Background: an optimization exercise with open tools, aiming at a short achievable clock period and few clock cycles per item. Do not read the settings as production practice.
RTL that was checked went through simulation tests only; none was proved equivalent to the original.
Not every run is shown, and edits may drop behaviour that the tests do not exercise.
The RTL of run 2 was laid out without a check of its function.
Power is estimated from default activity; no workload was simulated.

==> run_1/layer_met1.png <==
Drawn at 1 px/micron.
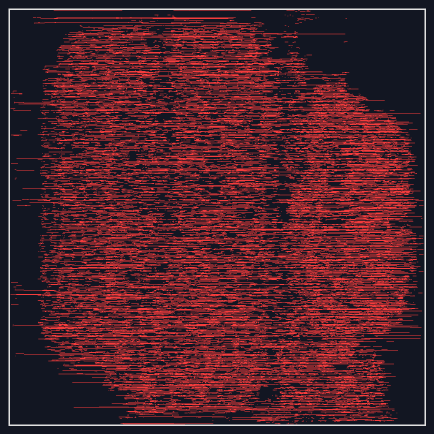
==> run_1/layer_met2.png <==
Drawn at 1 px/micron.
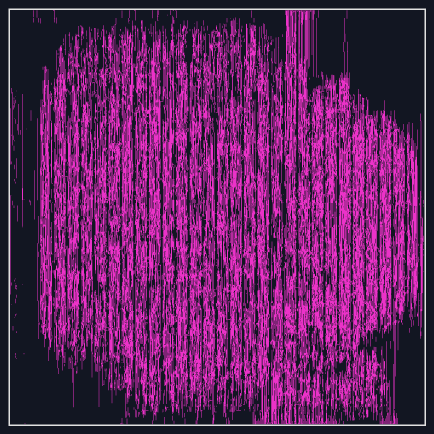
==> run_1/placement.png <==
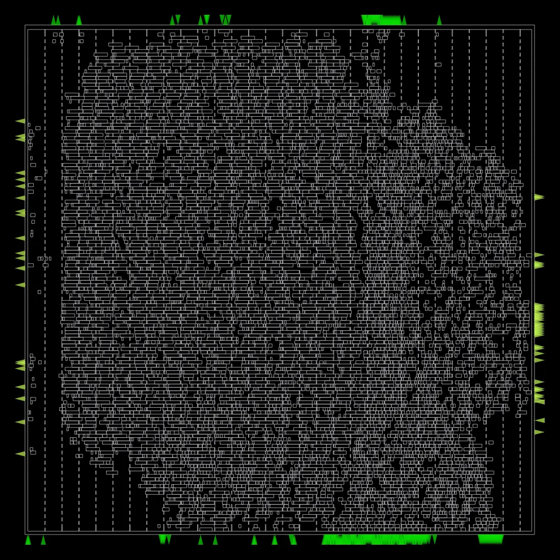
===== design/flow/config.mk =====
export PLATFORM = sky130hd
export DESIGN_NAME = top_cpu
export DESIGN_NICKNAME = top_cpu
export VERILOG_FILES = /design/flow/design.v
export SDC_FILE = /design/flow/constraint.sdc
export NUM_CORES = 4
export LEC_CHECK = 0
export CAP_MARGIN = 20
export CORE_MARGIN = 2
export CORE_UTILIZATION = 40
export SETUP_SLACK_MARGIN = 4
export SLEW_MARGIN = 20

===== design/flow/constraint.sdc =====
create_clock -name core_clock -period 12.0 [get_ports {clk}]
set_input_delay 2.4000 -clock core_clock [delete_from_list [all_inputs] [get_ports {clk}]]
set_output_delay 2.4000 -clock core_clock [all_outputs]
set_load 0.01 [all_outputs]

===== design/flow/design.v =====
module adder(
  input     [31:0]    operand1,
  input     [31:0]    operand2,
  output    [31:0]    out_data
);
  assign  out_data = operand1 + operand2;
endmodule
module mux(
  input   [31:0]    input1,
  input   [31:0]    input2,
  input             sel,
  output  [31:0]    out_data
);
  assign  out_data = (sel == 0) ? input1 : input2;
endmodule
module alu(
  input           [3:0]     alu_opr,
  input           [31:0]    operand1,
  input           [31:0]    operand2,
  output   reg    [31:0]    result,
  output   reg    [3:0]     flag
);
  localparam      ADD     = 4'b0000;
  localparam      SUB     = 4'b0001;
  localparam      AND     = 4'b0010;
  localparam      OR      = 4'b0011;
  localparam      XOR     = 4'b0100;
  localparam      SLL     = 4'b0101;
  localparam      SLT     = 4'b0110;
  localparam      SLTU    = 4'b0111;
  localparam      SRL     = 4'b1000;
  localparam      SRA     = 4'b1001;
  localparam      SUBU    = 4'b1010;
  reg           c_out;
  reg   [31:0]  temp;
  always @(*) begin
    c_out = 1'b0;
    temp  = 32'd0;
    case(alu_opr)
      ADD: begin
        result = operand1 + operand2;
      end
      SUB: begin
        {c_out, result} = {1'b0, operand1} + ~{1'b0, operand2} + 1'b1;
      end
      AND: begin
        result = operand1 & operand2; 
      end
      OR: begin
        result = operand1 | operand2; 
      end
      XOR: begin
        result = operand1 ^ operand2; 
      end
      SLL: begin
        result = operand1 << operand2[4:0]; 
      end
      SLT: begin
        if($signed(operand1) < $signed(operand2))begin
          result = 32'd1; 
        end
        else begin
          result = 32'd0; 
        end        
      end
      SLTU: begin
        if (operand1 < operand2) begin
          result = 32'd1; 
        end
        else begin
          result = 32'd0; 
        end    
      end
      SRL: begin
        result = operand1 >> operand2[4:0]; 
      end
      SRA: begin
        result = $signed(operand1) >>> operand2[4:0]; 
      end
      SUBU: begin
        result = operand1 - operand2;
      end
      default: begin
        result = operand1;
      end
    endcase
    flag = {result==32'b0, result[31], result[31]^result[30:0] == 31'b0, 1'b1};   
  end
endmodule
module alu_control(
  input       [2:0] alu_op,
  input       [3:0] func,
  output reg  [3:0] alu_operation
);
  localparam      R_TYPE       = 3'b000;
  localparam      I_TYPE_L     = 3'b100;
  localparam      I_TYPE_A     = 3'b001;
  localparam      S_TYPE       = 3'b010;
  localparam      SB_TYPE      = 3'b011;
  always @(*) begin
    alu_operation = 4'b0000;
    case(alu_op)
      R_TYPE: begin
        case(func)
          4'b0000: begin  
            alu_operation = 4'b0000;
          end
          4'b1000: begin  
            alu_operation = 4'b0001;
          end
          4'b0001: begin  
            alu_operation = 4'b0101;
          end
          4'b0010: begin  
            alu_operation = 4'b0110;
          end
          4'b0011: begin  
            alu_operation = 4'b0111;
          end
          4'b0100: begin  
            alu_operation = 4'b0100;
          end
          4'b0101: begin  
            alu_operation = 4'b1000;
          end
          4'b1101: begin  
            alu_operation = 4'b1001;
          end
          4'b0110: begin  
            alu_operation = 4'b0011;
          end
          4'b0111: begin   
            alu_operation = 4'b0010;
          end
        endcase
      end
      I_TYPE_L: begin
        case(func[2:0])
          3'b000: begin  
            alu_operation = 4'b0000;
          end
          3'b001: begin  
            alu_operation = 4'b0000;
          end
          3'b010: begin  
            alu_operation = 4'b0000;
          end
          3'b100: begin  
            alu_operation = 4'b0000;
          end
          3'b101: begin  
            alu_operation = 4'b0000;
          end
        endcase
      end
      I_TYPE_A: begin
        case(func[2:0])
          3'b000: begin  
            alu_operation = 4'b0000;
          end
          3'b010: begin  
            alu_operation = 4'b0110;
          end
          3'b011: begin  
            alu_operation = 4'b0111;
          end
          3'b100: begin  
            alu_operation = 4'b0100;
          end
          3'b110: begin  
            alu_operation = 4'b0011;
          end
          3'b111: begin  
            alu_operation = 4'b0010;
          end
          3'b001: begin  
            alu_operation = 4'b0101;
          end
          3'b101: begin
            if(func[3]) begin  
              alu_operation = 4'b1001;
            end
            else begin         
              alu_operation = 4'b1000;
            end
          end
        endcase
      end
      S_TYPE: begin
        case(func[2:0])
          3'b000: begin  
            alu_operation = 4'b0000;
          end
          3'b001: begin  
            alu_operation = 4'b0000;
          end
          3'b010: begin  
            alu_operation = 4'b0000;
          end
        endcase
      end
      SB_TYPE: begin
        case(func[2:0])
          3'b000: begin  
            alu_operation = 4'b0001;
          end
          3'b001: begin  
            alu_operation = 4'b0001;
          end
          3'b100: begin  
            alu_operation = 4'b0001;
          end
          3'b101: begin  
            alu_operation = 4'b0001;
          end
          3'b110: begin  
            alu_operation = 4'b1010;
          end
          3'b111: begin  
            alu_operation = 4'b1010;
          end
        endcase
      end
    endcase
  end
endmodule
module controller(
  input              [6:0]      opcode,
  output      reg               mem_to_reg,
  output      reg               mem_write,
  output      reg               mem_read,
  output      reg               alu_src,
  output      reg    [2:0]      alu_op,
  output      reg               reg_write,
  output      reg               branch
);
  localparam      R_TYPE       = 5'b01100;
  localparam      I_TYPE_L     = 5'b00000;
  localparam      I_TYPE_A     = 5'b00100;
  localparam      S_TYPE       = 5'b01000;
  localparam      SB_TYPE      = 5'b11000;
  always @(*) begin
    case(opcode[6:2])
      R_TYPE: begin
        mem_to_reg =  1'b0;
        mem_write  =  1'b0;
        mem_read   =  1'b0;
        alu_src    =  1'b0;
        alu_op     =  3'b000;
        reg_write  =  1'b1;
        branch     =  1'b0;
      end 
      I_TYPE_L: begin
        mem_to_reg =  1'b1;
        mem_write  =  1'b0;
        mem_read   =  1'b1;
        alu_src    =  1'b1;
        alu_op     =  3'b100;
        reg_write  =  1'b1;
        branch     =  1'b0;
      end
      I_TYPE_A: begin
        mem_to_reg =  1'b0;
        mem_write  =  1'b0;
        mem_read   =  1'b0;
        alu_src    =  1'b1;
        alu_op     =  3'b001;
        reg_write  =  1'b1;
        branch     =  1'b0;
      end
      S_TYPE: begin
        mem_to_reg =  1'b0;
        mem_write  =  1'b1;
        mem_read   =  1'b0;
        alu_src    =  1'b1;
        alu_op     =  3'b010;
        reg_write  =  1'b0;
        branch     =  1'b0;
      end
      SB_TYPE: begin
        mem_to_reg =  1'b0;
        mem_write  =  1'b0;
        mem_read   =  1'b0;
        alu_src    =  1'b0;
        alu_op     =  3'b011;
        reg_write  =  1'b0;
        branch     =  1'b1;
      end
      default: begin
        mem_to_reg =  1'b0;
        mem_write  =  1'b0;
        mem_read   =  1'b0;
        alu_src    =  1'b0;
        alu_op     =  3'b000;
        reg_write  =  1'b0;
        branch     =  1'b0;
      end
    endcase
  end
endmodule
module immediate_generator(
  input           [31:0]    instruction,
  output   reg    [31:0]    immediate   
);
  localparam      I_TYPE_L     = 5'b00000;
  localparam      I_TYPE_A     = 5'b00100;
  localparam      S_TYPE       = 5'b01000;
  localparam      SB_TYPE      = 5'b11000;
  always @(*) begin
    case(instruction[6:2]) 
      I_TYPE_L: begin
        immediate = {{20{instruction[31]}}, instruction[31:20]};
      end
      I_TYPE_A: begin
        immediate = {{20{instruction[31]}}, instruction[31:20]};
      end
      S_TYPE: begin
        immediate = {{20{instruction[31]}}, instruction[31:25], instruction[11:7]};
      end
      SB_TYPE: begin
        immediate = {{20{instruction[31]}}, instruction[7], instruction[30:25], instruction[11:8], 1'b0};
      end
      default: begin
        immediate = 32'b0;
      end
    endcase
  end
endmodule 
module program_counter(
  input                    clk,
  input                    rst,
  input                    mem_out_ready,
  input           [31:0]   next_pc,
  output    reg   [31:0]   pc 
);
  always @(posedge clk) begin
    if (rst) begin
      pc <= 32'b0;
    end
    else if (~mem_out_ready) begin
      pc <= pc;
    end
    else begin
      pc <= next_pc;
    end 
  end
endmodule
module register_array(
  input                 clk,
  input                 rst,
  input         [4:0]   rs1_sel,
  input         [4:0]   rs2_sel,
  input         [31:0]  wr_data,
  input         [4:0]   rd_sel,
  input                 wr_en,
  output  reg   [31:0]  rs1_data,
  output  reg   [31:0]  rs2_data
);
  reg   [31:0]    reg_array   [31:0];
  integer         count;  
  always @(posedge clk) begin
    if(rst) begin
      for(count=0; count<32; count = count +1) begin
        reg_array[count] 	<= 	32'b0;
      end 
    end
    else if(wr_en && rd_sel != 5'd0) begin
        reg_array[rd_sel] <= wr_data;
    end
    else begin
        reg_array[rd_sel] <= reg_array[rd_sel];
    end   
	end
  always @(*) begin
    rs1_data  = reg_array[rs1_sel];
    rs2_data  = reg_array[rs2_sel];
  end
endmodule
module width_sel(
    input               [2:0]     func,
    input               [31:0]    inp_word,
    output      reg     [31:0]    out_word
  );
  localparam      BYTE         = 3'b000;
  localparam      HALFWORD     = 3'b001;
  localparam      WORD         = 3'b010;
  localparam      BYTE_U       = 3'b100;
  localparam      HALFWORD_U   = 3'b101;
  reg signed [31:0] singed_word;
  reg signed [31:0] singed_byte;
  reg signed [31:0] singed_halfword;
  always @(*) begin
    singed_word = inp_word;
    singed_byte = (singed_word << 24) >>> 24;
    singed_halfword = (singed_word << 16) >>> 16;
    case(func)
      BYTE: begin
        out_word = singed_byte;
      end
      HALFWORD: begin
        out_word = singed_halfword;
      end
      WORD: begin
        out_word = inp_word;
      end
      BYTE_U: begin
        out_word = {24'b0, inp_word[7:0]};
      end
      HALFWORD_U: begin
        out_word = {16'b0, inp_word[15:0]};
      end
      default: begin
        out_word = inp_word;
      end
    endcase
  end 
endmodule
module branch_sel(
  input             branch,
  input   [3:0]     flag,
  input   [2:0]     func,
  input   [31:0]    operand1,
  input   [31:0]    operand2,
  output  reg       en_branch
);
  localparam      BEQ     = 3'b000;
  localparam      BNE     = 3'b001;
  localparam      BLT     = 3'b100;
  localparam      BGE     = 3'b101;
  localparam      BLTU    = 3'b110;
  localparam      BGEU    = 3'b111;
  always @(*) begin
    en_branch = 1'b0;
    if (branch) begin
      case(func)
        BEQ:  en_branch = flag[3];
        BNE:  en_branch = ~flag[3];
        BLT:  en_branch = ($signed(operand1) <  $signed(operand2));
        BGE:  en_branch = ($signed(operand1) >= $signed(operand2));
        BLTU: en_branch = (operand1 <  operand2);
        BGEU: en_branch = (operand1 >= operand2);
        default: en_branch = 1'b0;
      endcase
    end
  end
endmodule
module top_cpu#(
  parameter ADDR_WIDTH       = 32,
  parameter DATA_WIDTH       = 32
)(
  input                   clk,
  input                   rst,
  output [ADDR_WIDTH-1:0] imem_addr,
  input  [DATA_WIDTH-1:0] imem_rdata,
  output [ADDR_WIDTH-1:0] dmem_addr,
  output                  dmem_re,
  output                  dmem_we,
  output [DATA_WIDTH-1:0] dmem_wdata,
  input  [DATA_WIDTH-1:0] dmem_rdata,
  output                  retire_valid,
  output [ADDR_WIDTH-1:0] retire_pc,
  output                  retire_rd_we,
  output [4:0]            retire_rd,
  output [DATA_WIDTH-1:0] retire_rd_wdata
);
  wire [ADDR_WIDTH-1:0] next_address;
  wire [ADDR_WIDTH-1:0] pc;
  wire [ADDR_WIDTH-1:0] next_pc;
  wire                  out_ready;
  wire                  en_branch;
  wire [ADDR_WIDTH-1:0] branch_address;
  wire [DATA_WIDTH-1:0] immediate;
  wire [DATA_WIDTH-1:0] instruction;
  wire [3:0]            flag; 
  wire [3:0]            alu_operation;
  wire [DATA_WIDTH-1:0] alu_operand2;
  wire [DATA_WIDTH-1:0] alu_result;
  wire                  mem_to_reg;
  wire                  mem_write;
  wire                  mem_read;
  wire                  alu_src;             
  wire [2:0]            alu_op;        
  wire                  reg_write;
  wire                  branch;
  wire [DATA_WIDTH-1:0] read_data1;
  wire [DATA_WIDTH-1:0] read_data2;
  wire [DATA_WIDTH-1:0] WriteData;
  wire [DATA_WIDTH-1:0] StoreData;
  wire [DATA_WIDTH-1:0] write_data;
  wire [DATA_WIDTH-1:0] mem_read_data;
  wire [DATA_WIDTH-1:0] mem_read_data_width;
  wire [DATA_WIDTH-1:0] write_data_width;
  adder pc_adder(
    .operand1         (pc), 
    .operand2         (32'd4), 
    .out_data         (next_address)
    );
  assign imem_addr   = pc;
  assign instruction = imem_rdata;
  immediate_generator immediate_gen(
    .instruction      (instruction), 
    .immediate        (immediate)
    );
  controller controller(
    .opcode           (instruction[6:0]), 
    .mem_to_reg       (mem_to_reg), 
    .mem_write        (mem_write), 
    .mem_read         (mem_read), 
    .alu_src          (alu_src), 
    .alu_op           (alu_op), 
    .reg_write        (reg_write), 
    .branch           (branch)
  );
  alu_control alu_control(
    .alu_op           (alu_op), 
    .func             ({instruction[30], instruction[14:12]}), 
    .alu_operation    (alu_operation)
  );
  mux alu_mux(
    .input1           (read_data2), 
    .input2           (immediate), 
    .sel              (alu_src), 
    .out_data         (alu_operand2)
    );
  alu alu(
    .alu_opr          (alu_operation),
    .operand1         (read_data1), 
    .operand2         (alu_operand2), 
    .result           (alu_result), 
    .flag             (flag)
  );
  mux reg_mux(
    .input1           (alu_result), 
    .input2           (mem_read_data_width), 
    .sel              (mem_to_reg), 
    .out_data         (write_data)
    );
  register_array register_array(
    .clk              (clk), 
    .rst              (rst),
    .rs1_sel          (instruction[19:15]), 
    .rs2_sel          (instruction[24:20]),
    .wr_data          (write_data), 
    .rd_sel           (instruction[11:7]), 
    .wr_en            (reg_write), 
    .rs1_data         (read_data1), 
    .rs2_data         (read_data2)
  );
  branch_sel branch_sel(
    .branch           (branch),
    .flag             (flag),
    .func             (instruction[14:12]),
    .operand1         (read_data1),
    .operand2         (read_data2),
    .en_branch        (en_branch)
  ); 
  adder branch_adder(
    .operand1         (pc), 
    .operand2         (immediate), 
    .out_data         (branch_address)
    );
  mux pc_mux(
    .input1           (next_address), 
    .input2           (branch_address), 
    .sel              (en_branch), 
    .out_data         (next_pc)
    );
  program_counter PC(
    .clk              (clk), 
    .rst              (rst),
    .mem_out_ready    (1'b1), 
    .next_pc          (next_pc), 
    .pc               (pc)
  );
  width_sel mem_store_width_sel(
    .func             (instruction[14:12]), 
    .inp_word         (read_data2), 
    .out_word         (write_data_width)
  );
  assign dmem_addr     = alu_result;
  assign dmem_re       = mem_read;
  assign dmem_we       = mem_write;
  assign dmem_wdata    = write_data_width;
  assign mem_read_data = dmem_rdata;
  assign retire_valid    = ~rst;
  assign retire_pc       = pc;
  assign retire_rd_we    = reg_write & (instruction[11:7] != 5'd0);
  assign retire_rd       = instruction[11:7];
  assign retire_rd_wdata = write_data;
  width_sel mem_load_width_sel(
    .func             (instruction[14:12]), 
    .inp_word         (mem_read_data), 
    .out_word         (mem_read_data_width)
  );
endmodule

===== design/flow/run.sh =====
#!/bin/bash
# synth_recipe.tcl (not shown) runs the flow's synth.tcl, then flattens the netlist and writes it again
# the make line also repeats each setting of config.mk as NAME=value (left out here)
make -C /OpenROAD-flow-scripts/flow DESIGN_CONFIG=/design/flow/config.mk WORK_HOME=/design/flow/orfs CLKGATE_MAP_FILE= SYNTH_SCRIPT=/design/flow/synth_recipe.tcl finish

==> flow_metrics.py, run 1 <==
metrics = {
    "synth": {
        "synth_edf_count": 1024,
        "synth_xor_xnor_area_share_pct": 0.494,
        "synth_sequential_area_ratio_pct": 46.6,
        "synth-simple-area-share_pct": 13.2,
        "netlist_area_sq_um": 67400,
        "synthMuxAreaShare_pct": 20.6,
        "synth_top_flop_cell": "edfxtp_1",
        "synth-adder-area-share_pct": 2.89,
        "synth_async_sr_flop_share_pct": 0,
        "synth.ff_latch_count": 1056,
        "synth-warning-count": 8,
        "syn_inst": 6178,
        "synth_compound_gate_area_share_pct": 11.2,
        "post_synth.cell_area_avg_sq_um": 10.9,
        "synth.lib_cells_used.distinct": 107,
        "synth_top_family_by_area": "multiplexers",
    },
    "worst_setup_path": {
        "setup.worst_path.start_class": "input port",
        "rr_endpoint": "PC.pc[26]$_SDFF_PP0_",
        "worstSetupEndpointType": "output pin",
        "critical_path_required_ns": 9.60,
        "critical_path_class": "input port to output pin",
        "timing.reg2reg.worst_path_depth": 40,
        "reg2reg_setup_slack_ns": 3.99,
        "rr_startpoint": "register_array.reg_array[0][8]$_SDFFCE_PN0P_",
        "crit_arrival_ns": 8.05,
        "cp_max_fo": 11,
    },
    "clocking": {
        "cts.reportedPaths.clkPinSlew_ns": 0.06,
        "cts_num_sinks": 1056,
        "tritoncts": "built",
        "cts_root_buf": "clkbuf_16",
        "number_of_h_tree_branching_levels": 3,
        "clk_latency_ns": 0.76,
        "clock_tree.buffer_depth": 3,
        "cts_hold_repair.buffers": 0,
        "numCtsBuffers": 110,
    },
    "timing": {
        "whs_ns": 0.527,
        "final-max-slew-violation-count": 0,
        "postLayoutSetupSlackWorst_ns": 1.55,
        "normalized_max_slew_margin_pct": 21.6,
        "fmaxAchievable_mhz": 95.7,
        "timing.final.crit_share_pct": 87.1,
        "tightestPinTransition_ns": 1.17,
        "worst_clock_skew_ns": 0.0694,
        "hold_viol_final": 0,
        "rsz_0062_raised_after_global_routing": "yes",
        "setup-tns-final_ns": 0,
        "period_needed_ns": 10.45,
        "setup-violations-final": 0,
    },
    "pwr": {
        "finalPower_mw": 12.9,
        "power.share.switching_pct": 37.0,
        "p_clk_mw": 3.48,
        "power.switching_mw": 4.78,
        "pwr-share-seq_pct": 32.8,
        "power.internal_mw": 8.14,
        "power.clock.fraction_pct": 26.9,
        "vdd_ir_drop_max_mv": 0.120,
        "leakage_nw": 33.2,
        "pg_comb_mw": 5.20,
        "comb_power_share_pct": 40.3,
        "power_per_cell_area_nw_per_um2": 151,
        "seq_cell_power_mw": 4.24,
        "maxPowerGroup": "combinational cells",
    },
    "detailed_routing": {
        "viasPerCell": 6.58,
        "final_antenna_net_count": 0,
        "detailedRoute.firstIterationViolations": 8716,
        "detail_route.wirelength_mm": 314,
        "drc_errors": 0,
        "detail_routed_net_length_per_standard_cell_microns": 34.6,
        "met1_length_mm": 108,
        "met2RoutedLength_mm": 141,
        "via_count": 59700,
        "top_signal_layer_used": "met5",
        "detailroute.wirelength.met3_mm": 38.7,
        "drt_pre_antenna_iters": 6,
    },
    "placement": {
        "postPlaceCellArea_sq_um": 73900,
        "place.detailed.hpwl_mm": 195,
        "gp_routability_congestion": 1.04,
        "buffer_ports.inserted": 232,
        "pre_cts_slack_ns": 0.217,
        "dp.cells": 8423,
    },
    "finish": {
        "antennaDiodeCount": 6,
        "inverters": 161,
        "sequential_cell_area_sq_um": 31400,
        "layout.cells.most_common": "nor2_1",
        "clkbuf_count": 127,
        "final.fill_count": 14500,
        "finish.cell_count_without_fillers": 9078,
        "multi_input_gate_share_of_total_cell_area_pct": 42.2,
        "final_cell_mix": "1,197 x nor2_1, 1,024 x edfxtp_1, 547 x mux2i_1, 502 x buf_4, 341 x mux4_2",
        "final.signal_buffer_count": 1044,
        "layout.cell_area.non_filler_sq_um": 85700,
        "multi_input_comb_area_sq_um": 36200,
        "seq-cell-share_pct": 36.6,
        "non_clock_buffer_area_share_pct": 12.9,
        "layout-drive-gt1-share_pct": 29.1,
        "fin_nets": 6994,
        "layout.comb_gates.multi_input": 4401,
        "biggestCellCategory": "multi-input gates",
        "sequential_cells": 1056,
        "area_growth_syn_to_layout_pct": 27.3,
        "clk_share_pct": 4.22,
    },
    "global_route": {
        "grt_max_degree": 57,
        "met2_use_gr_pct": 55.2,
        "grt_util_met1_pct": 42.1,
        "met3_usage_pct": 9.75,
        "overflow": 0,
        "grt_pass1_wl_mm": 433,
        "overall_global_routing_usage_pct": 35.2,
        "grt-busiest-layer": "met2",
        "antenna_found_initial": 12,
        "first_global_vias": 58000,
    },
    "die": {
        "horizontal_die_dimension_microns": 414,
        "num_io_pins": 235,
        "core_area_sq_um": 167000,
        "initial_util_pct": 40.3,
        "dieHeight_microns": 414,
        "die_area_sq_um": 172000,
    },
    "status": {
        "outcome": "timing/DRC/antenna clean",
    },
    "min_path": {
        "min_to": "PC.pc[0]$_SDFFE_PP0P_",
        "timing.hold.worst.start": "PC.pc[0]$_SDFFE_PP0P_",
        "worstHoldPathCells": 2,
        "timing.hold.worst.class": "flop to flop",
    },
    "run": {
        "drv_cap": 0,
    },
}
Testbench counts for the RTL of run 1, summed over its fixed seeds: cycles 24,000, instrs 24,000.
Back to the opening pictures, layer_met1.png:
longest straight run: 116 microns
main direction: horizontal
share of all routed wire: 34%
nets with wire on the layer: 6,618

Back to the opening pictures, layer_met2.png:
longest straight run: 141 microns
share of all routed wire: 45%
main direction: vertical
nets with wire on the layer: 6,055

Back to the opening pictures, placement.png:
Site Rows: 150
share of the core filled with cells in the final layout: 51.3%
tap cell instance count: 2,204

[run 1: cell usage after synthesis, types with 54 or more instances]
master | count | area, sq um
mux4_2 | 341 | 7680
nor3_1 | 78 | 390
edfxtp_1 | 1024 | 30700
a21oi_1 | 293 | 1470
inv_1 | 157 | 589
buf_1 | 57 | 214
ha_1 | 153 | 1910
o21ai_0 | 135 | 676
nor2_1 | 1226 | 4600
buf_2 | 74 | 370
nand2_1 | 383 | 1440
a22oi_1 | 222 | 1670
clkbuf_1 | 385 | 1450
buf_4 | 54 | 405
mux2i_1 | 591 | 5920
nand3_1 | 150 | 751
a211oi_1 | 61 | 458
[run 1: kinds of logic (layout without fill, tap and decap cells)]
logic type | count (synthesis) | count (layout)
AO/OA/AOI/OAI | 1123 | 1124
XOR/XNOR | 38 | 38
adder cells (fa/ha/maj) | 155 | 155
buffers and inverters | 756 | 1411
flip-flops | 1056 | 1056
multiplexers | 958 | 958
other | 1 | 38
AND/OR/NAND/NOR | 2091 | 2094
[run 1: worst max path at each step]
stage	start	endpoint
floorplan	imem_rdata[21]	retire_rd_wdata[31]
global route	imem_rdata[21]	retire_rd_wdata[29]
CTS	imem_rdata[20]	retire_rd_wdata[30]
global placement	imem_rdata[15]	retire_rd_wdata[28]
finish	imem_rdata[19]	retire_rd_wdata[29]
detailed placement	imem_rdata[15]	retire_rd_wdata[28]
[run 1: repair_timing]
| item | in CTS | in global routing |
|---|---|---|
| gates resized for setup | 996 | 225 |
| pin swaps | 127 | 119 |
| cloned | 39 | 7 |
| setup buffers | 316 | 79 |
| setup endpoints to repair | 871 | 171 |
[run 1: critical path, stage by stage]
cell and delay (ns):
clkdlybuf4s18_2 0.33, buf_8 0.23, nor2_1 0.37, nand3_1 0.32
o21ai_1 0.35, nor2_2 0.10, inv_1 0.21, ha_4 0.19
a21oi_2 0.07, or4_4 0.54, a21oi_4 0.25, o221ai_4 0.17
a211o_1 0.38, a21o_1 0.25, a221oi_4 0.35, a211oi_2 0.15
buf_4 0.16, buf_4 0.13, xnor2_2 0.17, nor2_2 0.06
a211oi_2 0.23, inv_2 0.11, o21ai_4 0.17, buf_8 0.18
inv_2 0.05, buf_6 0.11
[run 1: state kept, by name, summed over array words and instances, names as in the netlist]
signal                    count
register_array.reg_array   1024
PC.pc                        32
--- run 2 (changed files replaced; the others as in run 1) ---
removed: design/flow/run.sh
==> design/flow/design.v <==
module top_cpu#(
  parameter ADDR_WIDTH       = 32,
  parameter DATA_WIDTH       = 32
)(
  input                   clk,
  input                   rst,
  output [ADDR_WIDTH-1:0] imem_addr,
  input  [DATA_WIDTH-1:0] imem_rdata,
  output [ADDR_WIDTH-1:0] dmem_addr,
  output                  dmem_re,
  output                  dmem_we,
  output [DATA_WIDTH-1:0] dmem_wdata,
  input  [DATA_WIDTH-1:0] dmem_rdata,
  output                  retire_valid,
  output [ADDR_WIDTH-1:0] retire_pc,
  output                  retire_rd_we,
  output [4:0]            retire_rd,
  output [DATA_WIDTH-1:0] retire_rd_wdata
);
  localparam BI = 5;
  localparam BN = 1 << BI;
  reg  [31:0] pc_f;
  reg         bht_v   [0:BN-1];
  reg  [9-BI:0] bht_tag [0:BN-1];
  reg  [1:0]  bht_ctr [0:BN-1];
  reg         v_e;
  reg  [31:0] pc_e;
  reg  [31:0] a_e, b_e, s_e;           
  reg         fa_m_e, fb_m_e, fs_m_e;  
  reg  [4:0]  rd_e;
  reg         wr_e;                    
  reg         ld_e, st_e, br_e;        
  reg  [2:0]  f3_e;
  reg         sel_add_e, sel_slt_e, sel_sltu_e, sel_xor_e, sel_or_e, sel_and_e;
  reg         sel_sll_e, sel_srl_e, sel_sra_e;
  reg         sub_e;
  reg         bq_eq_e, bq_lt_e, bq_ltu_e, bq_inv_e;    
  reg         pred_e;
  reg         hit_e;
  reg  [1:0]  ctr_e;
  reg  [31:0] alt_e;                   
  reg         v_m;
  reg  [31:0] pc_m;
  reg  [31:0] res_m;
  reg  [4:0]  rd_m;
  reg         wr_m;
  reg         ld_m;
  reg  [2:0]  f3_m;
  reg  [31:0] daddr_q, dwdata_q;
  reg         dre_q, dwe_q;
  reg         bu_v, bu_t, bu_hit;      
  reg  [1:0]  bu_ctr;
  reg         v_w;
  reg  [31:0] pc_w;
  reg  [4:0]  rd_w;
  reg         wr_w;
  reg  [31:0] rwd_w;
  reg  [31:0] rf [1:31];
  wire [31:0] ld_x = (f3_m == 3'b000) ? {{24{dmem_rdata[7]}}, dmem_rdata[7:0]} :
                     (f3_m == 3'b001) ? {{16{dmem_rdata[15]}}, dmem_rdata[15:0]} :
                     (f3_m == 3'b100) ? {24'd0, dmem_rdata[7:0]} :
                     (f3_m == 3'b101) ? {16'd0, dmem_rdata[15:0]} : dmem_rdata;
  wire [31:0] wd_x = ld_m ? ld_x : res_m;
  wire [31:0] ir    = imem_rdata;
  wire [6:0]  opc_f = ir[6:0];
  wire [4:0]  rd_f  = ir[11:7];
  wire [2:0]  f3_f  = ir[14:12];
  wire [4:0]  rs1_f = ir[19:15];
  wire [4:0]  rs2_f = ir[24:20];
  wire        f7_f  = ir[30];
  wire is_r_f  = (opc_f[6:2] == 5'b01100);
  wire is_i_f  = (opc_f[6:2] == 5'b00100);
  wire is_ld_f = (opc_f[6:2] == 5'b00000);
  wire is_st_f = (opc_f[6:2] == 5'b01000);
  wire is_br_f = (opc_f[6:2] == 5'b11000);
  wire wr_f      = (is_r_f | is_i_f | is_ld_f) & (rd_f != 5'd0);
  wire use_rs2_f = is_r_f | is_st_f | is_br_f;
  wire use_imm_f = is_i_f | is_ld_f | is_st_f;
  wire [31:0] imm_i_f = {{20{ir[31]}}, ir[31:20]};
  wire [31:0] imm_s_f = {{20{ir[31]}}, ir[31:25], ir[11:7]};
  wire [31:0] imm_b_f = {{20{ir[31]}}, ir[7], ir[30:25], ir[11:8], 1'b0};
  wire [31:0] imm_f   = is_st_f ? imm_s_f : imm_i_f;
  wire [13:0] tlo_f   = {1'b0, pc_f[12:0]} + {1'b0, imm_b_f[12:0]};
  wire [18:0] hinc_f  = pc_f[31:13] + 19'd1;
  wire [18:0] hdec_f  = pc_f[31:13] - 19'd1;
  wire [18:0] thi_f   = (ir[31] == tlo_f[13]) ? pc_f[31:13] : (tlo_f[13] ? hinc_f : hdec_f);
  wire [31:0] tgt_f   = {thi_f, tlo_f[12:0]};
  wire [31:0] pcp4_f  = pc_f + 32'd4;
  wire [BI-1:0] fi    = pc_f[BI+1:2];
  wire          hit_f = bht_v[fi] & (bht_tag[fi] == pc_f[11:BI+2]);
  wire [1:0]    ctr_f = bht_ctr[fi];
  wire          pred_f = is_br_f & (hit_f ? ctr_f[1] : (ir[31] | f3_f == 3'b001));
  wire [31:0] rf1_f = (rs1_f == 5'd0) ? 32'd0 : rf[rs1_f];
  wire [31:0] rf2_f = (rs2_f == 5'd0) ? 32'd0 : rf[rs2_f];
  wire        m1_f  = wr_m & (rd_m == rs1_f);
  wire        m2_f  = wr_m & (rd_m == rs2_f);
  wire [31:0] r1_f  = m1_f ? wd_x : rf1_f;
  wire [31:0] r2_f  = m2_f ? wd_x : rf2_f;
  wire [31:0] b_f   = ({32{use_imm_f}} & imm_f) |
                      ({32{~use_imm_f & m2_f}} & wd_x) |
                      ({32{~use_imm_f & ~m2_f}} & rf2_f);
  wire stall_f = ld_e & wr_e & ((rs1_f == rd_e) | (use_rs2_f & (rs2_f == rd_e)));
  wire alu_any = is_r_f | is_i_f;
  wire f_add  = (alu_any & f3_f == 3'b000 & ~(is_r_f & f7_f)) | is_ld_f | is_st_f;
  wire f_sub  = is_r_f & f3_f == 3'b000 & f7_f;
  wire f_sll  = alu_any & f3_f == 3'b001;
  wire f_slt  = alu_any & f3_f == 3'b010;
  wire f_sltu = alu_any & f3_f == 3'b011;
  wire f_xor  = alu_any & f3_f == 3'b100;
  wire f_srl  = alu_any & f3_f == 3'b101 & ~f7_f;
  wire f_sra  = alu_any & f3_f == 3'b101 & f7_f;
  wire f_or   = alu_any & f3_f == 3'b110;
  wire f_and  = alu_any & f3_f == 3'b111;
  wire [31:0] a_x = fa_m_e ? res_m : a_e;
  wire [31:0] b_x = fb_m_e ? res_m : b_e;
  wire [31:0] s_x = fs_m_e ? res_m : s_e;
  wire [31:0] sum_x  = a_x + (sub_e ? ~b_x : b_x) + {31'd0, sub_e};
  wire        eq_ab  = (a_e == b_e);
  wire        lt_ab  = ($signed(a_e) < $signed(b_e));
  wire        ltu_ab = (a_e < b_e);
  wire        eq_mb  = (res_m == b_e);
  wire        lt_mb  = ($signed(res_m) < $signed(b_e));
  wire        ltu_mb = (res_m < b_e);
  wire        eq_am  = (a_e == res_m);
  wire        lt_am  = ($signed(a_e) < $signed(res_m));
  wire        ltu_am = (a_e < res_m);
  wire        eq_x   = fa_m_e ? (fb_m_e | eq_mb) : (fb_m_e ? eq_am : eq_ab);
  wire        lt_x   = fa_m_e ? (~fb_m_e & lt_mb) : (fb_m_e ? lt_am : lt_ab);
  wire        ltu_x  = fa_m_e ? (~fb_m_e & ltu_mb) : (fb_m_e ? ltu_am : ltu_ab);
  wire [31:0] sll_x  = a_x << b_x[4:0];
  wire [31:0] srl_x  = a_x >> b_x[4:0];
  wire [31:0] sra_x  = $signed(a_x) >>> b_x[4:0];
  wire [31:0] res_x =
      ({32{sel_add_e}}  & sum_x) |
      ({32{sel_slt_e}}  & {31'd0, lt_x}) |
      ({32{sel_sltu_e}} & {31'd0, ltu_x}) |
      ({32{sel_xor_e}}  & (a_x ^ b_x)) |
      ({32{sel_or_e}}   & (a_x | b_x)) |
      ({32{sel_and_e}}  & (a_x & b_x)) |
      ({32{sel_sll_e}}  & sll_x) |
      ({32{sel_srl_e}}  & srl_x) |
      ({32{sel_sra_e}}  & sra_x);
  wire [31:0] sd_x = (f3_e[1:0] == 2'b00) ? {{24{s_x[7]}}, s_x[7:0]} :
                     (f3_e[1:0] == 2'b01) ? {{16{s_x[15]}}, s_x[15:0]} : s_x;
  wire cmp_x = (bq_eq_e & eq_x) | (bq_lt_e & lt_x) | (bq_ltu_e & ltu_x);
  wire mis_e = br_e & (cmp_x ^ bq_inv_e);
  wire go_f = ~stall_f & ~mis_e;           
  always @(posedge clk) begin
    if (rst)            pc_f <= 32'd0;
    else if (mis_e)     pc_f <= alt_e;
    else if (stall_f)   pc_f <= pc_f;
    else if (pred_f)    pc_f <= tgt_f;
    else                pc_f <= pcp4_f;
    v_e  <= ~rst & go_f;
    wr_e <= ~rst & go_f & wr_f;
    ld_e <= ~rst & go_f & is_ld_f;
    st_e <= ~rst & go_f & is_st_f;
    br_e <= ~rst & go_f & is_br_f;
    pc_e <= pc_f;
    rd_e <= rd_f;
    f3_e <= f3_f;
    a_e  <= r1_f;
    b_e  <= b_f;
    s_e  <= r2_f;
    fa_m_e <= wr_e & (rd_e == rs1_f);
    fb_m_e <= ~use_imm_f & wr_e & (rd_e == rs2_f);
    fs_m_e <= wr_e & (rd_e == rs2_f);
    sel_add_e  <= f_add | f_sub;
    sub_e      <= f_sub;
    sel_slt_e  <= f_slt;
    sel_sltu_e <= f_sltu;
    sel_xor_e  <= f_xor;
    sel_or_e   <= f_or;
    sel_and_e  <= f_and;
    sel_sll_e  <= f_sll;
    sel_srl_e  <= f_srl;
    sel_sra_e  <= f_sra;
    bq_eq_e  <= (f3_f[2:1] == 2'b00);
    bq_lt_e  <= (f3_f[2:1] == 2'b10);
    bq_ltu_e <= (f3_f[2:1] == 2'b11);
    bq_inv_e <= f3_f[0] ^ pred_f;
    pred_e   <= pred_f;
    hit_e    <= hit_f;
    ctr_e    <= ctr_f;
    alt_e    <= pred_f ? pcp4_f : tgt_f;
    v_m  <= ~rst & v_e;
    wr_m <= ~rst & wr_e;
    ld_m <= ~rst & ld_e;
    pc_m <= pc_e;
    rd_m <= rd_e;
    f3_m <= f3_e;
    res_m <= res_x;
    dre_q <= ~rst & ld_e;
    dwe_q <= ~rst & st_e;
    if (ld_e | st_e) daddr_q  <= sum_x;
    if (st_e)        dwdata_q <= sd_x;
    bu_v   <= ~rst & br_e;
    bu_t   <= mis_e ^ pred_e;
    bu_hit <= hit_e;
    bu_ctr <= ctr_e;
    v_w  <= ~rst & v_m;
    wr_w <= ~rst & wr_m;
    pc_w <= pc_m;
    rd_w <= rd_m;
    if (wr_m) rwd_w <= wd_x;
  end
  wire [BI-1:0] ui = pc_m[BI+1:2];
  integer bj;
  always @(posedge clk) begin
    if (rst) begin
      for (bj = 0; bj < BN; bj = bj + 1) bht_v[bj] <= 1'b0;
    end else if (bu_v) begin
      bht_v[ui]   <= 1'b1;
      bht_tag[ui] <= pc_m[11:BI+2];
      if (!bu_hit)
        bht_ctr[ui] <= bu_t ? 2'b10 : 2'b01;
      else if (bu_t)
        bht_ctr[ui] <= (bu_ctr == 2'b11) ? 2'b11 : bu_ctr + 2'b01;
      else
        bht_ctr[ui] <= (bu_ctr == 2'b00) ? 2'b00 : bu_ctr - 2'b01;
    end
  end
  genvar gi;
  generate
    for (gi = 1; gi < 32; gi = gi + 1) begin : g_rf
      always @(posedge clk) begin
        if (rst)
          rf[gi] <= 32'd0;
        else if (wr_m && rd_m == gi)
          rf[gi] <= wd_x;
      end
    end
  endgenerate
  assign imem_addr       = pc_f;
  assign dmem_addr       = daddr_q;
  assign dmem_re         = dre_q;
  assign dmem_we         = dwe_q;
  assign dmem_wdata      = dwdata_q;
  assign retire_valid    = v_w;
  assign retire_pc       = pc_w;
  assign retire_rd_we    = wr_w;
  assign retire_rd       = rd_w;
  assign retire_rd_wdata = rwd_w;
endmodule
==> design/flow/flow/run.sh <==
#!/bin/bash
# The standard layout, with timing repair aimed well below the clock period:
# SETUP_SLACK_MARGIN asks repair_timing for that much slack at the design's
# 12 ns clock, so the achieved period is pushed toward 12 - margin.
set -euo pipefail
bash standard.sh SETUP_SLACK_MARGIN=8.5 finish > standard_make.log 2>&1
==> design/flow/standard.sh <==
#!/bin/bash
# synth_recipe.tcl (not shown) runs the flow's synth.tcl, then flattens the netlist and writes it again
# the make line also repeats each setting of config.mk as NAME=value (left out here)
make -C /OpenROAD-flow-scripts/flow DESIGN_CONFIG=/design/flow/config.mk WORK_HOME=/design/flow/orfs CLKGATE_MAP_FILE= SYNTH_SCRIPT=/design/flow/synth_recipe.tcl "${@:-finish}"
==> design/flow/config.mk <==
export PLATFORM = sky130hd
export DESIGN_NAME = top_cpu
export DESIGN_NICKNAME = top_cpu
export VERILOG_FILES = /design/flow/design.v
export SDC_FILE = /design/flow/constraint.sdc
export NUM_CORES = 4
export LEC_CHECK = 0
export CAP_MARGIN = 20
export CORE_MARGIN = 2
export CORE_UTILIZATION = 60
export CTS_CLUSTER_DIAMETER = 80
export CTS_CLUSTER_SIZE = 30
export PLACE_DENSITY = 0.7
export SLEW_MARGIN = 20
==> flow_metrics.py, run 2 <==
metrics = {
    "synth": {
        "netlist_area_sq_um": 81500,
        "synth.lib_cells_used.distinct": 82,
        "post_synth.cell_area_avg_sq_um": 8.56,
        "synth.most_common_cell": "nand2_1",
        "yosysTopAreaCellShare_pct": 33.8,
        "synth_async_sr_flop_share_pct": 0,
        "cell_type_with_the_highest_aggregate_area_in_the_netlist": "dfxtp_1",
        "syn_inst": 9520,
        "synth_area_leaders": "dfxtp_1 34%, edfxtp_1 12%, a21oi_1 7.0%, nand2_1 6.4%, nor2_1 5.5%",
        "synth_edf_count": 320,
        "synth-warning-count": 34,
        "synth.ff_latch_count": 1694,
        "synth_top_flop_cell": "dfxtp_1",
        "synth_sequential_area_ratio_pct": 45.5,
        "post_synth_most_frequent_cells": "1,388 x nand2_1, 1,374 x dfxtp_1, 1,196 x nor2_1",
    },
    "status": {
        "lastStage": "global routing",
        "toolErrorMsg": "[ERROR GRT-0232] Routing congestion too high. Check the congestion heatmap in the GUI.",
        "outcome": "did not finish",
    },
    "clocking": {
        "numCtsBuffers": 84,
        "cts_root_buf": "clkbuf_16",
        "cts_hold_repair.buffers": 0,
        "cts_num_sinks": 1694,
        "clock_tree.buffer_depth": 3,
        "number_of_h_tree_branching_levels": 3,
    },
    "global_route": {
        "overall_global_routing_usage_pct": 65.6,
        "grt_max_degree": 108,
        "overflow": 3,
    },
    "placement": {
        "postPlaceCellArea_sq_um": 87400,
        "buffer_ports.inserted": 232,
        "place.detailed.hpwl_mm": 226,
        "gp_routability_congestion": 1.03,
    },
    "die": {
        "num_io_pins": 235,
        "initial_util_pct": 60.3,
        "horizontal_die_dimension_microns": 373,
        "num_rows": 135,
        "dieHeight_microns": 373,
    },
}
==> run 2: timing repair <==
item                                    in CTS
endpoints found under the setup margin    1479
resized for setup                         2103
gates cloned                                98
pin swaps                                  463
setup buffers                              589
==> run 2: stage by stage <==
stage	power [mW]	setup slack, ns	std cells	hold WS [ns]
CTS	10.8	6.08	11800	0.313
detailed placement	6.92	4.20	10900	0.312
floorplan	6.61	5.62	9520	0.310
global placement	6.91	4.25	10900	0.310
==> run 2: power by group through the flow <==
stage,clock [mW],combinational [mW],sequential (mW)
2_1_floorplan,0,0.620,5.99
3_3_place_gp,0,0.881,6.02
3_5_place_dp,0,0.892,6.03
4_1_cts,3.66,1.22,5.88
==> run 2: cell families after synthesis <==
group | Yosys count | share of synthesized area (%)
and+or+nand+nor | 3273 | 16.9
AOI/OAI and AO/OA | 2896 | 23.4
adders and majority gates | 224 | 3.47
buffers and inverters | 1019 | 4.83
DFF | 1694 | 45.5
xor gates and xnor gates | 129 | 1.39
muxes | 285 | 4.51
==> run 2: metal layers <==
layer  track usage (%)  overflow
met1              73.4         3
met3              48.1         0
met5              31.8         0
met4              51.8         0
met2              79.6         0
==> run 2: worst min path at each step <==
stage | start | endpoint | cells past startpoint | slack (ns)
floorplan | ctr_e[0]$_DFF_P_ | bu_ctr[0]$_DFF_P_ | 0 | 0.31
global placement | pc_e[28]$_DFF_P_ | pc_m[28]$_DFF_P_ | 0 | 0.31
CTS | pc_m[18]$_DFF_P_ | pc_w[18]$_DFF_P_ | 0 | 0.31
detailed placement | pc_e[30]$_DFF_P_ | pc_m[30]$_DFF_P_ | 0 | 0.31
==> run 3, diff against run 2 <==
--- a/design/flow/design.v
+++ b/design/flow/design.v
@@ -1 +1,42 @@
+module adder(
+  input  [12:0] operand1,
+  input  [12:0] operand2,
+  output [13:0] out_data
+);
+  assign out_data = {1'b0, operand1} + {1'b0, operand2};
+endmodule
+module program_counter(
+  input  [31:0] pc,
+  output [31:0] pcp4,
+  output [18:0] hinc,
+  output [18:0] hdec
+);
+  assign pcp4 = pc + 32'd4;
+  assign hinc = pc[31:13] + 19'd1;
+  assign hdec = pc[31:13] - 19'd1;
+endmodule
+module register_array(
+  input      [991:0] regs,
+  input      [4:0]   sel,
+  output     [31:0]  q
+);
+  wire [1023:0] all = {regs, 32'd0};
+  wire [511:0] l1; wire [255:0] l2; wire [127:0] l3; wire [63:0] l4;
+  genvar i;
+  generate
+    for (i = 0; i < 16; i = i + 1) begin : g1
+      assign l1[i*32 +: 32] = sel[0] ? all[(2*i+1)*32 +: 32] : all[(2*i)*32 +: 32];
+    end
+    for (i = 0; i < 8; i = i + 1) begin : g2
+      assign l2[i*32 +: 32] = sel[1] ? l1[(2*i+1)*32 +: 32] : l1[(2*i)*32 +: 32];
+    end
+    for (i = 0; i < 4; i = i + 1) begin : g3
+      assign l3[i*32 +: 32] = sel[2] ? l2[(2*i+1)*32 +: 32] : l2[(2*i)*32 +: 32];
+    end
+    for (i = 0; i < 2; i = i + 1) begin : g4
+      assign l4[i*32 +: 32] = sel[3] ? l3[(2*i+1)*32 +: 32] : l3[(2*i)*32 +: 32];
+    end
+  endgenerate
+  assign q = sel[4] ? l4[63:32] : l4[31:0];
+endmodule
 module top_cpu#(
@@ -82,8 +123,9 @@
   wire [31:0] imm_f   = is_st_f ? imm_s_f : imm_i_f;
-  wire [13:0] tlo_f   = {1'b0, pc_f[12:0]} + {1'b0, imm_b_f[12:0]};
-  wire [18:0] hinc_f  = pc_f[31:13] + 19'd1;
-  wire [18:0] hdec_f  = pc_f[31:13] - 19'd1;
+  wire [13:0] tlo_f;
+  wire [18:0] hinc_f, hdec_f;
+  wire [31:0] pcp4_f;
+  adder           u_tlo (.operand1(pc_f[12:0]), .operand2(imm_b_f[12:0]), .out_data(tlo_f));
+  program_counter u_pcx (.pc(pc_f), .pcp4(pcp4_f), .hinc(hinc_f), .hdec(hdec_f));
   wire [18:0] thi_f   = (ir[31] == tlo_f[13]) ? pc_f[31:13] : (tlo_f[13] ? hinc_f : hdec_f);
   wire [31:0] tgt_f   = {thi_f, tlo_f[12:0]};
-  wire [31:0] pcp4_f  = pc_f + 32'd4;
   wire [BI-1:0] fi    = pc_f[BI+1:2];
@@ -92,4 +134,6 @@
   wire          pred_f = is_br_f & (hit_f ? ctr_f[1] : (ir[31] | f3_f == 3'b001));
-  wire [31:0] rf1_f = (rs1_f == 5'd0) ? 32'd0 : rf[rs1_f];
-  wire [31:0] rf2_f = (rs2_f == 5'd0) ? 32'd0 : rf[rs2_f];
+  wire [991:0] rf_flat;
+  wire [31:0]  rf1_f, rf2_f;
+  register_array u_rd1 (.regs(rf_flat), .sel(rs1_f), .q(rf1_f));
+  register_array u_rd2 (.regs(rf_flat), .sel(rs2_f), .q(rf2_f));
   wire        m1_f  = wr_m & (rd_m == rs1_f);
@@ -102,2 +146,3 @@
   wire stall_f = ld_e & wr_e & ((rs1_f == rd_e) | (use_rs2_f & (rs2_f == rd_e)));
+  reg  rp_f;                               
   wire alu_any = is_r_f | is_i_f;
@@ -146,3 +191,3 @@
   wire mis_e = br_e & (cmp_x ^ bq_inv_e);
-  wire go_f = ~stall_f & ~mis_e;           
+  wire go_f = ~stall_f & ~mis_e & ~rp_f;   
   always @(posedge clk) begin
@@ -150,5 +195,6 @@
     else if (mis_e)     pc_f <= alt_e;
-    else if (stall_f)   pc_f <= pc_f;
+    else if (rp_f)      pc_f <= pc_e;
     else if (pred_f)    pc_f <= tgt_f;
     else                pc_f <= pcp4_f;
+    rp_f <= ~rst & stall_f;
     v_e  <= ~rst & go_f;
@@ -225,2 +271,3 @@
     for (gi = 1; gi < 32; gi = gi + 1) begin : g_rf
+      assign rf_flat[(gi-1)*32 +: 32] = rf[gi];
       always @(posedge clk) begin
--- a/design/flow/config.mk
+++ b/design/flow/config.mk
@@ -9,6 +9,7 @@
 export CORE_MARGIN = 2
-export CORE_UTILIZATION = 60
+export CORE_UTILIZATION = 40
 export CTS_CLUSTER_DIAMETER = 80
 export CTS_CLUSTER_SIZE = 30
-export PLACE_DENSITY = 0.7
 export SLEW_MARGIN = 20
+export SYNTH_HIERARCHICAL = 1
+export SYNTH_MINIMUM_KEEP_SIZE = 0
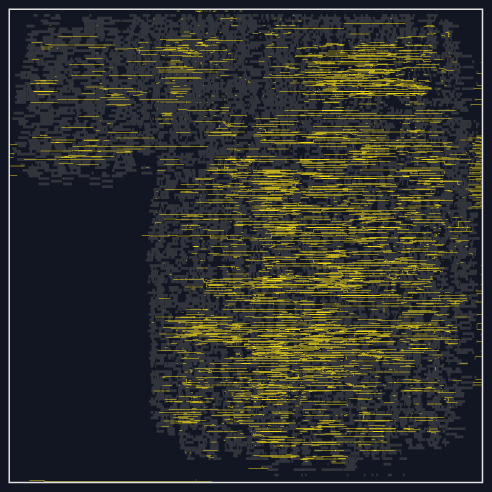
(run_3/layer_met3.png)
Drawn at 1 px/micron. Cells faint in the background.
main direction: horizontal
longest straight run: 167 microns

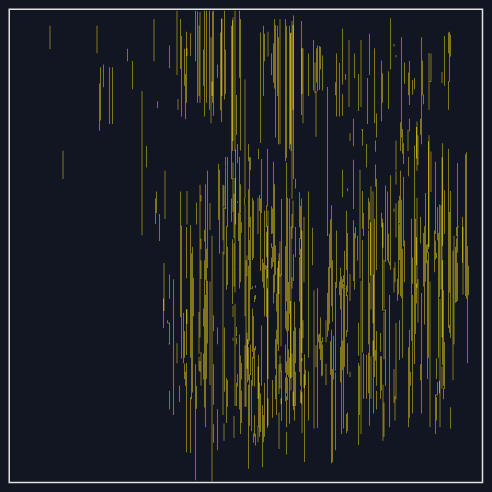
(run_3/layer_met4.png)
Drawn at 1 px/micron.
nets with wire on the layer: 366
share of all routed wire: 8.5%
longest straight run: 246 microns

==> flow_metrics.py, run 3 <==
metrics = {
    "global_route": {
        "overflow": 0,
        "overall_global_routing_usage_pct": 30.3,
        "first_global_vias": 73400,
        "met2_use_gr_pct": 46.8,
        "grt-busiest-layer": "met2",
        "grt_max_degree": 224,
        "met3_usage_pct": 5.90,
        "antenna_found_initial": 14,
        "grt_util_met1_pct": 38.0,
        "grt_pass1_wl_mm": 502,
    },
    "finish": {
        "largestRegisters": "rf (992), bht_tag (160), bht_ctr (64)",
        "flip_flop_count_of_the_largest_register_after_layout": 992,
        "fin_nets": 9616,
        "final_cell_mix": "1,306 x nand2_1, 1,261 x dfxtp_1, 1,038 x nor2_1, 892 x a21oi_1, 452 x mux4_2",
        "seq-cell-share_pct": 34.6,
        "multi_input_gate_share_of_total_cell_area_pct": 47.5,
        "non_clock_buffer_area_share_pct": 10.2,
        "area_growth_syn_to_layout_pct": 23.2,
        "layout.comb_gates.multi_input": 6478,
        "largest_register": "rf",
        "sequential_cell_area_sq_um": 37300,
        "clkbuf_count": 107,
        "multi_input_comb_area_sq_um": 51200,
        "layout.cells.most_common": "nand2_1",
        "inverters": 225,
        "antennaDiodeCount": 6,
        "final.signal_buffer_count": 846,
        "layout.cell_area.non_filler_sq_um": 108000,
        "clk_share_pct": 3.50,
        "biggestCellCategory": "multi-input gates",
        "sequential_cells": 1691,
        "finish.cell_count_without_fillers": 12300,
        "layout-drive-gt1-share_pct": 25.4,
        "final.fill_count": 19200,
    },
    "pwr": {
        "power.internal_mw": 8.34,
        "leakage_nw": 39.0,
        "power.switching_mw": 3.45,
        "pwr-share-seq_pct": 50.0,
        "vdd_ir_drop_max_mv": 0.126,
        "power_per_cell_area_nw_per_um2": 109,
        "comb_power_share_pct": 14.1,
        "power.clock.fraction_pct": 35.9,
        "power.share.switching_pct": 29.3,
    },
    "timing": {
        "setup-violations-final": 0,
        "normalized_max_slew_margin_pct": 17.2,
        "worst_clock_skew_ns": 0.0734,
        "timing.final.crit_share_pct": 33.8,
        "final-max-slew-violation-count": 0,
        "rsz_0062_raised_after_global_routing": "yes",
        "hold_viol_final": 0,
        "whs_ns": 0.331,
        "fmaxAchievable_mhz": 246,
        "tightestPinTransition_ns": 1.24,
        "period_needed_ns": 4.06,
        "setup-tns-final_ns": 0,
    },
    "placement": {
        "gp_routability_congestion": 0.981,
        "buffer_ports.inserted": 232,
        "place.detailed.hpwl_mm": 196,
        "dp.cells": 11700,
        "postPlaceCellArea_sq_um": 92600,
    },
    "clocking": {
        "numCtsBuffers": 99,
        "tritoncts": "built",
        "number_of_h_tree_branching_levels": 3,
        "cts.reportedPaths.clkPinSlew_ns": 0.11,
        "cts_root_buf": "clkbuf_16",
        "clock_tree.buffer_depth": 3,
        "clk_latency_ns": 0.84,
        "cts_hold_repair.buffers": 0,
        "cts_num_sinks": 1691,
    },
    "synth": {
        "synth.most_common_cell": "dfxtp_1",
        "netlist_area_sq_um": 87500,
        "synth_area_leaders": "dfxtp_1 31%, mux4_2 12%, edfxtp_1 11%, nand2_1 5.7%, a21oi_1 5.4%",
        "synth_async_sr_flop_share_pct": 0,
        "cell_type_with_the_highest_aggregate_area_in_the_netlist": "dfxtp_1",
        "post_synth.cell_area_avg_sq_um": 9.50,
        "synth_edf_count": 320,
        "synth_sequential_area_ratio_pct": 42.3,
        "syn_inst": 9215,
        "yosysTopAreaCellShare_pct": 31.4,
        "post_synth_most_frequent_cells": "1,371 x dfxtp_1, 1,321 x nand2_1, 1,143 x nor2_1",
        "synth.lib_cells_used.distinct": 94,
        "synth.ff_latch_count": 1691,
        "synth_top_flop_cell": "dfxtp_1",
        "synth-warning-count": 8,
    },
    "detailed_routing": {
        "drt_pre_antenna_iters": 7,
        "met2RoutedLength_mm": 156,
        "via_count": 76400,
        "top_signal_layer_used": "met5",
        "detail_route.wirelength_mm": 355,
        "met1_length_mm": 134,
        "detailedRoute.firstIterationViolations": 9625,
        "final_antenna_net_count": 0,
        "detail_routed_net_length_per_standard_cell_microns": 28.9,
        "detailroute.wirelength.met3_mm": 34.9,
        "drc_errors": 0,
        "viasPerCell": 6.22,
    },
    "worst_setup_path": {
        "worstSetupEndpointType": "flop",
        "cpLargestDelayFamily": "compound AO/OA/AOI/OAI gates",
        "rr_startpoint": "fa_m_e$_DFF_P_",
        "timing.reg2reg.worst_path_depth": 16,
        "critical_path_class": "input port to flop",
        "worst-path-buf-inv": 3,
        "crit_arrival_ns": 4.81,
        "cp_cell_sequence": "buf_2 > ha_4 > a211oi_4 > o21ai_1 > o21a_1 > a21oi_4 > o21ai_4 > buf_8 > buf_16 > nor2b_2 > a211oi_1 > a21oi_1 > nor2_1 > mux2_4 > o32ai_2",
        "cp_max_fo": 7,
        "critical_path_required_ns": 12.75,
        "crit_path_top_delay_cell": "mux2_4",
        "reg2reg_setup_slack_ns": 8.13,
        "rr_endpoint": "res_m[26]$_DFF_P_",
        "setup.worst_path.start_class": "input port",
        "critical-path-max-stage-delay_ns": 0.31,
    },
    "min_path": {
        "timing.hold.worst.start": "f3_e[2]$_DFF_P_",
        "timing.hold.worst.class": "flop to flop",
        "worstHoldPathCells": 0,
        "min_to": "f3_m[2]$_DFF_P_",
    },
    "die": {
        "core_area_sq_um": 217000,
        "initial_util_pct": 40.3,
        "dieHeight_microns": 472,
        "tap-cell-count": 2854,
        "die_area_sq_um": 223000,
        "num_rows": 171,
        "num_io_pins": 235,
        "horizontal_die_dimension_microns": 472,
    },
    "status": {
        "outcome": "timing/DRC/antenna clean",
    },
    "run": {
        "drv_cap": 0,
    },
}
Testbench counts for the RTL of run 3, summed over its fixed seeds: cycles 24,956, instrs 24,000.
[run 3: cell count changes after synthesis, sizes merged, moves of 89 or more]
cell    previous run  this run
a22oi            528        13
mux4              56       456
mux2i            132       419
a21oi           1135       953
a221oi           183        12
nand4            183        31
nand3            156        66
buf               79       168
[run 3: cells by family after synthesis]
| logic type | count (synthesis) | synth area share, % |
|---|---|---|
| AND/OR/NAND/NOR | 2882 | 13.5 |
| AO/OA/AOI/OAI | 2174 | 15.7 |
| flip-flops | 1691 | 42.3 |
| buffers and inverters | 1055 | 5.05 |
| multiplexers | 1049 | 18.8 |
| adder cells (fa/ha/maj) | 209 | 3.00 |
| XOR/XNOR | 154 | 1.55 |
| other | 1 | 0.00428 |
[run 3: through the flow]
stage	util, %	power [mW]	worst slack, ns
finish	49.6	11.8	7.94
global route	49.6	12.1	7.88
CTS	48.3	11.7	8.05
detailed placement	42.6	7.20	5.51
global placement	42.6	7.19	5.48
floorplan	-	6.83	7.55
[run 3: modules after synthesis (local to each module, per instance)]
module | flops+latches | cell area [sq um]
top_cpu | 1691 | 69400
program_counter | 0 | 1200
register_array | 0 | 8130
adder | 0 | 687
[run 3: worst max-delay path by stage]
stage                    from                   to  slack (ns)  cells past startpoint
3_5_place_dp   imem_rdata[22]       b_e[8]$_DFF_P_        5.51                     10
5_1_grt        imem_rdata[25]  pc_f[21]$_SDFF_PP0_        7.88                     15
3_3_place_gp   imem_rdata[22]       b_e[8]$_DFF_P_        5.48                     10
2_1_floorplan  imem_rdata[27]  pc_f[28]$_SDFF_PP0_        7.55                     14
4_1_cts        imem_rdata[26]  pc_f[18]$_SDFF_PP0_        8.05                     15
6_report       imem_rdata[25]  pc_f[21]$_SDFF_PP0_        7.94                     15
[run 3: power groups by stage]
stage          Combinational [mW]  Clock (mW)  Sequential (mW)
6_report                     1.67        4.23             5.89
5_1_grt                      1.73        4.47             5.90
4_1_cts                      1.52        4.27             5.89
3_5_place_dp                 1.17           0             6.03
3_3_place_gp                 1.16           0             6.03
2_1_floorplan               0.841           0             5.99
[run 3: what timing repair did]
item | 4_1_cts | 5_1_grt
buffers inserted | 206 | 100
gates resized for setup | 1764 | 353
pin swaps | 164 | 152
gates cloned | 115 | 16
setup endpoints to repair | 1479 | 1057
==> run 4, diff against run 3 <==
--- a/design/flow/design.v
+++ b/design/flow/design.v
@@ -1,5 +1,5 @@
 module adder(
-  input  [12:0] operand1,
-  input  [12:0] operand2,
-  output [13:0] out_data
+  input  [8:0]  operand1,
+  input  [8:0]  operand2,
+  output [9:0]  out_data
 );
@@ -7,2 +7,51 @@
 endmodule
+module mux(
+  input   [31:0]    input1,
+  input   [31:0]    input2,
+  input             sel,
+  output  [31:0]    out_data
+);
+  assign  out_data = ({32{sel}} & input1) | input2;
+endmodule
+module alu(
+  input  [31:0] operand1,
+  input  [31:0] operand2,
+  input         cin,
+  output [31:0] sum
+);
+  wire [31:0] p0 = operand1 ^ operand2;
+  wire [31:0] g0 = (operand1 & operand2) | {31'd0, p0[0] & cin};
+  wire [31:0] g1, p1, g2, p2, g3, p3, g4, p4, g5, p5;
+  width_sel l1 (.g(g0), .p(p0), .gs({g0[30:0], 1'b0}),  .ps({p0[30:0], 1'b1}),  .go(g1), .po(p1));
+  width_sel l2 (.g(g1), .p(p1), .gs({g1[29:0], 2'b0}),  .ps({p1[29:0], 2'b11}), .go(g2), .po(p2));
+  width_sel l3 (.g(g2), .p(p2), .gs({g2[27:0], 4'b0}),  .ps({p2[27:0], 4'hf}),  .go(g3), .po(p3));
+  width_sel l4 (.g(g3), .p(p3), .gs({g3[23:0], 8'b0}),  .ps({p3[23:0], 8'hff}), .go(g4), .po(p4));
+  width_sel l5 (.g(g4), .p(p4), .gs({g4[15:0], 16'b0}), .ps({p4[15:0], 16'hffff}), .go(g5), .po(p5));
+  assign sum = p0 ^ {g5[30:0], cin};
+endmodule
+module alu_control(
+  input   [31:0]    pc,
+  input   [12:0]    offset,
+  output  [31:0]    target
+);
+  assign  target = pc + {{19{offset[12]}}, offset};
+endmodule
+module controller(
+  input         sel_add, sel_slt, sel_sltu, sel_xor, sel_or, sel_and,
+  input         sel_sll, sel_srl, sel_sra,
+  input  [31:0] sum, x_xor, x_or, x_and, x_sll, x_srl, x_sra,
+  input         lt, ltu,
+  output [31:0] result
+);
+  assign result =
+      ({32{sel_add}}  & sum) |
+      ({32{sel_slt}}  & {31'd0, lt}) |
+      ({32{sel_sltu}} & {31'd0, ltu}) |
+      ({32{sel_xor}}  & x_xor) |
+      ({32{sel_or}}   & x_or) |
+      ({32{sel_and}}  & x_and) |
+      ({32{sel_sll}}  & x_sll) |
+      ({32{sel_srl}}  & x_srl) |
+      ({32{sel_sra}}  & x_sra);
+endmodule
 module program_counter(
@@ -10,8 +59,8 @@
   output [31:0] pcp4,
-  output [18:0] hinc,
-  output [18:0] hdec
+  output [22:0] hinc,
+  output [22:0] hdec
 );
   assign pcp4 = pc + 32'd4;
-  assign hinc = pc[31:13] + 19'd1;
-  assign hdec = pc[31:13] - 19'd1;
+  assign hinc = pc[31:9] + 23'd1;
+  assign hdec = pc[31:9] - 23'd1;
 endmodule
@@ -41,2 +90,21 @@
 endmodule
+module width_sel(
+  input  [31:0] g,
+  input  [31:0] p,
+  input  [31:0] gs,
+  input  [31:0] ps,
+  output [31:0] go,
+  output [31:0] po
+);
+  assign go = g | (p & gs);
+  assign po = p & ps;
+endmodule
+module branch_sel(
+  input   [22:0]    if_carry,
+  input   [22:0]    if_no_carry,
+  input             carry,
+  output  [22:0]    hi
+);
+  assign  hi = carry ? if_carry : if_no_carry;
+endmodule
 module top_cpu#(
@@ -81,3 +149,4 @@
   reg  [1:0]  ctr_e;
-  reg  [31:0] alt_e;                   
+  reg  [31:0] pcp4_e;
+  reg  [12:0] offb_e;                  
   reg         v_m;
@@ -123,9 +192,13 @@
   wire [31:0] imm_f   = is_st_f ? imm_s_f : imm_i_f;
-  wire [13:0] tlo_f;
-  wire [18:0] hinc_f, hdec_f;
+  wire [9:0]  tlo_f;
+  wire [22:0] hinc_f, hdec_f;
   wire [31:0] pcp4_f;
-  adder           u_tlo (.operand1(pc_f[12:0]), .operand2(imm_b_f[12:0]), .out_data(tlo_f));
+  adder           u_tlo (.operand1(pc_f[8:0]), .operand2(imm_b_f[8:0]), .out_data(tlo_f));
   program_counter u_pcx (.pc(pc_f), .pcp4(pcp4_f), .hinc(hinc_f), .hdec(hdec_f));
-  wire [18:0] thi_f   = (ir[31] == tlo_f[13]) ? pc_f[31:13] : (tlo_f[13] ? hinc_f : hdec_f);
-  wire [31:0] tgt_f   = {thi_f, tlo_f[12:0]};
+  wire        near_f = (ir[7] == ir[31]) & (ir[30] == ir[31]) & (ir[29] == ir[31]);
+  wire [22:0] thi_f;
+  branch_sel u_thi (.if_carry(ir[31] ? pc_f[31:9] : hinc_f),
+                    .if_no_carry(ir[31] ? hdec_f : pc_f[31:9]),
+                    .carry(tlo_f[9]), .hi(thi_f));
+  wire [31:0] tgt_f   = {thi_f, tlo_f[8:0]};
   wire [BI-1:0] fi    = pc_f[BI+1:2];
@@ -133,3 +206,3 @@
   wire [1:0]    ctr_f = bht_ctr[fi];
-  wire          pred_f = is_br_f & (hit_f ? ctr_f[1] : (ir[31] | f3_f == 3'b001));
+  wire          pred_f = is_br_f & near_f & (hit_f ? ctr_f[1] : (ir[31] | f3_f == 3'b001));
   wire [991:0] rf_flat;
@@ -140,7 +213,7 @@
   wire        m2_f  = wr_m & (rd_m == rs2_f);
-  wire [31:0] r1_f  = m1_f ? wd_x : rf1_f;
-  wire [31:0] r2_f  = m2_f ? wd_x : rf2_f;
-  wire [31:0] b_f   = ({32{use_imm_f}} & imm_f) |
-                      ({32{~use_imm_f & m2_f}} & wd_x) |
-                      ({32{~use_imm_f & ~m2_f}} & rf2_f);
+  wire [31:0] r1_f, r2_f, b_f;
+  mux u_r1 (.input1(rf1_f), .sel(~m1_f), .input2({32{m1_f}} & wd_x), .out_data(r1_f));
+  mux u_r2 (.input1(rf2_f), .sel(~m2_f), .input2({32{m2_f}} & wd_x), .out_data(r2_f));
+  mux u_b  (.input1(rf2_f), .sel(~use_imm_f & ~m2_f),
+            .input2(use_imm_f ? imm_f : ({32{m2_f}} & wd_x)), .out_data(b_f));
   wire stall_f = ld_e & wr_e & ((rs1_f == rd_e) | (use_rs2_f & (rs2_f == rd_e)));
@@ -161,3 +234,4 @@
   wire [31:0] s_x = fs_m_e ? res_m : s_e;
-  wire [31:0] sum_x  = a_x + (sub_e ? ~b_x : b_x) + {31'd0, sub_e};
+  wire [31:0] sum_x;
+  alu u_add (.operand1(a_x), .operand2(b_x ^ {32{sub_e}}), .cin(sub_e), .sum(sum_x));
   wire        eq_ab  = (a_e == b_e);
@@ -177,23 +251,23 @@
   wire [31:0] sra_x  = $signed(a_x) >>> b_x[4:0];
-  wire [31:0] res_x =
-      ({32{sel_add_e}}  & sum_x) |
-      ({32{sel_slt_e}}  & {31'd0, lt_x}) |
-      ({32{sel_sltu_e}} & {31'd0, ltu_x}) |
-      ({32{sel_xor_e}}  & (a_x ^ b_x)) |
-      ({32{sel_or_e}}   & (a_x | b_x)) |
-      ({32{sel_and_e}}  & (a_x & b_x)) |
-      ({32{sel_sll_e}}  & sll_x) |
-      ({32{sel_srl_e}}  & srl_x) |
-      ({32{sel_sra_e}}  & sra_x);
+  wire [31:0] res_x;
+  controller u_res (.sel_add(sel_add_e), .sel_slt(sel_slt_e), .sel_sltu(sel_sltu_e),
+                    .sel_xor(sel_xor_e), .sel_or(sel_or_e), .sel_and(sel_and_e),
+                    .sel_sll(sel_sll_e), .sel_srl(sel_srl_e), .sel_sra(sel_sra_e),
+                    .sum(sum_x), .x_xor(a_x ^ b_x), .x_or(a_x | b_x), .x_and(a_x & b_x),
+                    .x_sll(sll_x), .x_srl(srl_x), .x_sra(sra_x),
+                    .lt(lt_x), .ltu(ltu_x), .result(res_x));
   wire [31:0] sd_x = (f3_e[1:0] == 2'b00) ? {{24{s_x[7]}}, s_x[7:0]} :
                      (f3_e[1:0] == 2'b01) ? {{16{s_x[15]}}, s_x[15:0]} : s_x;
+  wire [31:0] tgt_x;
+  alu_control u_tgt (.pc(pc_e), .offset(offb_e), .target(tgt_x));
+  wire [31:0] alt_x = pred_e ? pcp4_e : tgt_x;
   wire cmp_x = (bq_eq_e & eq_x) | (bq_lt_e & lt_x) | (bq_ltu_e & ltu_x);
   wire mis_e = br_e & (cmp_x ^ bq_inv_e);
+  wire        tsel_f  = ~rst & ~mis_e & ~rp_f & pred_f;
+  wire [31:0] nother_f = rst ? 32'd0 : mis_e ? alt_x : rp_f ? pc_e : pcp4_f;
+  wire [31:0] npc_f;
+  mux u_npc (.input1(tgt_f), .sel(tsel_f), .input2({32{~tsel_f}} & nother_f), .out_data(npc_f));
   wire go_f = ~stall_f & ~mis_e & ~rp_f;   
   always @(posedge clk) begin
-    if (rst)            pc_f <= 32'd0;
-    else if (mis_e)     pc_f <= alt_e;
-    else if (rp_f)      pc_f <= pc_e;
-    else if (pred_f)    pc_f <= tgt_f;
-    else                pc_f <= pcp4_f;
+    pc_f <= npc_f;
     rp_f <= ~rst & stall_f;
@@ -230,3 +304,4 @@
     ctr_e    <= ctr_f;
-    alt_e    <= pred_f ? pcp4_f : tgt_f;
+    pcp4_e   <= pcp4_f;
+    offb_e   <= imm_b_f[12:0];
     v_m  <= ~rst & v_e;
@@ -240,4 +315,4 @@
     dwe_q <= ~rst & st_e;
-    if (ld_e | st_e) daddr_q  <= sum_x;
-    if (st_e)        dwdata_q <= sd_x;
+    daddr_q  <= sum_x;
+    dwdata_q <= sd_x;
     bu_v   <= ~rst & br_e;
@@ -250,3 +325,3 @@
     rd_w <= rd_m;
-    if (wr_m) rwd_w <= wd_x;
+    rwd_w <= wd_x;
   end
--- a/design/flow/config.mk
+++ b/design/flow/config.mk
@@ -10,4 +10,4 @@
 export CORE_UTILIZATION = 40
-export CTS_CLUSTER_DIAMETER = 80
-export CTS_CLUSTER_SIZE = 30
+export CTS_CLUSTER_DIAMETER = 60
+export CTS_CLUSTER_SIZE = 20
 export SLEW_MARGIN = 20
==> flow_metrics.py, run 4 <==
metrics = {
    "finish": {
        "final.fill_count": 20200,
        "sequential_cell_area_sq_um": 36600,
        "layout-drive-gt1-share_pct": 24.7,
        "fin_nets": 10200,
        "largest_register": "rf",
        "layout.cell_area.non_filler_sq_um": 111000,
        "area_growth_syn_to_layout_pct": 22.8,
        "multi_input_comb_area_sq_um": 53300,
        "flip_flop_count_of_the_largest_register_after_layout": 992,
        "final_cell_mix": "1,281 x dfxtp_1, 1,273 x nand2_1, 1,034 x nor2_1, 895 x a21oi_1, 434 x mux4_2",
        "layout.cells.most_common": "dfxtp_1",
        "largestRegisters": "rf (992), bht_tag (160), bht_ctr (64)",
        "finalCoreUtilization_pct": 49.4,
        "finish.cell_count_without_fillers": 13000,
    },
    "die": {
        "core_area_sq_um": 225000,
        "die_area_sq_um": 230000,
        "initial_util_pct": 40.2,
        "dieHeight_microns": 479,
        "num_io_pins": 235,
        "horizontal_die_dimension_microns": 479,
        "num_rows": 174,
    },
    "worst_setup_path": {
        "rr_endpoint": "pc_f[6]$_DFF_P_",
        "critical_path_class": "flop to flop",
        "rr_startpoint": "pc_f[2]$_DFF_P_",
        "critical-path-max-stage-delay_ns": 0.58,
        "timing.reg2reg.worst_path_depth": 15,
        "worstSetupEndpointType": "flop",
        "cp_max_fo": 8,
        "crit_arrival_ns": 4.84,
        "reg2reg_setup_slack_ns": 7.94,
        "crit_path_top_delay_cell": "or4_4",
        "cp_cell_sequence": "buf_12 > buf_16 > buf_12 > mux4_2 > a22o_1 > a221oi_4 > nand3_2 > xor2_2 > or4_4 > o311a_4 > buf_12 > buf_8 > o31a_1 > a221oi_2 > a21o_1",
        "setup.worst_path.start_class": "flop",
        "critical_path_required_ns": 12.78,
        "critPathMostFrequentCell": "buf_12",
    },
    "timing": {
        "setup-tns-final_ns": 0,
        "tightestPinTransition_ns": 1.18,
        "normalized_max_slew_margin_pct": 21.5,
        "whs_ns": 0.325,
        "worst_clock_skew_ns": 0.0486,
        "timing.final.crit_share_pct": 33.8,
        "period_needed_ns": 4.06,
        "hold_viol_final": 0,
        "rsz_0062_raised_after_global_routing": "yes",
        "setup-violations-final": 0,
        "fmaxAchievable_mhz": 246,
        "postLayoutSetupSlackWorst_ns": 7.94,
        "final-max-slew-violation-count": 0,
    },
    "clocking": {
        "clock_tree.buffer_depth": 3,
        "cts.reportedPaths.clkPinSlew_ns": 0.08,
        "tritoncts": "built",
        "cts_hold_repair.buffers": 0,
        "cts_num_sinks": 1698,
        "clk_latency_ns": 0.86,
        "numCtsBuffers": 145,
        "cts_root_buf": "clkbuf_16",
        "number_of_h_tree_branching_levels": 4,
    },
    "detailed_routing": {
        "detail_routed_net_length_per_standard_cell_microns": 28.6,
        "final_antenna_net_count": 0,
        "drc_errors": 0,
        "viasPerCell": 6.19,
        "via_count": 80600,
        "detailedRoute.firstIterationViolations": 10700,
        "drt_pre_antenna_iters": 8,
    },
    "pwr": {
        "pwr-share-seq_pct": 46.0,
        "power_per_cell_area_nw_per_um2": 115,
        "vdd_ir_drop_max_mv": 0.179,
        "leakage_nw": 42.3,
        "power.clock.fraction_pct": 40.0,
        "power.internal_mw": 9.13,
        "comb_power_share_pct": 14.1,
        "finalPower_mw": 12.8,
        "power.share.switching_pct": 28.5,
        "power.switching_mw": 3.63,
    },
    "min_path": {
        "timing.hold.worst.start": "pc_m[26]$_DFF_P_",
        "timing.hold.worst.class": "flop to flop",
        "worstHoldPathCells": 0,
        "min_to": "pc_w[26]$_DFF_P_",
    },
    "global_route": {
        "first_global_vias": 76400,
        "grt_max_degree": 107,
        "overflow": 0,
        "overall_global_routing_usage_pct": 30.7,
        "grt_pass1_wl_mm": 526,
        "antenna_found_initial": 21,
    },
    "synth": {
        "netlist_area_sq_um": 90300,
        "post_synth.cell_area_avg_sq_um": 9.27,
        "syn_inst": 9741,
        "synth-warning-count": 8,
    },
    "placement": {
        "postPlaceCellArea_sq_um": 95000,
        "place.detailed.hpwl_mm": 209,
        "dp.cells": 12300,
        "gp_routability_congestion": 0.965,
        "buffer_ports.inserted": 232,
        "pre_cts_slack_ns": 5.37,
    },
    "run": {
        "drv_cap": 0,
    },
    "status": {
        "outcome": "timing/DRC/antenna clean",
    },
}
Testbench counts for the RTL of run 4, summed over its fixed seeds: cycles 24,956, instrs 24,000.
-- run 4: changes by cell type in the layout (fill, tap and decap cells not counted), sizes merged, moves of 37 or more --
cell and delta:
conb +47, clkbuf +81, nor2b -52, a21o +269, buf -70, xor2 +41, dfxtp +103, nand3 +37
and2 +159, edfxtp -96, a22oi +62, mux2i -80, inv +58
-- run 4: area by class of cell --
class	count	area share, %
multi-input combinational	6948	48.1
sequential	1698	33.0
timing repair buffer	799	9.63
clock buffer	174	3.51
tap	2992	3.38
inverter	283	1.21
clock inverter	94	1.02
timing repair inverter	12	0.0982
antenna	16	0.0361
-- run 4: what timing repair did --
item                       in CTS  in global routing
setup buffers                 183                106
gates cloned                  102                 31
resized for setup            1702                373
setup endpoints to repair    1292                923
pin swaps                     113                175
-- run 4: power by group through the flow --
stage / Clock, mW / Combinational (mW) / Sequential [mW]
after CTS: 5.16 / 1.63 / 5.87
after global routing: 5.38 / 1.86 / 5.87
after detailed placement: 0 / 1.30 / 6.01
after global placement: 0 / 1.30 / 6.01
final: 5.10 / 1.80 / 5.87
after floorplan: 0 / 0.873 / 5.98
-- run 4: worst max-delay path by stage --
stage	start	end	cells after the start
2_1_floorplan	imem_rdata[20]	b_e[13]$_DFF_P_	8
3_3_place_gp	imem_rdata[20]	b_e[14]$_DFF_P_	8
3_5_place_dp	imem_rdata[20]	s_e[14]$_DFF_P_	8
4_1_cts	pc_f[2]$_DFF_P_	pc_f[6]$_DFF_P_	15
5_1_grt	pc_f[2]$_DFF_P_	pc_f[6]$_DFF_P_	15
6_report	pc_f[2]$_DFF_P_	pc_f[6]$_DFF_P_	15
-- run 4: worst max-delay path: cells and delay by family (launching register included) --
family	cells	cell delay [ns]
XOR/XNOR	1	0.19
AND/OR/NAND/NOR	2	0.74
buffers and inverters	5	0.66
flip-flops	1	0.40
multiplexers	1	0.50
AO/OA/AOI/OAI	6	1.47
-- run 4: metal layers --
| metal | vias to the layer above | routed length (microns) | track usage, % |
|---|---|---|---|
| met2 | 4906 | 163000 | 47.2 |
| met4 | 8 | 26600 | 19.6 |
| met3 | 1229 | 39500 | 6.49 |
| li1 | 35100 | - | - |
| met1 | 39300 | 142000 | 39.3 |
| met5 | - | 55 | 0 |
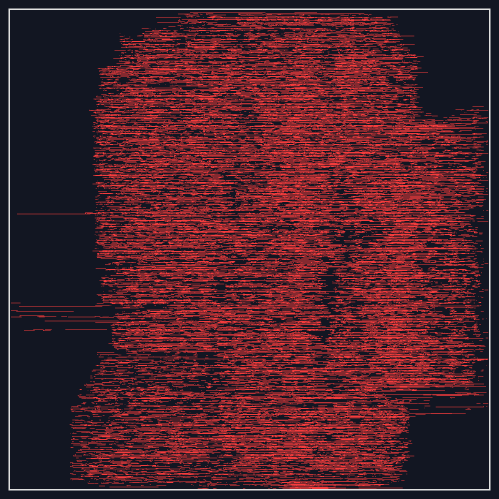
(run_4/layer_met1.png)
Drawn at 1 px/micron.
total wire length after detailed routing: 372 mm
routing usage on met1: 39.3%

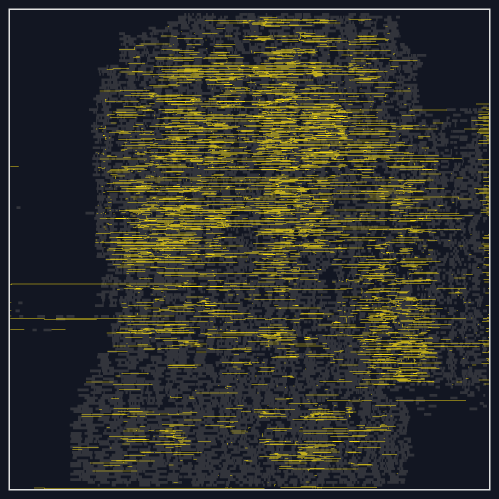
(run_4/layer_met3.png)
Drawn at 1 px/micron. Cells faint in the background.
nets with wire on the layer: 1,199
main direction: horizontal
share of all routed wire: 11%
longest straight run: 220 microns
wire length on this layer: 39.5 mm

==> run 5, diff against run 4 <==
--- a/design/flow/design.v
+++ b/design/flow/design.v
@@ -56,2 +56,43 @@
 endmodule
+module branch_check(
+  input  br, fa, fb, t_eq, t_lt, t_ltu, inv,
+  input  eq_ab, lt_ab, ltu_ab, eq_mb, lt_mb, ltu_mb, eq_am, lt_am, ltu_am,
+  output eq, lt, ltu, mis
+);
+  assign eq  = fa ? (fb | eq_mb) : (fb ? eq_am : eq_ab);
+  assign lt  = fa ? (~fb & lt_mb) : (fb ? lt_am : lt_ab);
+  assign ltu = fa ? (~fb & ltu_mb) : (fb ? ltu_am : ltu_ab);
+  assign mis = br & (((t_eq & eq) | (t_lt & lt) | (t_ltu & ltu)) ^ inv);
+endmodule
+module immediate_generator(
+  input  [31:0] a,
+  input  [31:0] b,
+  output        eq,
+  output        lt
+);
+  wire [31:0] g0 = a & ~b;
+  wire [31:0] e0 = ~(a ^ b);
+  wire [15:0] g1, e1, g2, e2, g3, e3, g4, e4, g5, e5;
+  cmp_step s1 (.g(g0), .e(e0), .go(g1), .eo(e1));
+  cmp_step s2 (.g({16'd0, g1}), .e({16'd0, e1}), .go(g2), .eo(e2));
+  cmp_step s3 (.g({24'd0, g2[7:0]}), .e({24'd0, e2[7:0]}), .go(g3), .eo(e3));
+  cmp_step s4 (.g({28'd0, g3[3:0]}), .e({28'd0, e3[3:0]}), .go(g4), .eo(e4));
+  cmp_step s5 (.g({30'd0, g4[1:0]}), .e({30'd0, e4[1:0]}), .go(g5), .eo(e5));
+  assign eq = e5[0];
+  assign lt = ~g5[0] & ~e5[0];
+endmodule
+module cmp_step(
+  input  [31:0] g,
+  input  [31:0] e,
+  output [15:0] go,
+  output [15:0] eo
+);
+  genvar i;
+  generate
+    for (i = 0; i < 16; i = i + 1) begin : g_pair
+      assign go[i] = g[2*i+1] | (e[2*i+1] & g[2*i]);
+      assign eo[i] = e[2*i+1] & e[2*i];
+    end
+  endgenerate
+endmodule
 module program_counter(
@@ -236,14 +277,11 @@
   alu u_add (.operand1(a_x), .operand2(b_x ^ {32{sub_e}}), .cin(sub_e), .sum(sum_x));
-  wire        eq_ab  = (a_e == b_e);
-  wire        lt_ab  = ($signed(a_e) < $signed(b_e));
-  wire        ltu_ab = (a_e < b_e);
-  wire        eq_mb  = (res_m == b_e);
-  wire        lt_mb  = ($signed(res_m) < $signed(b_e));
-  wire        ltu_mb = (res_m < b_e);
-  wire        eq_am  = (a_e == res_m);
-  wire        lt_am  = ($signed(a_e) < $signed(res_m));
-  wire        ltu_am = (a_e < res_m);
-  wire        eq_x   = fa_m_e ? (fb_m_e | eq_mb) : (fb_m_e ? eq_am : eq_ab);
-  wire        lt_x   = fa_m_e ? (~fb_m_e & lt_mb) : (fb_m_e ? lt_am : lt_ab);
-  wire        ltu_x  = fa_m_e ? (~fb_m_e & ltu_mb) : (fb_m_e ? ltu_am : ltu_ab);
+  wire        eq_ab, lt_ab, ltu_ab, eq_mb, lt_mb, ltu_mb, eq_am, lt_am, ltu_am;
+  wire        eq_x, lt_x, ltu_x, mis_e;
+  wire [31:0] sgn = 32'h8000_0000;
+  immediate_generator u_cab  (.a(a_e),         .b(b_e),         .eq(eq_ab), .lt(ltu_ab));
+  immediate_generator u_sab  (.a(a_e ^ sgn),   .b(b_e ^ sgn),   .eq(),      .lt(lt_ab));
+  immediate_generator u_cmb  (.a(res_m),       .b(b_e),         .eq(eq_mb), .lt(ltu_mb));
+  immediate_generator u_smb  (.a(res_m ^ sgn), .b(b_e ^ sgn),   .eq(),      .lt(lt_mb));
+  immediate_generator u_cam  (.a(a_e),         .b(res_m),       .eq(eq_am), .lt(ltu_am));
+  immediate_generator u_sam  (.a(a_e ^ sgn),   .b(res_m ^ sgn), .eq(),      .lt(lt_am));
   wire [31:0] sll_x  = a_x << b_x[4:0];
@@ -263,8 +301,13 @@
   wire [31:0] alt_x = pred_e ? pcp4_e : tgt_x;
-  wire cmp_x = (bq_eq_e & eq_x) | (bq_lt_e & lt_x) | (bq_ltu_e & ltu_x);
-  wire mis_e = br_e & (cmp_x ^ bq_inv_e);
-  wire        tsel_f  = ~rst & ~mis_e & ~rp_f & pred_f;
-  wire [31:0] nother_f = rst ? 32'd0 : mis_e ? alt_x : rp_f ? pc_e : pcp4_f;
-  wire [31:0] npc_f;
-  mux u_npc (.input1(tgt_f), .sel(tsel_f), .input2({32{~tsel_f}} & nother_f), .out_data(npc_f));
+  branch_check u_br (.br(br_e), .fa(fa_m_e), .fb(fb_m_e),
+                     .t_eq(bq_eq_e), .t_lt(bq_lt_e), .t_ltu(bq_ltu_e), .inv(bq_inv_e),
+                     .eq_ab(eq_ab), .lt_ab(lt_ab), .ltu_ab(ltu_ab),
+                     .eq_mb(eq_mb), .lt_mb(lt_mb), .ltu_mb(ltu_mb),
+                     .eq_am(eq_am), .lt_am(lt_am), .ltu_am(ltu_am),
+                     .eq(eq_x), .lt(lt_x), .ltu(ltu_x), .mis(mis_e));
+  wire        tsel_f  = ~rst & ~rp_f & pred_f;
+  wire [31:0] nother_f = rst ? 32'd0 : rp_f ? pc_e : pcp4_f;
+  wire [31:0] npc0_f, npc_f;
+  mux u_npc (.input1(tgt_f), .sel(tsel_f), .input2({32{~tsel_f}} & nother_f), .out_data(npc0_f));
+  mux u_mis (.input1(alt_x), .sel(mis_e & ~rst), .input2({32{~mis_e | rst}} & npc0_f), .out_data(npc_f));
   wire go_f = ~stall_f & ~mis_e & ~rp_f;   
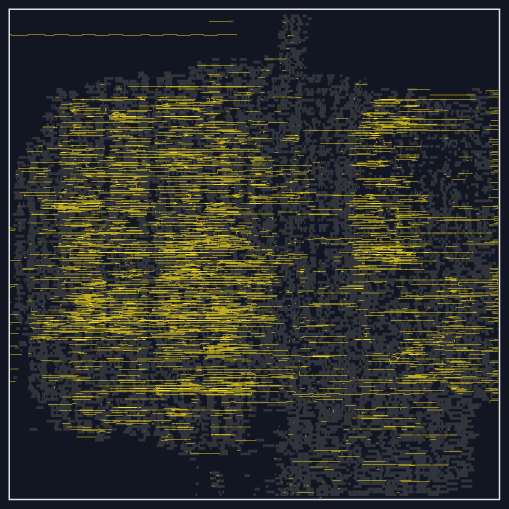
(run_5/layer_met3.png)
Drawn at 1 px/micron. Cells faint in the background.
met3 Track Usage GR: 6.35%
vias post-DR: 83,200
total wire length after detailed routing: 384 mm

==> flow_metrics.py, run 5 <==
metrics = {
    "worst_setup_path": {
        "timing.reg2reg.worst_path_depth": 16,
        "cp_max_fo": 2,
        "rr_endpoint": "pc_f[22]$_DFF_P_",
        "critical_path_class": "flop to output pin",
        "setup.worst_path.start_class": "flop",
        "worstSetupEndpointType": "output pin",
        "rr_startpoint": "pc_f[2]$_DFF_P_",
        "reg2reg_setup_slack_ns": 8.27,
        "critical_path_required_ns": 9.60,
        "crit_arrival_ns": 1.46,
    },
    "global_route": {
        "grt_max_degree": 108,
        "overall_global_routing_usage_pct": 30.1,
        "grt_pass1_wl_mm": 535,
        "first_global_vias": 79700,
        "antenna_found_initial": 25,
        "overflow": 0,
    },
    "synth": {
        "synth-warning-count": 8,
        "netlist_area_sq_um": 94000,
        "syn_inst": 10200,
        "post_synth.cell_area_avg_sq_um": 9.22,
    },
    "die": {
        "die_area_sq_um": 239000,
        "core_area_sq_um": 233000,
        "num_io_pins": 235,
        "dieHeight_microns": 489,
        "num_rows": 177,
        "initial_util_pct": 40.3,
        "horizontal_die_dimension_microns": 489,
    },
    "placement": {
        "gp_routability_congestion": 0.911,
        "dp.cells": 12900,
        "buffer_ports.inserted": 232,
        "place.detailed.hpwl_mm": 222,
    },
    "timing": {
        "worst_clock_skew_ns": 0.0443,
        "fmaxAchievable_mhz": 259,
        "rsz_0062_raised_after_global_routing": "yes",
        "tightestPinTransition_ns": 1.28,
        "setup-violations-final": 0,
        "timing.final.crit_share_pct": 32.1,
        "normalized_max_slew_margin_pct": 14.7,
        "setup-tns-final_ns": 0,
        "final-max-slew-violation-count": 0,
        "hold_viol_final": 0,
        "period_needed_ns": 3.86,
    },
    "detailed_routing": {
        "drc_errors": 0,
        "final_antenna_net_count": 0,
        "detailroute.wirelength.met3_mm": 39.6,
        "viasPerCell": 6.11,
        "top_signal_layer_used": "met5",
        "detail_routed_net_length_per_standard_cell_microns": 28.2,
        "met2RoutedLength_mm": 173,
        "met1_length_mm": 146,
        "detailedRoute.firstIterationViolations": 10100,
        "drt_pre_antenna_iters": 9,
    },
    "pwr": {
        "leakage_nw": 45.8,
        "vdd_ir_drop_max_mv": 0.125,
        "power_per_cell_area_nw_per_um2": 112,
    },
    "clocking": {
        "cts.reportedPaths.clkPinSlew_ns": 0.07,
        "tritoncts": "built",
        "clock_tree.buffer_depth": 3,
        "cts_num_sinks": 1698,
        "number_of_h_tree_branching_levels": 4,
        "cts_root_buf": "clkbuf_16",
        "numCtsBuffers": 147,
        "cts_hold_repair.buffers": 0,
        "clk_latency_ns": 0.86,
    },
    "min_path": {
        "worstHoldPathCells": 0,
        "min_to": "pc_w[1]$_DFF_P_",
        "timing.hold.worst.start": "pc_m[1]$_DFF_P_",
        "timing.hold.worst.class": "flop to flop",
    },
    "finish": {
        "final.fill_count": 20900,
        "flip_flop_count_of_the_largest_register_after_layout": 992,
        "finish.cell_count_without_fillers": 13600,
        "finalCoreUtilization_pct": 49.5,
        "layout.cells.most_common": "dfxtp_1",
        "largest_register": "rf",
        "final_cell_mix": "1,261 x dfxtp_1, 1,221 x nand2_1, 997 x nor2_1, 852 x a21oi_1, 518 x a21o_1",
        "fin_nets": 10800,
        "multi_input_comb_area_sq_um": 57100,
        "sequential_cell_area_sq_um": 36700,
        "layout-drive-gt1-share_pct": 24.1,
        "area_growth_syn_to_layout_pct": 22.7,
        "largestRegisters": "rf (992), bht_tag (160), bht_ctr (64)",
    },
    "run": {
        "drv_cap": 0,
    },
    "status": {
        "outcome": "timing/DRC/antenna clean",
    },
}
Testbench counts for the RTL of run 5, summed over its fixed seeds: cycles 24,956, instrs 24,000.
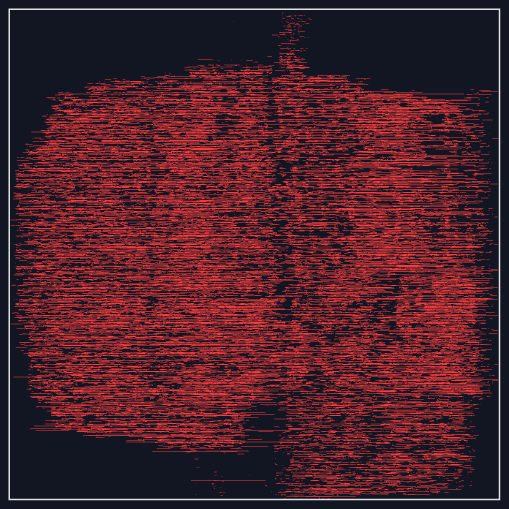
(run_5/layer_met1.png)
Drawn at 1 px/micron.
wire length on this layer: 146 mm
main direction: horizontal
longest straight run: 135 microns
nets with wire on the layer: 10,195

## run 5: cell type report
cell class	count	area share, %
antenna	15	0.0326
clock buffer	170	3.43
clock inverter	95	1.00
inverter	386	1.59
multi-input combinational	7302	49.5
sequential	1698	31.8
tap	3132	3.40
timing repair buffer	795	9.01
timing repair inverter	24	0.182
## run 5: metrics by stage
| stage | cell area [sq um] | hold slack (ns) | total power, mW | worst slack (ns) |
|---|---|---|---|---|
| 4_1_cts | 111000 | 0.318 | 12.8 | 8.10 |
| 3_5_place_dp | 98900 | 0.312 | 7.42 | 5.37 |
| 6_report | 115000 | 0.324 | 12.9 | 8.14 |
| 3_3_place_gp | 98800 | 0.310 | 7.40 | 5.37 |
| 2_1_floorplan | 96100 | 0.310 | 6.93 | 7.73 |
| 5_1_grt | 115000 | 0.329 | 13.3 | 8.11 |
## run 5: critical path, cell delays in order, from the launching register on
cell and delay, ns:
dfxtp_4 0.36, buf_16 0.14, buf_6 0.12
## run 5: layer usage
| metal | vias to the layer above | global-route usage (%) |
|---|---|---|
| met2 | 4915 | 47.9 |
| li1 | 36500 | - |
| met4 | 8 | 18.2 |
| met1 | 40600 | 37.2 |
| met3 | 1218 | 6.35 |
| met5 | - | 0 |
## run 5: repair_timing
| item | CTS | global route |
|---|---|---|
| resized for setup | 1704 | 428 |
| gates cloned | 85 | 45 |
| setup buffers | 169 | 142 |
| pin swaps | 74 | 122 |
| endpoints found under the setup margin | 1452 | 1078 |
## run 5: worst max path at each step
stage	start	to	slack [ns]	cells after the start
after floorplan	imem_rdata[29]	pc_f[30]$_DFF_P_	7.73	8
after global placement	imem_rdata[20]	b_e[31]$_DFF_P_	5.37	8
after detailed placement	imem_rdata[20]	b_e[31]$_DFF_P_	5.37	8
after CTS	pc_f[2]$_DFF_P_	imem_addr[2]	8.10	2
after global routing	pc_f[2]$_DFF_P_	pc_f[22]$_DFF_P_	8.11	16
final	pc_f[2]$_DFF_P_	imem_addr[2]	8.14	2
## run 5: report_power, final
group / total (mW) / switching [mW] / internal [mW]
clock network: 5.19 / 2.56 / 2.63
registers: 5.88 / 0.0844 / 5.79
logic: 1.87 / 1.10 / 0.772
==> run 6, diff against run 5 <==
--- a/design/flow/design.v
+++ b/design/flow/design.v
@@ -260,3 +260,2 @@
   wire stall_f = ld_e & wr_e & ((rs1_f == rd_e) | (use_rs2_f & (rs2_f == rd_e)));
-  reg  rp_f;                               
   wire alu_any = is_r_f | is_i_f;
@@ -307,4 +306,4 @@
                      .eq(eq_x), .lt(lt_x), .ltu(ltu_x), .mis(mis_e));
-  wire        tsel_f  = ~rst & ~rp_f & pred_f;
-  wire [31:0] nother_f = rst ? 32'd0 : rp_f ? pc_e : pcp4_f;
+  wire        tsel_f  = ~rst & ~stall_f & pred_f;
+  wire [31:0] nother_f = rst ? 32'd0 : stall_f ? pc_f : pcp4_f;
   wire [31:0] npc0_f, npc_f;
@@ -312,6 +311,5 @@
   mux u_mis (.input1(alt_x), .sel(mis_e & ~rst), .input2({32{~mis_e | rst}} & npc0_f), .out_data(npc_f));
-  wire go_f = ~stall_f & ~mis_e & ~rp_f;   
+  wire go_f = ~stall_f & ~mis_e;           
   always @(posedge clk) begin
     pc_f <= npc_f;
-    rp_f <= ~rst & stall_f;
     v_e  <= ~rst & go_f;
==> flow_metrics.py, run 6 <==
metrics = {
    "die": {
        "core_area_sq_um": 233000,
        "num_rows": 177,
        "initial_util_pct": 40.3,
        "horizontal_die_dimension_microns": 489,
        "num_io_pins": 235,
        "dieHeight_microns": 489,
        "die_area_sq_um": 239000,
    },
    "finish": {
        "largestRegisters": "rf (992), bht_tag (160), bht_ctr (64)",
        "layout-drive-gt1-share_pct": 22.9,
        "multi_input_comb_area_sq_um": 56600,
        "flip_flop_count_of_the_largest_register_after_layout": 992,
        "area_growth_syn_to_layout_pct": 21.4,
        "fin_nets": 10700,
        "largest_register": "rf",
        "sequential_cell_area_sq_um": 36500,
        "final_cell_mix": "1,317 x dfxtp_1, 1,232 x nand2_1, 1,005 x nor2_1, 858 x a21oi_1, 519 x a21o_1",
        "final.fill_count": 21100,
        "layout.cells.most_common": "dfxtp_1",
    },
    "clocking": {
        "number_of_h_tree_branching_levels": 4,
        "clock_tree.buffer_depth": 3,
        "clk_latency_ns": 0.87,
        "cts_num_sinks": 1697,
        "cts_root_buf": "clkbuf_16",
        "cts_hold_repair.buffers": 0,
        "cts.reportedPaths.clkPinSlew_ns": 0.07,
        "tritoncts": "built",
        "numCtsBuffers": 147,
    },
    "timing": {
        "normalized_max_slew_margin_pct": 23.5,
        "final-max-slew-violation-count": 0,
        "period_needed_ns": 3.97,
        "setup-violations-final": 0,
        "postLayoutSetupSlackWorst_ns": 8.03,
        "timing.final.crit_share_pct": 33.0,
        "setup-tns-final_ns": 0,
        "worst_clock_skew_ns": 0.0485,
        "tightestPinTransition_ns": 1.14,
        "hold_viol_final": 0,
        "rsz_0062_raised_after_global_routing": "yes",
        "fmaxAchievable_mhz": 252,
    },
    "min_path": {
        "min_to": "pc_w[18]$_DFF_P_",
        "timing.hold.worst.class": "flop to flop",
        "timing.hold.worst.start": "pc_m[18]$_DFF_P_",
        "worstHoldPathCells": 0,
    },
    "placement": {
        "pre_cts_slack_ns": 5.52,
        "gp_routability_congestion": 0.968,
        "buffer_ports.inserted": 232,
        "place.detailed.hpwl_mm": 218,
    },
    "status": {
        "outcome": "timing/DRC/antenna clean",
    },
    "worst_setup_path": {
        "rr_endpoint": "pc_f[20]$_DFF_P_",
        "worstSetupEndpointType": "flop",
        "setup.worst_path.start_class": "input port",
        "crit_arrival_ns": 4.71,
        "timing.reg2reg.worst_path_depth": 16,
        "reg2reg_setup_slack_ns": 8.11,
        "critical_path_class": "input port to flop",
        "cp_max_fo": 7,
        "critical_path_required_ns": 12.75,
        "rr_startpoint": "pc_f[3]$_DFF_P_",
    },
    "global_route": {
        "antenna_found_initial": 13,
        "overall_global_routing_usage_pct": 30.0,
        "overflow": 0,
        "first_global_vias": 78800,
        "grt_pass1_wl_mm": 532,
        "grt_max_degree": 165,
    },
    "detailed_routing": {
        "detailedRoute.firstIterationViolations": 9853,
        "detail_route.wirelength_mm": 378,
        "detail_routed_net_length_per_standard_cell_microns": 27.9,
        "final_antenna_net_count": 0,
        "via_count": 82500,
        "drc_errors": 0,
        "drt_pre_antenna_iters": 9,
        "viasPerCell": 6.08,
    },
    "synth": {
        "synth-warning-count": 8,
        "netlist_area_sq_um": 94000,
        "syn_inst": 10200,
        "post_synth.cell_area_avg_sq_um": 9.23,
    },
    "pwr": {
        "leakage_nw": 45.7,
        "vdd_ir_drop_max_mv": 0.144,
        "power_per_cell_area_nw_per_um2": 114,
    },
    "run": {
        "drv_cap": 0,
    },
}
Testbench counts for the RTL of run 6, summed over its fixed seeds: cycles 24,810, instrs 24,000.
run 6: repair_timing:
| action | CTS | global route |
|---|---|---|
| pin swaps | 90 | 85 |
| hold endpoints to repair | 0 | 0 |
| resized for setup | 1580 | 318 |
| cloned | 97 | 23 |
| buffers inserted | 178 | 94 |
| endpoints found under the setup margin | 1328 | 1294 |
run 6: metal layers:
layer | GRT usage (%) | up-vias | part of all wire, %
li1 | - | 36400 | -
met1 | 38.0 | 40200 | 39
met2 | 47.7 | 4630 | 45
met3 | 6.27 | 1209 | 9.7
met4 | 16.6 | 6 | 6.2
met5 | 0 | - | 0.011
run 6: worst max path at each step:
stage / start / to
3_5_place_dp: imem_rdata[15] / a_e[17]$_DFF_P_
4_1_cts: imem_rdata[21] / pc_f[31]$_DFF_P_
2_1_floorplan: imem_rdata[10] / pc_f[30]$_DFF_P_
6_report: imem_rdata[19] / pc_f[20]$_DFF_P_
5_1_grt: imem_rdata[19] / pc_f[20]$_DFF_P_
3_3_place_gp: imem_rdata[15] / a_e[21]$_DFF_P_
run 6: area by class of cell:
cell class,count,area share (%)
Antenna cell,4,0.00877
Inverter,387,1.44
Tap cell,3132,3.43
Timing Repair inverter,6,0.0460
Sequential cell,1697,32.0
Timing Repair Buffer,767,8.88
Clock buffer,163,3.37
Multi-Input combinational cell,7300,49.6
Clock inverter,106,1.26
run 6: power breakdown:
| part | internal, mW | total [mW] | switching [mW] |
|---|---|---|---|
| Combinational | 0.743 | 1.82 | 1.08 |
| Sequential | 5.79 | 5.87 | 0.0765 |
| Clock | 2.67 | 5.29 | 2.62 |
| Total | 9.21 | 13.0 | 3.77 |
run 6: per-stage QoR:
step | area, sq um | hold slack [ns] | util, % | power [mW] | instances
after detailed placement | 98800 | 0.312 | 42.4 | 7.41 | 12900
final | 114000 | 0.326 | 49.0 | 13.0 | 13600
after global routing | 114000 | 0.331 | 49.0 | 13.3 | 13600
after global placement | 98800 | 0.312 | 42.4 | 7.39 | 12900
after CTS | 111000 | 0.326 | 47.8 | 12.9 | 13400
after floorplan | 96000 | 0.310 | - | 6.93 | 10200
run 6: critical path, cell delays in order:
cell and delay, ns:
buf_12 0.10, buf_16 0.13, xor2_2 0.17, nor4_1 0.29, and3_2 0.27, a41o_4 0.16, nand2_8 0.09, nor2b_4 0.21
and4_4 0.28, clkbuf_16 0.17, a21o_1 0.17, and2_1 0.13, a21o_1 0.14
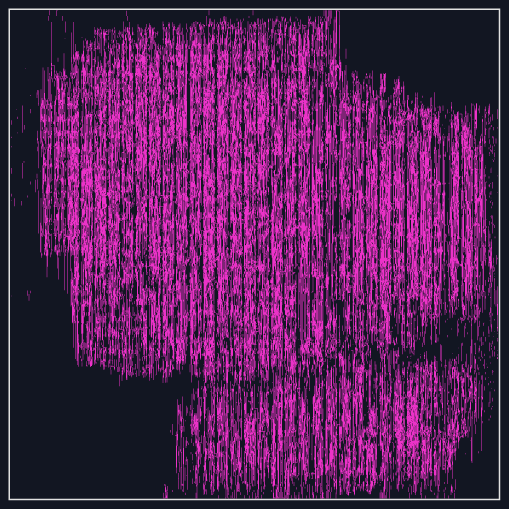
(run_6/layer_met2.png)
Drawn at 1 px/micron.
wire length on this layer: 171 mm
longest straight run: 166 microns

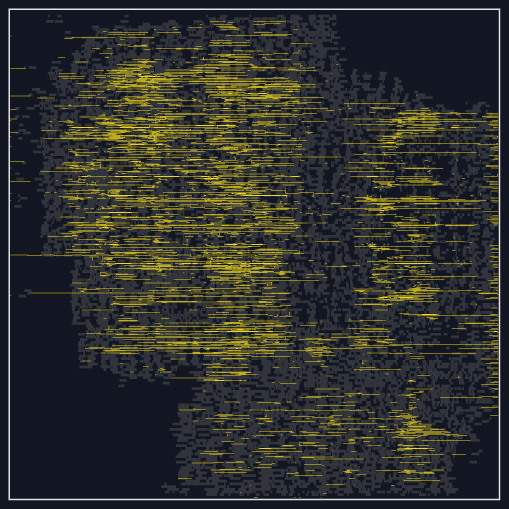
(run_6/layer_met3.png)
Drawn at 1 px/micron. Cells faint in the background.
longest straight run: 174 microns
main direction: horizontal

==> run_6/placement.png <==
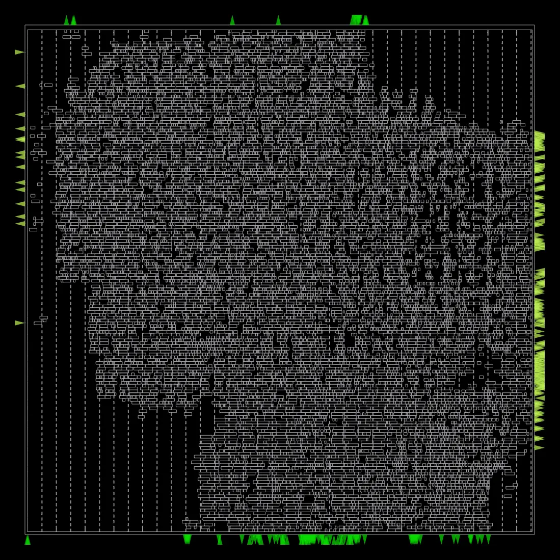

==> run 7, diff against run 6 <==
--- a/design/flow/design.v
+++ b/design/flow/design.v
@@ -306,7 +306,7 @@
                      .eq(eq_x), .lt(lt_x), .ltu(ltu_x), .mis(mis_e));
-  wire        tsel_f  = ~rst & ~stall_f & pred_f;
-  wire [31:0] nother_f = rst ? 32'd0 : stall_f ? pc_f : pcp4_f;
-  wire [31:0] npc0_f, npc_f;
-  mux u_npc (.input1(tgt_f), .sel(tsel_f), .input2({32{~tsel_f}} & nother_f), .out_data(npc0_f));
-  mux u_mis (.input1(alt_x), .sel(mis_e & ~rst), .input2({32{~mis_e | rst}} & npc0_f), .out_data(npc_f));
+  wire        tsel_f  = ~rst & ~mis_e & ~stall_f & pred_f;
+  wire [31:0] nother_f = rst ? 32'd0 : mis_e ? alt_x : stall_f ? pc_f :
+                         pred_f ? 32'd0 : pcp4_f;
+  wire [31:0] npc_f;
+  mux u_npc (.input1(tgt_f), .sel(tsel_f), .input2(nother_f), .out_data(npc_f));
   wire go_f = ~stall_f & ~mis_e;           
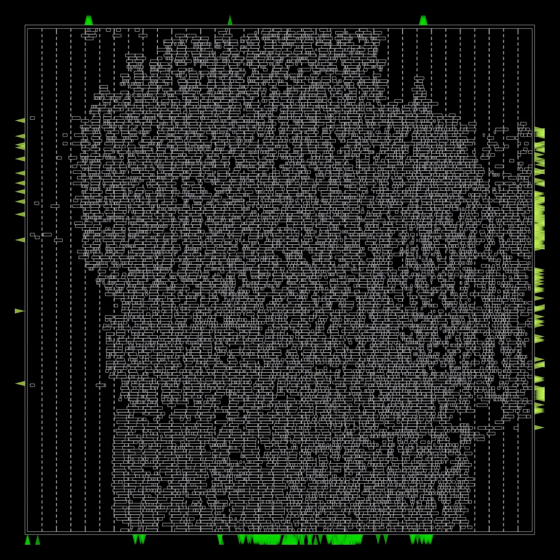
(run_7/placement.png)
non-filler cells, final: 13,600
share of the core filled with cells in the final layout: 49.6%
number of fill cells in the layout: 20,900

==> flow_metrics.py, run 7 <==
metrics = {
    "detailed_routing": {
        "drc_errors": 0,
        "detail_routed_net_length_per_standard_cell_microns": 27.6,
        "via_count": 83100,
        "detail_route.wirelength_mm": 375,
        "viasPerCell": 6.11,
        "final_antenna_net_count": 0,
        "drt_pre_antenna_iters": 10,
        "detailedRoute.firstIterationViolations": 9865,
    },
    "pwr": {
        "power.switching_mw": 3.76,
        "power_per_cell_area_nw_per_um2": 113,
        "pwr-share-seq_pct": 45.0,
        "vdd_ir_drop_max_mv": 0.155,
        "leakage_nw": 45.4,
        "power.share.switching_pct": 28.8,
        "comb_power_share_pct": 14.7,
        "power.clock.fraction_pct": 40.3,
        "power.internal_mw": 9.29,
    },
    "worst_setup_path": {
        "setup.worst_path.start_class": "input port",
        "crit_arrival_ns": 4.66,
        "cpLargestDelayFamily": "compound AO/OA/AOI/OAI gates",
        "worst-path-buf-inv": 6,
        "rr_startpoint": "b_e[29]$_DFF_P_",
        "cp_cell_sequence": "buf_16 > buf_16 > buf_12 > buf_16 > buf_12 > buf_16 > mux4_2 > a22o_4 > o21ai_4 > o31ai_4 > a21o_1",
        "worst-path-stages": 11,
        "critical_path_class": "input port to flop",
        "critical-path-max-stage-delay_ns": 0.51,
        "critical_path_required_ns": 12.75,
        "critPathMostFrequentCell": "buf_16",
        "cp_max_fo": 6,
        "worstSetupEndpointType": "flop",
        "timing.critical_path.to": "s_e[18]$_DFF_P_",
        "timing.reg2reg.worst_path_depth": 21,
        "startpoint": "imem_rdata[20]",
        "reg2reg_setup_slack_ns": 8.14,
        "crit_path_top_delay_cell": "mux4_2",
        "rr_endpoint": "pc_f[29]$_DFF_P_",
    },
    "placement": {
        "buffer_ports.inserted": 232,
        "gp_routability_congestion": 0.980,
        "pre_cts_slack_ns": 5.36,
        "place.detailed.hpwl_mm": 216,
        "dp.cells": 12900,
    },
    "finish": {
        "flip_flop_count_of_the_largest_register_after_layout": 992,
        "fin_nets": 10800,
        "layout-drive-gt1-share_pct": 25.3,
        "final_cell_mix": "1,232 x nand2_1, 1,231 x dfxtp_1, 1,050 x nor2_1, 932 x a21oi_1, 489 x a21o_1",
        "largestRegisters": "rf (992), bht_tag (160), bht_ctr (64)",
        "area_growth_syn_to_layout_pct": 23.2,
        "layout.cells.most_common": "nand2_1",
        "largest_register": "rf",
    },
    "timing": {
        "setup-tns-final_ns": 0,
        "hold_viol_final": 0,
        "fmaxAchievable_mhz": 256,
        "final-max-slew-violation-count": 0,
        "normalized_max_slew_margin_pct": 25.6,
        "setup-violations-final": 0,
        "tightestPinTransition_ns": 1.11,
        "worst_clock_skew_ns": 0.0621,
        "postLayoutSetupSlackWorst_ns": 8.09,
        "rsz_0062_raised_after_global_routing": "yes",
        "timing.final.crit_share_pct": 32.6,
        "period_needed_ns": 3.91,
    },
    "global_route": {
        "antenna_found_initial": 17,
        "overflow": 0,
        "grt_pass1_wl_mm": 525,
        "grt_max_degree": 126,
        "first_global_vias": 78700,
        "overall_global_routing_usage_pct": 29.5,
    },
    "die": {
        "horizontal_die_dimension_microns": 488,
        "dieHeight_microns": 488,
        "die_area_sq_um": 238000,
        "core_area_sq_um": 233000,
        "initial_util_pct": 40.2,
        "num_io_pins": 235,
        "num_rows": 177,
    },
    "clocking": {
        "cts.reportedPaths.clkPinSlew_ns": 0.07,
        "cts_root_buf": "clkbuf_16",
        "tritoncts": "built",
        "cts_num_sinks": 1697,
        "cts_hold_repair.buffers": 0,
        "number_of_h_tree_branching_levels": 4,
        "clk_latency_ns": 0.88,
        "clock_tree.buffer_depth": 3,
        "numCtsBuffers": 147,
    },
    "synth": {
        "post_synth.cell_area_avg_sq_um": 9.14,
        "syn_inst": 10200,
        "synth-warning-count": 8,
        "netlist_area_sq_um": 93500,
    },
    "min_path": {
        "worstHoldPathCells": 0,
        "timing.hold.worst.class": "flop to flop",
    },
    "status": {
        "outcome": "timing/DRC/antenna clean",
    },
    "run": {
        "drv_cap": 0,
    },
}
Testbench counts for the RTL of run 7, summed over its fixed seeds: cycles 24,810, instrs 24,000.
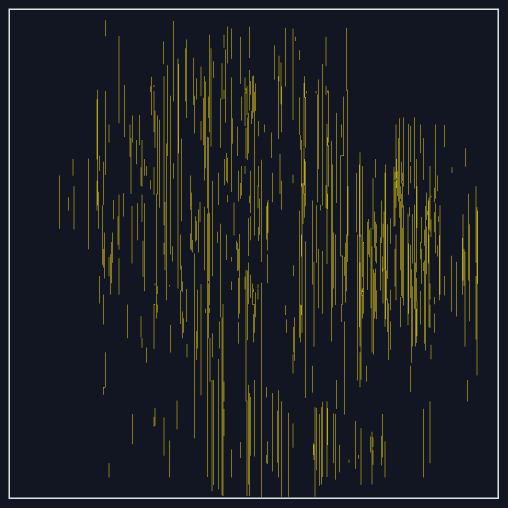
(run_7/layer_met4.png)
Drawn at 1 px/micron.
share of all routed wire: 6.0%
longest straight run: 263 microns
main direction: vertical

[run 7: layout make-up]
cell class,count,area [sq um],share of cell area (%)
clock buffers,170,3920,3.40
diodes,11,27.5,0.0239
inverters,383,1800,1.56
multi-input cells,7352,57100,49.6
repair buffers,815,10300,8.96
well taps,3043,3810,3.30
repair inverters,17,149,0.129
flip-flops and latches,1697,36800,32.0
clock inverters,98,1260,1.10
[run 7: per-layer routing]
metal	vias up	GRT usage [%]	part of all wire (%)	wire, microns
met5	-	0	0.011	42
li1	36700	-	-	-
met2	4628	46.9	45	170000
met1	40700	37.9	39	146000
met3	1023	5.09	9.8	36800
met4	6	16.7	6.0	22300
[run 7: repair_timing]
| item | 4_1_cts | 5_1_grt |
|---|---|---|
| setup endpoints to repair | 1258 | 1057 |
| gates resized for setup | 1930 | 435 |
| gates cloned | 83 | 32 |
| pin swaps | 165 | 155 |
| setup buffers | 203 | 129 |
[run 7: metrics by stage]
step / utilization (%) / power [mW] / hold WS, ns / instance area [sq um]
final: 49.6 / 13.0 / 0.326 / 115000
after global routing: 49.6 / 13.4 / 0.332 / 115000
after detailed placement: 42.2 / 7.42 / 0.312 / 98200
after floorplan: - / 6.95 / 0.310 / 95500
after CTS: 47.9 / 12.9 / 0.326 / 111000
after global placement: 42.2 / 7.40 / 0.311 / 98100
[run 7: worst min path at each step]
| stage | start | to | slack [ns] |
|---|---|---|---|
| after floorplan | ctr_e[0]$_DFF_P_ | bu_ctr[0]$_DFF_P_ | 0.31 |
| after global placement | ctr_e[1]$_DFF_P_ | bu_ctr[1]$_DFF_P_ | 0.31 |
| after detailed placement | f3_e[2]$_DFF_P_ | f3_m[2]$_DFF_P_ | 0.31 |
| after CTS | f3_e[2]$_DFF_P_ | f3_m[2]$_DFF_P_ | 0.33 |
| after global routing | pc_m[26]$_DFF_P_ | pc_w[26]$_DFF_P_ | 0.33 |
| final | f3_e[2]$_DFF_P_ | f3_m[2]$_DFF_P_ | 0.33 |
[run 7: power by group through the flow]
stage,clock network (mW),logic (mW),registers (mW)
CTS,5.32,1.71,5.87
finish,5.25,1.92,5.87
global placement,0,1.39,6.01
detailed placement,0,1.41,6.01
floorplan,0,0.969,5.98
global route,5.53,2.00,5.88
==> run_7/layer_met3.png <==
Drawn at 1 px/micron. Cells faint in the background.
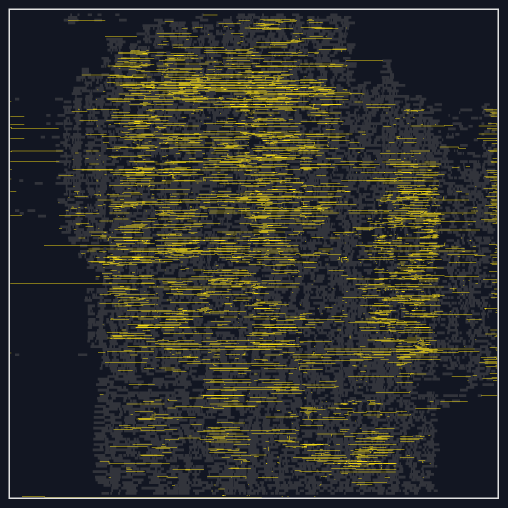

==> run 8, diff against run 7 <==
--- a/design/flow/config.mk
+++ b/design/flow/config.mk
@@ -9,3 +9,3 @@
 export CORE_MARGIN = 2
-export CORE_UTILIZATION = 40
+export CORE_UTILIZATION = 50
 export CTS_CLUSTER_DIAMETER = 60
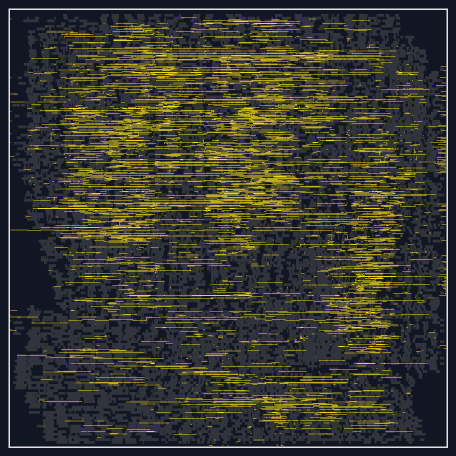
(run_8/layer_met3.png)
Drawn at 1 px/micron. Cells faint in the background.
nets with wire on the layer: 1,274
wire length on this layer: 42.0 mm

==> flow_metrics.py, run 8 <==
metrics = {
    "worst_setup_path": {
        "setup.worst_path.start_class": "flop",
        "worstSetupEndpointType": "flop",
        "cp_max_fo": 8,
        "critical_path_required_ns": 12.73,
        "crit_arrival_ns": 4.64,
        "critPathMostFrequentCell": "and2_4",
        "crit_path_top_delay_cell": "dfxtp_4",
        "worst-path-buf-inv": 4,
        "cp_cell_sequence": "ha_4 > and2_4 > and2_4 > and2_4 > and2_4 > and2_4 > or3b_1 > o311a_4 > a221oi_4 > mux2i_4 > buf_12 > buf_16 > nor3_4 > buf_6 > and2_4 > buf_12 > a21o_1",
        "critical_path_class": "flop to flop",
        "critical-path-max-stage-delay_ns": 0.47,
        "cpLargestDelayFamily": "simple AND/OR/NAND/NOR gates",
    },
    "placement": {
        "buffer_ports.inserted": 232,
        "postPlaceCellArea_sq_um": 97600,
        "pre_cts_slack_ns": 5.29,
        "gp_routability_congestion": 0.984,
        "place.detailed.hpwl_mm": 216,
    },
    "timing": {
        "normalized_max_slew_margin_pct": 18.7,
        "fmaxAchievable_mhz": 256,
        "whs_ns": 0.326,
        "period_needed_ns": 3.91,
        "setup-tns-final_ns": 0,
        "timing.final.crit_share_pct": 32.6,
        "postLayoutSetupSlackWorst_ns": 8.09,
        "tightestPinTransition_ns": 1.22,
        "rsz_0062_raised_after_global_routing": "yes",
        "setup-violations-final": 0,
        "hold_viol_final": 0,
        "worst_clock_skew_ns": 0.0411,
        "final-max-slew-violation-count": 0,
    },
    "run": {
        "drv_cap": 0,
    },
    "pwr": {
        "vdd_ir_drop_max_mv": 0.118,
        "leakage_nw": 45.8,
        "power_per_cell_area_nw_per_um2": 112,
        "finalPower_mw": 12.9,
    },
    "detailed_routing": {
        "detailedRoute.firstIterationViolations": 11000,
        "detail_routed_net_length_per_standard_cell_microns": 29.5,
        "final_antenna_net_count": 0,
        "drc_errors": 0,
        "via_count": 84400,
        "detail_route.wirelength_mm": 386,
        "viasPerCell": 6.45,
        "drt_pre_antenna_iters": 9,
    },
    "die": {
        "num_io_pins": 235,
        "num_rows": 158,
        "horizontal_die_dimension_microns": 436,
        "core_area_sq_um": 186000,
        "die_area_sq_um": 191000,
        "initial_util_pct": 50.4,
        "dieHeight_microns": 436,
    },
    "finish": {
        "fin_nets": 10900,
        "layout.cell_area.non_filler_sq_um": 115000,
        "largestRegisters": "rf (992), bht_tag (160), bht_ctr (64)",
        "flip_flop_count_of_the_largest_register_after_layout": 992,
        "layout-drive-gt1-share_pct": 25.4,
        "layout.cells.most_common": "dfxtp_1",
        "largest_register": "rf",
        "final_cell_mix": "1,249 x dfxtp_1, 1,230 x nand2_1, 1,047 x nor2_1, 912 x a21oi_1, 488 x a21o_1",
        "area_growth_syn_to_layout_pct": 23.2,
        "final.fill_count": 15200,
    },
    "clocking": {
        "clk_latency_ns": 0.85,
        "numCtsBuffers": 144,
        "cts.reportedPaths.clkPinSlew_ns": 0.08,
        "number_of_h_tree_branching_levels": 4,
        "tritoncts": "built",
        "cts_num_sinks": 1697,
        "cts_root_buf": "clkbuf_16",
        "clock_tree.buffer_depth": 3,
    },
    "synth": {
        "syn_inst": 10200,
        "netlist_area_sq_um": 93500,
        "synth-warning-count": 8,
        "post_synth.cell_area_avg_sq_um": 9.14,
    },
    "status": {
        "outcome": "timing/DRC/antenna clean",
    },
    "min_path": {
        "timing.hold.worst.class": "flop to flop",
    },
    "global_route": {
        "grt_max_degree": 113,
        "first_global_vias": 79400,
        "antenna_found_initial": 17,
        "grt_pass1_wl_mm": 536,
        "overall_global_routing_usage_pct": 37.8,
        "overflow": 0,
    },
}
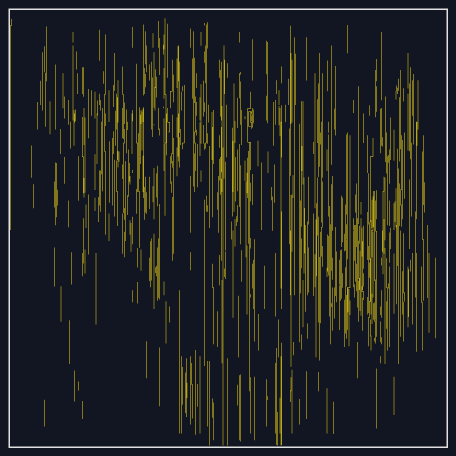
(run_8/layer_met4.png)
Drawn at 1 px/micron.
main direction: vertical
wire length on this layer: 26.9 mm
longest straight run: 298 microns
nets with wire on the layer: 368

[run 8: worst reg2reg max path: stages, from the launching register on]
cell and delay (ns):
dfxtp_4 0.47, ha_4 0.25, and2_4 0.13, and2_4 0.13
and2_4 0.16, and2_4 0.21, and2_4 0.15, or3b_1 0.38
o311a_4 0.16, a221oi_4 0.31, mux2i_4 0.39, buf_12 0.19
buf_16 0.18, nor3_4 0.05, buf_6 0.16, and2_4 0.18
buf_12 0.15, a21o_1 0.16
[run 8: worst paths after layout]
kind                    startpoint                to  slack (ns)  cells after the start
hold / removal    pc_m[20]$_DFF_P_  pc_w[20]$_DFF_P_        0.33                      0
setup / recovery   a_e[29]$_DFF_P_   pc_f[4]$_DFF_P_        8.09                     17
hold reg to reg   pc_m[20]$_DFF_P_  pc_w[20]$_DFF_P_        0.33                      0
setup reg to reg   a_e[29]$_DFF_P_   pc_f[4]$_DFF_P_        8.09                     17
[run 8: layout make-up]
class	instances	area, sq um	share of cell area (%)
multi-input combinational	7350	57000	49.5
sequential	1697	36800	32.0
timing repair buffer	891	11400	9.87
clock buffer	180	3960	3.43
tap	2480	3100	2.69
inverter	383	1820	1.58
clock inverter	88	1020	0.887
timing repair inverter	11	98.8	0.0858
antenna	10	25.0	0.0217
[run 8: timing repair]
action,CTS,global route
endpoints found under the hold margin,0,0
buffers inserted,214,171
pin swaps,153,170
gates cloned,98,35
setup endpoints to repair,1374,1065
resized for setup,1803,507
hold buffers,0,0
[run 8: stage by stage]
step	utilization, %	std cells
3_3_place_gp	52.5	12300
3_5_place_dp	52.6	12300
4_1_cts	59.6	12900
6_report	62.1	13100
5_1_grt	62.1	13100
2_1_floorplan	-	10300
[run 8: report_power, final]
group | leakage (nW) | switching (mW) | total, mW | internal (mW)
registers | 14.2 | 0.0796 | 5.86 | 5.79
logic | 29.2 | 1.14 | 1.96 | 0.816
clock network | 2.39 | 2.49 | 5.09 | 2.60
[run 8: layer usage]
layer / global-route usage [%] / wire length, microns
met3: 8.37 / 42000
met2: 58.1 / 170000
met4: 22.3 / 26900
met5: 0 / 46
met1: 48.8 / 148000
==> run 9, diff against run 8 <==
--- a/design/flow/design.v
+++ b/design/flow/design.v
@@ -260,2 +260,3 @@
   wire stall_f = ld_e & wr_e & ((rs1_f == rd_e) | (use_rs2_f & (rs2_f == rd_e)));
+  reg  rp_f;                               
   wire alu_any = is_r_f | is_i_f;
@@ -306,4 +307,4 @@
                      .eq(eq_x), .lt(lt_x), .ltu(ltu_x), .mis(mis_e));
-  wire        tsel_f  = ~rst & ~mis_e & ~stall_f & pred_f;
-  wire [31:0] nother_f = rst ? 32'd0 : mis_e ? alt_x : stall_f ? pc_f :
+  wire        tsel_f  = ~rst & ~mis_e & ~rp_f & pred_f;
+  wire [31:0] nother_f = rst ? 32'd0 : mis_e ? alt_x : rp_f ? pc_e :
                          pred_f ? 32'd0 : pcp4_f;
@@ -311,5 +312,6 @@
   mux u_npc (.input1(tgt_f), .sel(tsel_f), .input2(nother_f), .out_data(npc_f));
-  wire go_f = ~stall_f & ~mis_e;           
+  wire go_f = ~stall_f & ~mis_e & ~rp_f;   
   always @(posedge clk) begin
     pc_f <= npc_f;
+    rp_f <= ~rst & stall_f;
     v_e  <= ~rst & go_f;
--- a/design/flow/config.mk
+++ b/design/flow/config.mk
@@ -9,3 +9,3 @@
 export CORE_MARGIN = 2
-export CORE_UTILIZATION = 50
+export CORE_UTILIZATION = 40
 export CTS_CLUSTER_DIAMETER = 60
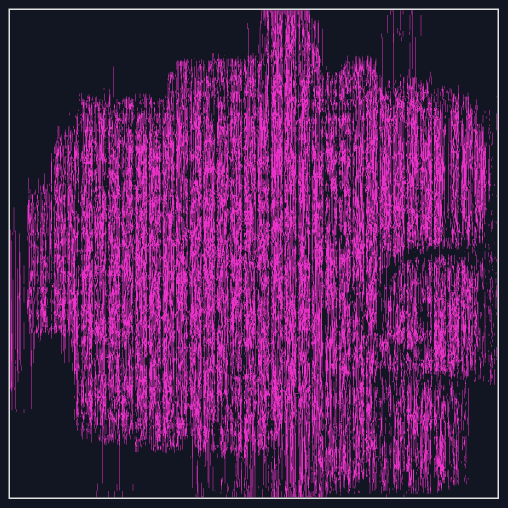
(run_9/layer_met2.png)
Drawn at 1 px/micron.
vias post-DR: 83,900
met2 Use GR: 48.8%
total wire length after detailed routing: 387 mm

==> flow_metrics.py, run 9 <==
metrics = {
    "clocking": {
        "clock_tree.buffer_depth": 3,
        "number_of_h_tree_branching_levels": 4,
        "cts.reportedPaths.clkPinSlew_ns": 0.07,
        "clk_latency_ns": 0.87,
        "numCtsBuffers": 146,
        "cts_root_buf": "clkbuf_16",
        "cts_num_sinks": 1698,
        "tritoncts": "built",
    },
    "placement": {
        "place.detailed.hpwl_mm": 218,
        "postPlaceCellArea_sq_um": 98400,
        "gp_routability_congestion": 0.929,
        "dp.cells": 12900,
        "pre_cts_slack_ns": 5.59,
        "buffer_ports.inserted": 232,
    },
    "global_route": {
        "antenna_found_initial": 23,
        "grt-busiest-layer": "met2",
        "grt_pass1_wl_mm": 540,
        "overflow": 0,
        "first_global_vias": 80200,
        "met3_usage_pct": 6.14,
        "grt_util_met1_pct": 37.3,
        "grt_max_degree": 196,
        "overall_global_routing_usage_pct": 30.6,
    },
    "min_path": {
        "worstHoldPathCells": 0,
        "min_to": "pc_w[18]$_DFF_P_",
        "timing.hold.worst.start": "pc_m[18]$_DFF_P_",
        "timing.hold.worst.class": "flop to flop",
    },
    "timing": {
        "whs_ns": 0.329,
        "postLayoutSetupSlackWorst_ns": 8.13,
        "tightestPinTransition_ns": 1.17,
        "hold_viol_final": 0,
        "period_needed_ns": 3.87,
        "rsz_0062_raised_after_global_routing": "yes",
        "timing.final.crit_share_pct": 32.3,
        "setup-violations-final": 0,
        "fmaxAchievable_mhz": 258,
        "setup-tns-final_ns": 0,
        "normalized_max_slew_margin_pct": 22.0,
        "final-max-slew-violation-count": 0,
        "worst_clock_skew_ns": 0.0536,
    },
    "finish": {
        "area_growth_syn_to_layout_pct": 24.7,
        "largest_register": "rf",
        "layout.cell_area.non_filler_sq_um": 117000,
        "fin_nets": 10900,
        "layout.cells.most_common": "dfxtp_1",
        "layout-drive-gt1-share_pct": 25.9,
        "final_cell_mix": "1,254 x dfxtp_1, 1,233 x nand2_1, 1,066 x nor2_1, 879 x a21oi_1, 496 x a21o_1",
        "finish.cell_count_without_fillers": 13700,
        "flip_flop_count_of_the_largest_register_after_layout": 992,
        "largestRegisters": "rf (992), bht_tag (160), bht_ctr (64)",
        "final.fill_count": 20900,
        "finalCoreUtilization_pct": 50.2,
    },
    "worst_setup_path": {
        "rr_endpoint": "pc_f[16]$_DFF_P_",
        "cp_max_fo": 7,
        "worstSetupEndpointType": "flop",
        "timing.reg2reg.worst_path_depth": 19,
        "crit_path_top_delay_cell": "mux4_2",
        "reg2reg_setup_slack_ns": 8.40,
        "setup.worst_path.start_class": "input port",
        "critical_path_class": "input port to flop",
        "crit_arrival_ns": 4.59,
        "cpLargestDelayFamily": "compound AO/OA/AOI/OAI gates",
        "rr_startpoint": "res_m[7]$_DFF_P_",
        "critPathMostFrequentCell": "buf_12",
        "critical-path-max-stage-delay_ns": 0.51,
        "cp_cell_sequence": "buf_16 > buf_12 > buf_12 > buf_16 > buf_12 > mux4_2 > a22o_1 > o21ai_4 > o31ai_4 > a21o_2",
        "critical_path_required_ns": 12.72,
        "worst-path-buf-inv": 5,
    },
    "synth": {
        "netlist_area_sq_um": 93600,
        "post_synth.cell_area_avg_sq_um": 9.13,
        "syn_inst": 10200,
        "synth-warning-count": 8,
    },
    "die": {
        "horizontal_die_dimension_microns": 488,
        "die_area_sq_um": 238000,
        "num_rows": 177,
        "num_io_pins": 235,
        "initial_util_pct": 40.2,
        "dieHeight_microns": 488,
        "core_area_sq_um": 233000,
    },
    "detailed_routing": {
        "drc_errors": 0,
        "final_antenna_net_count": 0,
        "detail_routed_net_length_per_standard_cell_microns": 28.3,
        "viasPerCell": 6.14,
        "drt_pre_antenna_iters": 10,
        "detailedRoute.firstIterationViolations": 10100,
    },
    "pwr": {
        "finalPower_mw": 13.1,
        "vdd_ir_drop_max_mv": 0.181,
        "leakage_nw": 45.7,
        "power_per_cell_area_nw_per_um2": 113,
    },
    "status": {
        "outcome": "timing/DRC/antenna clean",
    },
    "run": {
        "drv_cap": 0,
    },
}
Testbench counts for the RTL of run 9, summed over its fixed seeds: cycles 24,956, instrs 24,000.
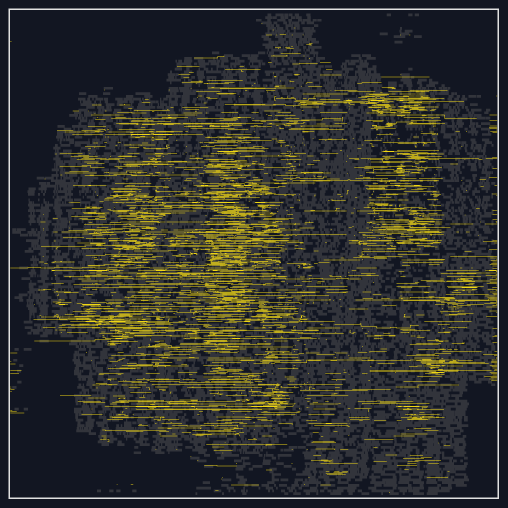
(run_9/layer_met3.png)
Drawn at 1 px/micron. Cells faint in the background.
wire length on this layer: 38.0 mm
main direction: horizontal
longest straight run: 166 microns
nets with wire on the layer: 1,262
share of all routed wire: 9.8%

[run 9: worst max-delay path by stage]
stage | startpoint | to | slack (ns) | cells past startpoint
floorplan | imem_rdata[20] | b_e[13]$_DFF_P_ | 8.01 | 8
global placement | imem_rdata[15] | a_e[27]$_DFF_P_ | 5.60 | 8
detailed placement | imem_rdata[15] | a_e[31]$_DFF_P_ | 5.59 | 8
CTS | pc_f[2]$_DFF_P_ | imem_addr[2] | 8.09 | 2
global route | pc_f[2]$_DFF_P_ | imem_addr[2] | 8.11 | 2
finish | imem_rdata[20] | b_e[30]$_DFF_P_ | 8.13 | 10
[run 9: final cells by class]
| cell class | count | area [sq um] | share of cell area [%] |
|---|---|---|---|
| multi-input combinational | 7359 | 57600 | 49.4 |
| sequential | 1698 | 36900 | 31.6 |
| timing repair buffer | 877 | 11300 | 9.70 |
| clock buffer | 170 | 3980 | 3.41 |
| tap | 3043 | 3810 | 3.26 |
| inverter | 384 | 1640 | 1.40 |
| clock inverter | 98 | 1250 | 1.07 |
| timing repair inverter | 10 | 87.6 | 0.0751 |
| antenna | 35 | 87.6 | 0.0751 |
[run 9: repair_timing]
action / CTS / global route
setup endpoints to repair: 1281 / 935
hold buffers: 0 / 0
pin swaps: 138 / 171
setup buffers: 248 / 116
cloned: 102 / 29
resized for setup: 1976 / 440
[run 9: report_power, final]
group / switching (mW) / internal (mW)
logic: 1.15 / 0.839
clock network: 2.53 / 2.74
registers: 0.0852 / 5.79
total: 3.77 / 9.37
[run 9: metal layers]
layer | wire, microns | vias to the layer above
met5 | 39 | -
met2 | 175000 | 4872
met4 | 30000 | 8
met3 | 38000 | 1285
li1 | - | 36800
met1 | 144000 | 41000

-- afterwards: timing with drivers on the ports --
The results above use ideal ports. As a check the final layouts listed here were re-extracted and re-timed, cells and wires unchanged.
Step 1 sets driving cells, clkbuf_16 on the clock port and buf_2 on the other inputs (assumed; they add their load-dependent delay and slew).
Step 2 times the ports against the registers' clock, not the clock port: input delays grow and output delays shrink by t, the midpoint of the rising clock arrivals with the driver on.
a / b / c = ideal / step 1 / step 2; a / b = the first two.
run | t (ns) | setup WS [ns] | clock arrival spread, ns | slew at the worst register clock pin (ns)
run 1 | 0.813 | 1.554 / 1.149 / 1.149 | 0.069 / 0.070 | 0.07 / 0.07
run 3 | 0.891 | 7.943 / 7.445 / 6.554 | 0.074 / 0.074 | 0.12 / 0.12
run 4 | 0.928 | 7.940 / 7.879 / 6.951 | 0.056 / 0.056 | 0.09 / 0.09
run 5 | 0.928 | 8.144 / 7.981 / 7.053 | 0.054 / 0.054 | 0.09 / 0.09
run 6 | 0.938 | 8.035 / 7.748 / 6.810 | 0.060 / 0.059 | 0.09 / 0.09
run 7 | 0.947 | 8.090 / 7.863 / 6.916 | 0.067 / 0.067 | 0.09 / 0.09
run 8 | 0.915 | 8.094 / 7.855 / 6.940 | 0.044 / 0.044 | 0.09 / 0.09
run 9 | 0.939 | 8.128 / 7.830 / 6.891 | 0.054 / 0.054 | 0.09 / 0.09
After both steps setup and hold are still met in every run listed. For run 3, which loses most, drivers alone change the setup slack by -0.498 ns; drivers and shift together by -1.389 ns.
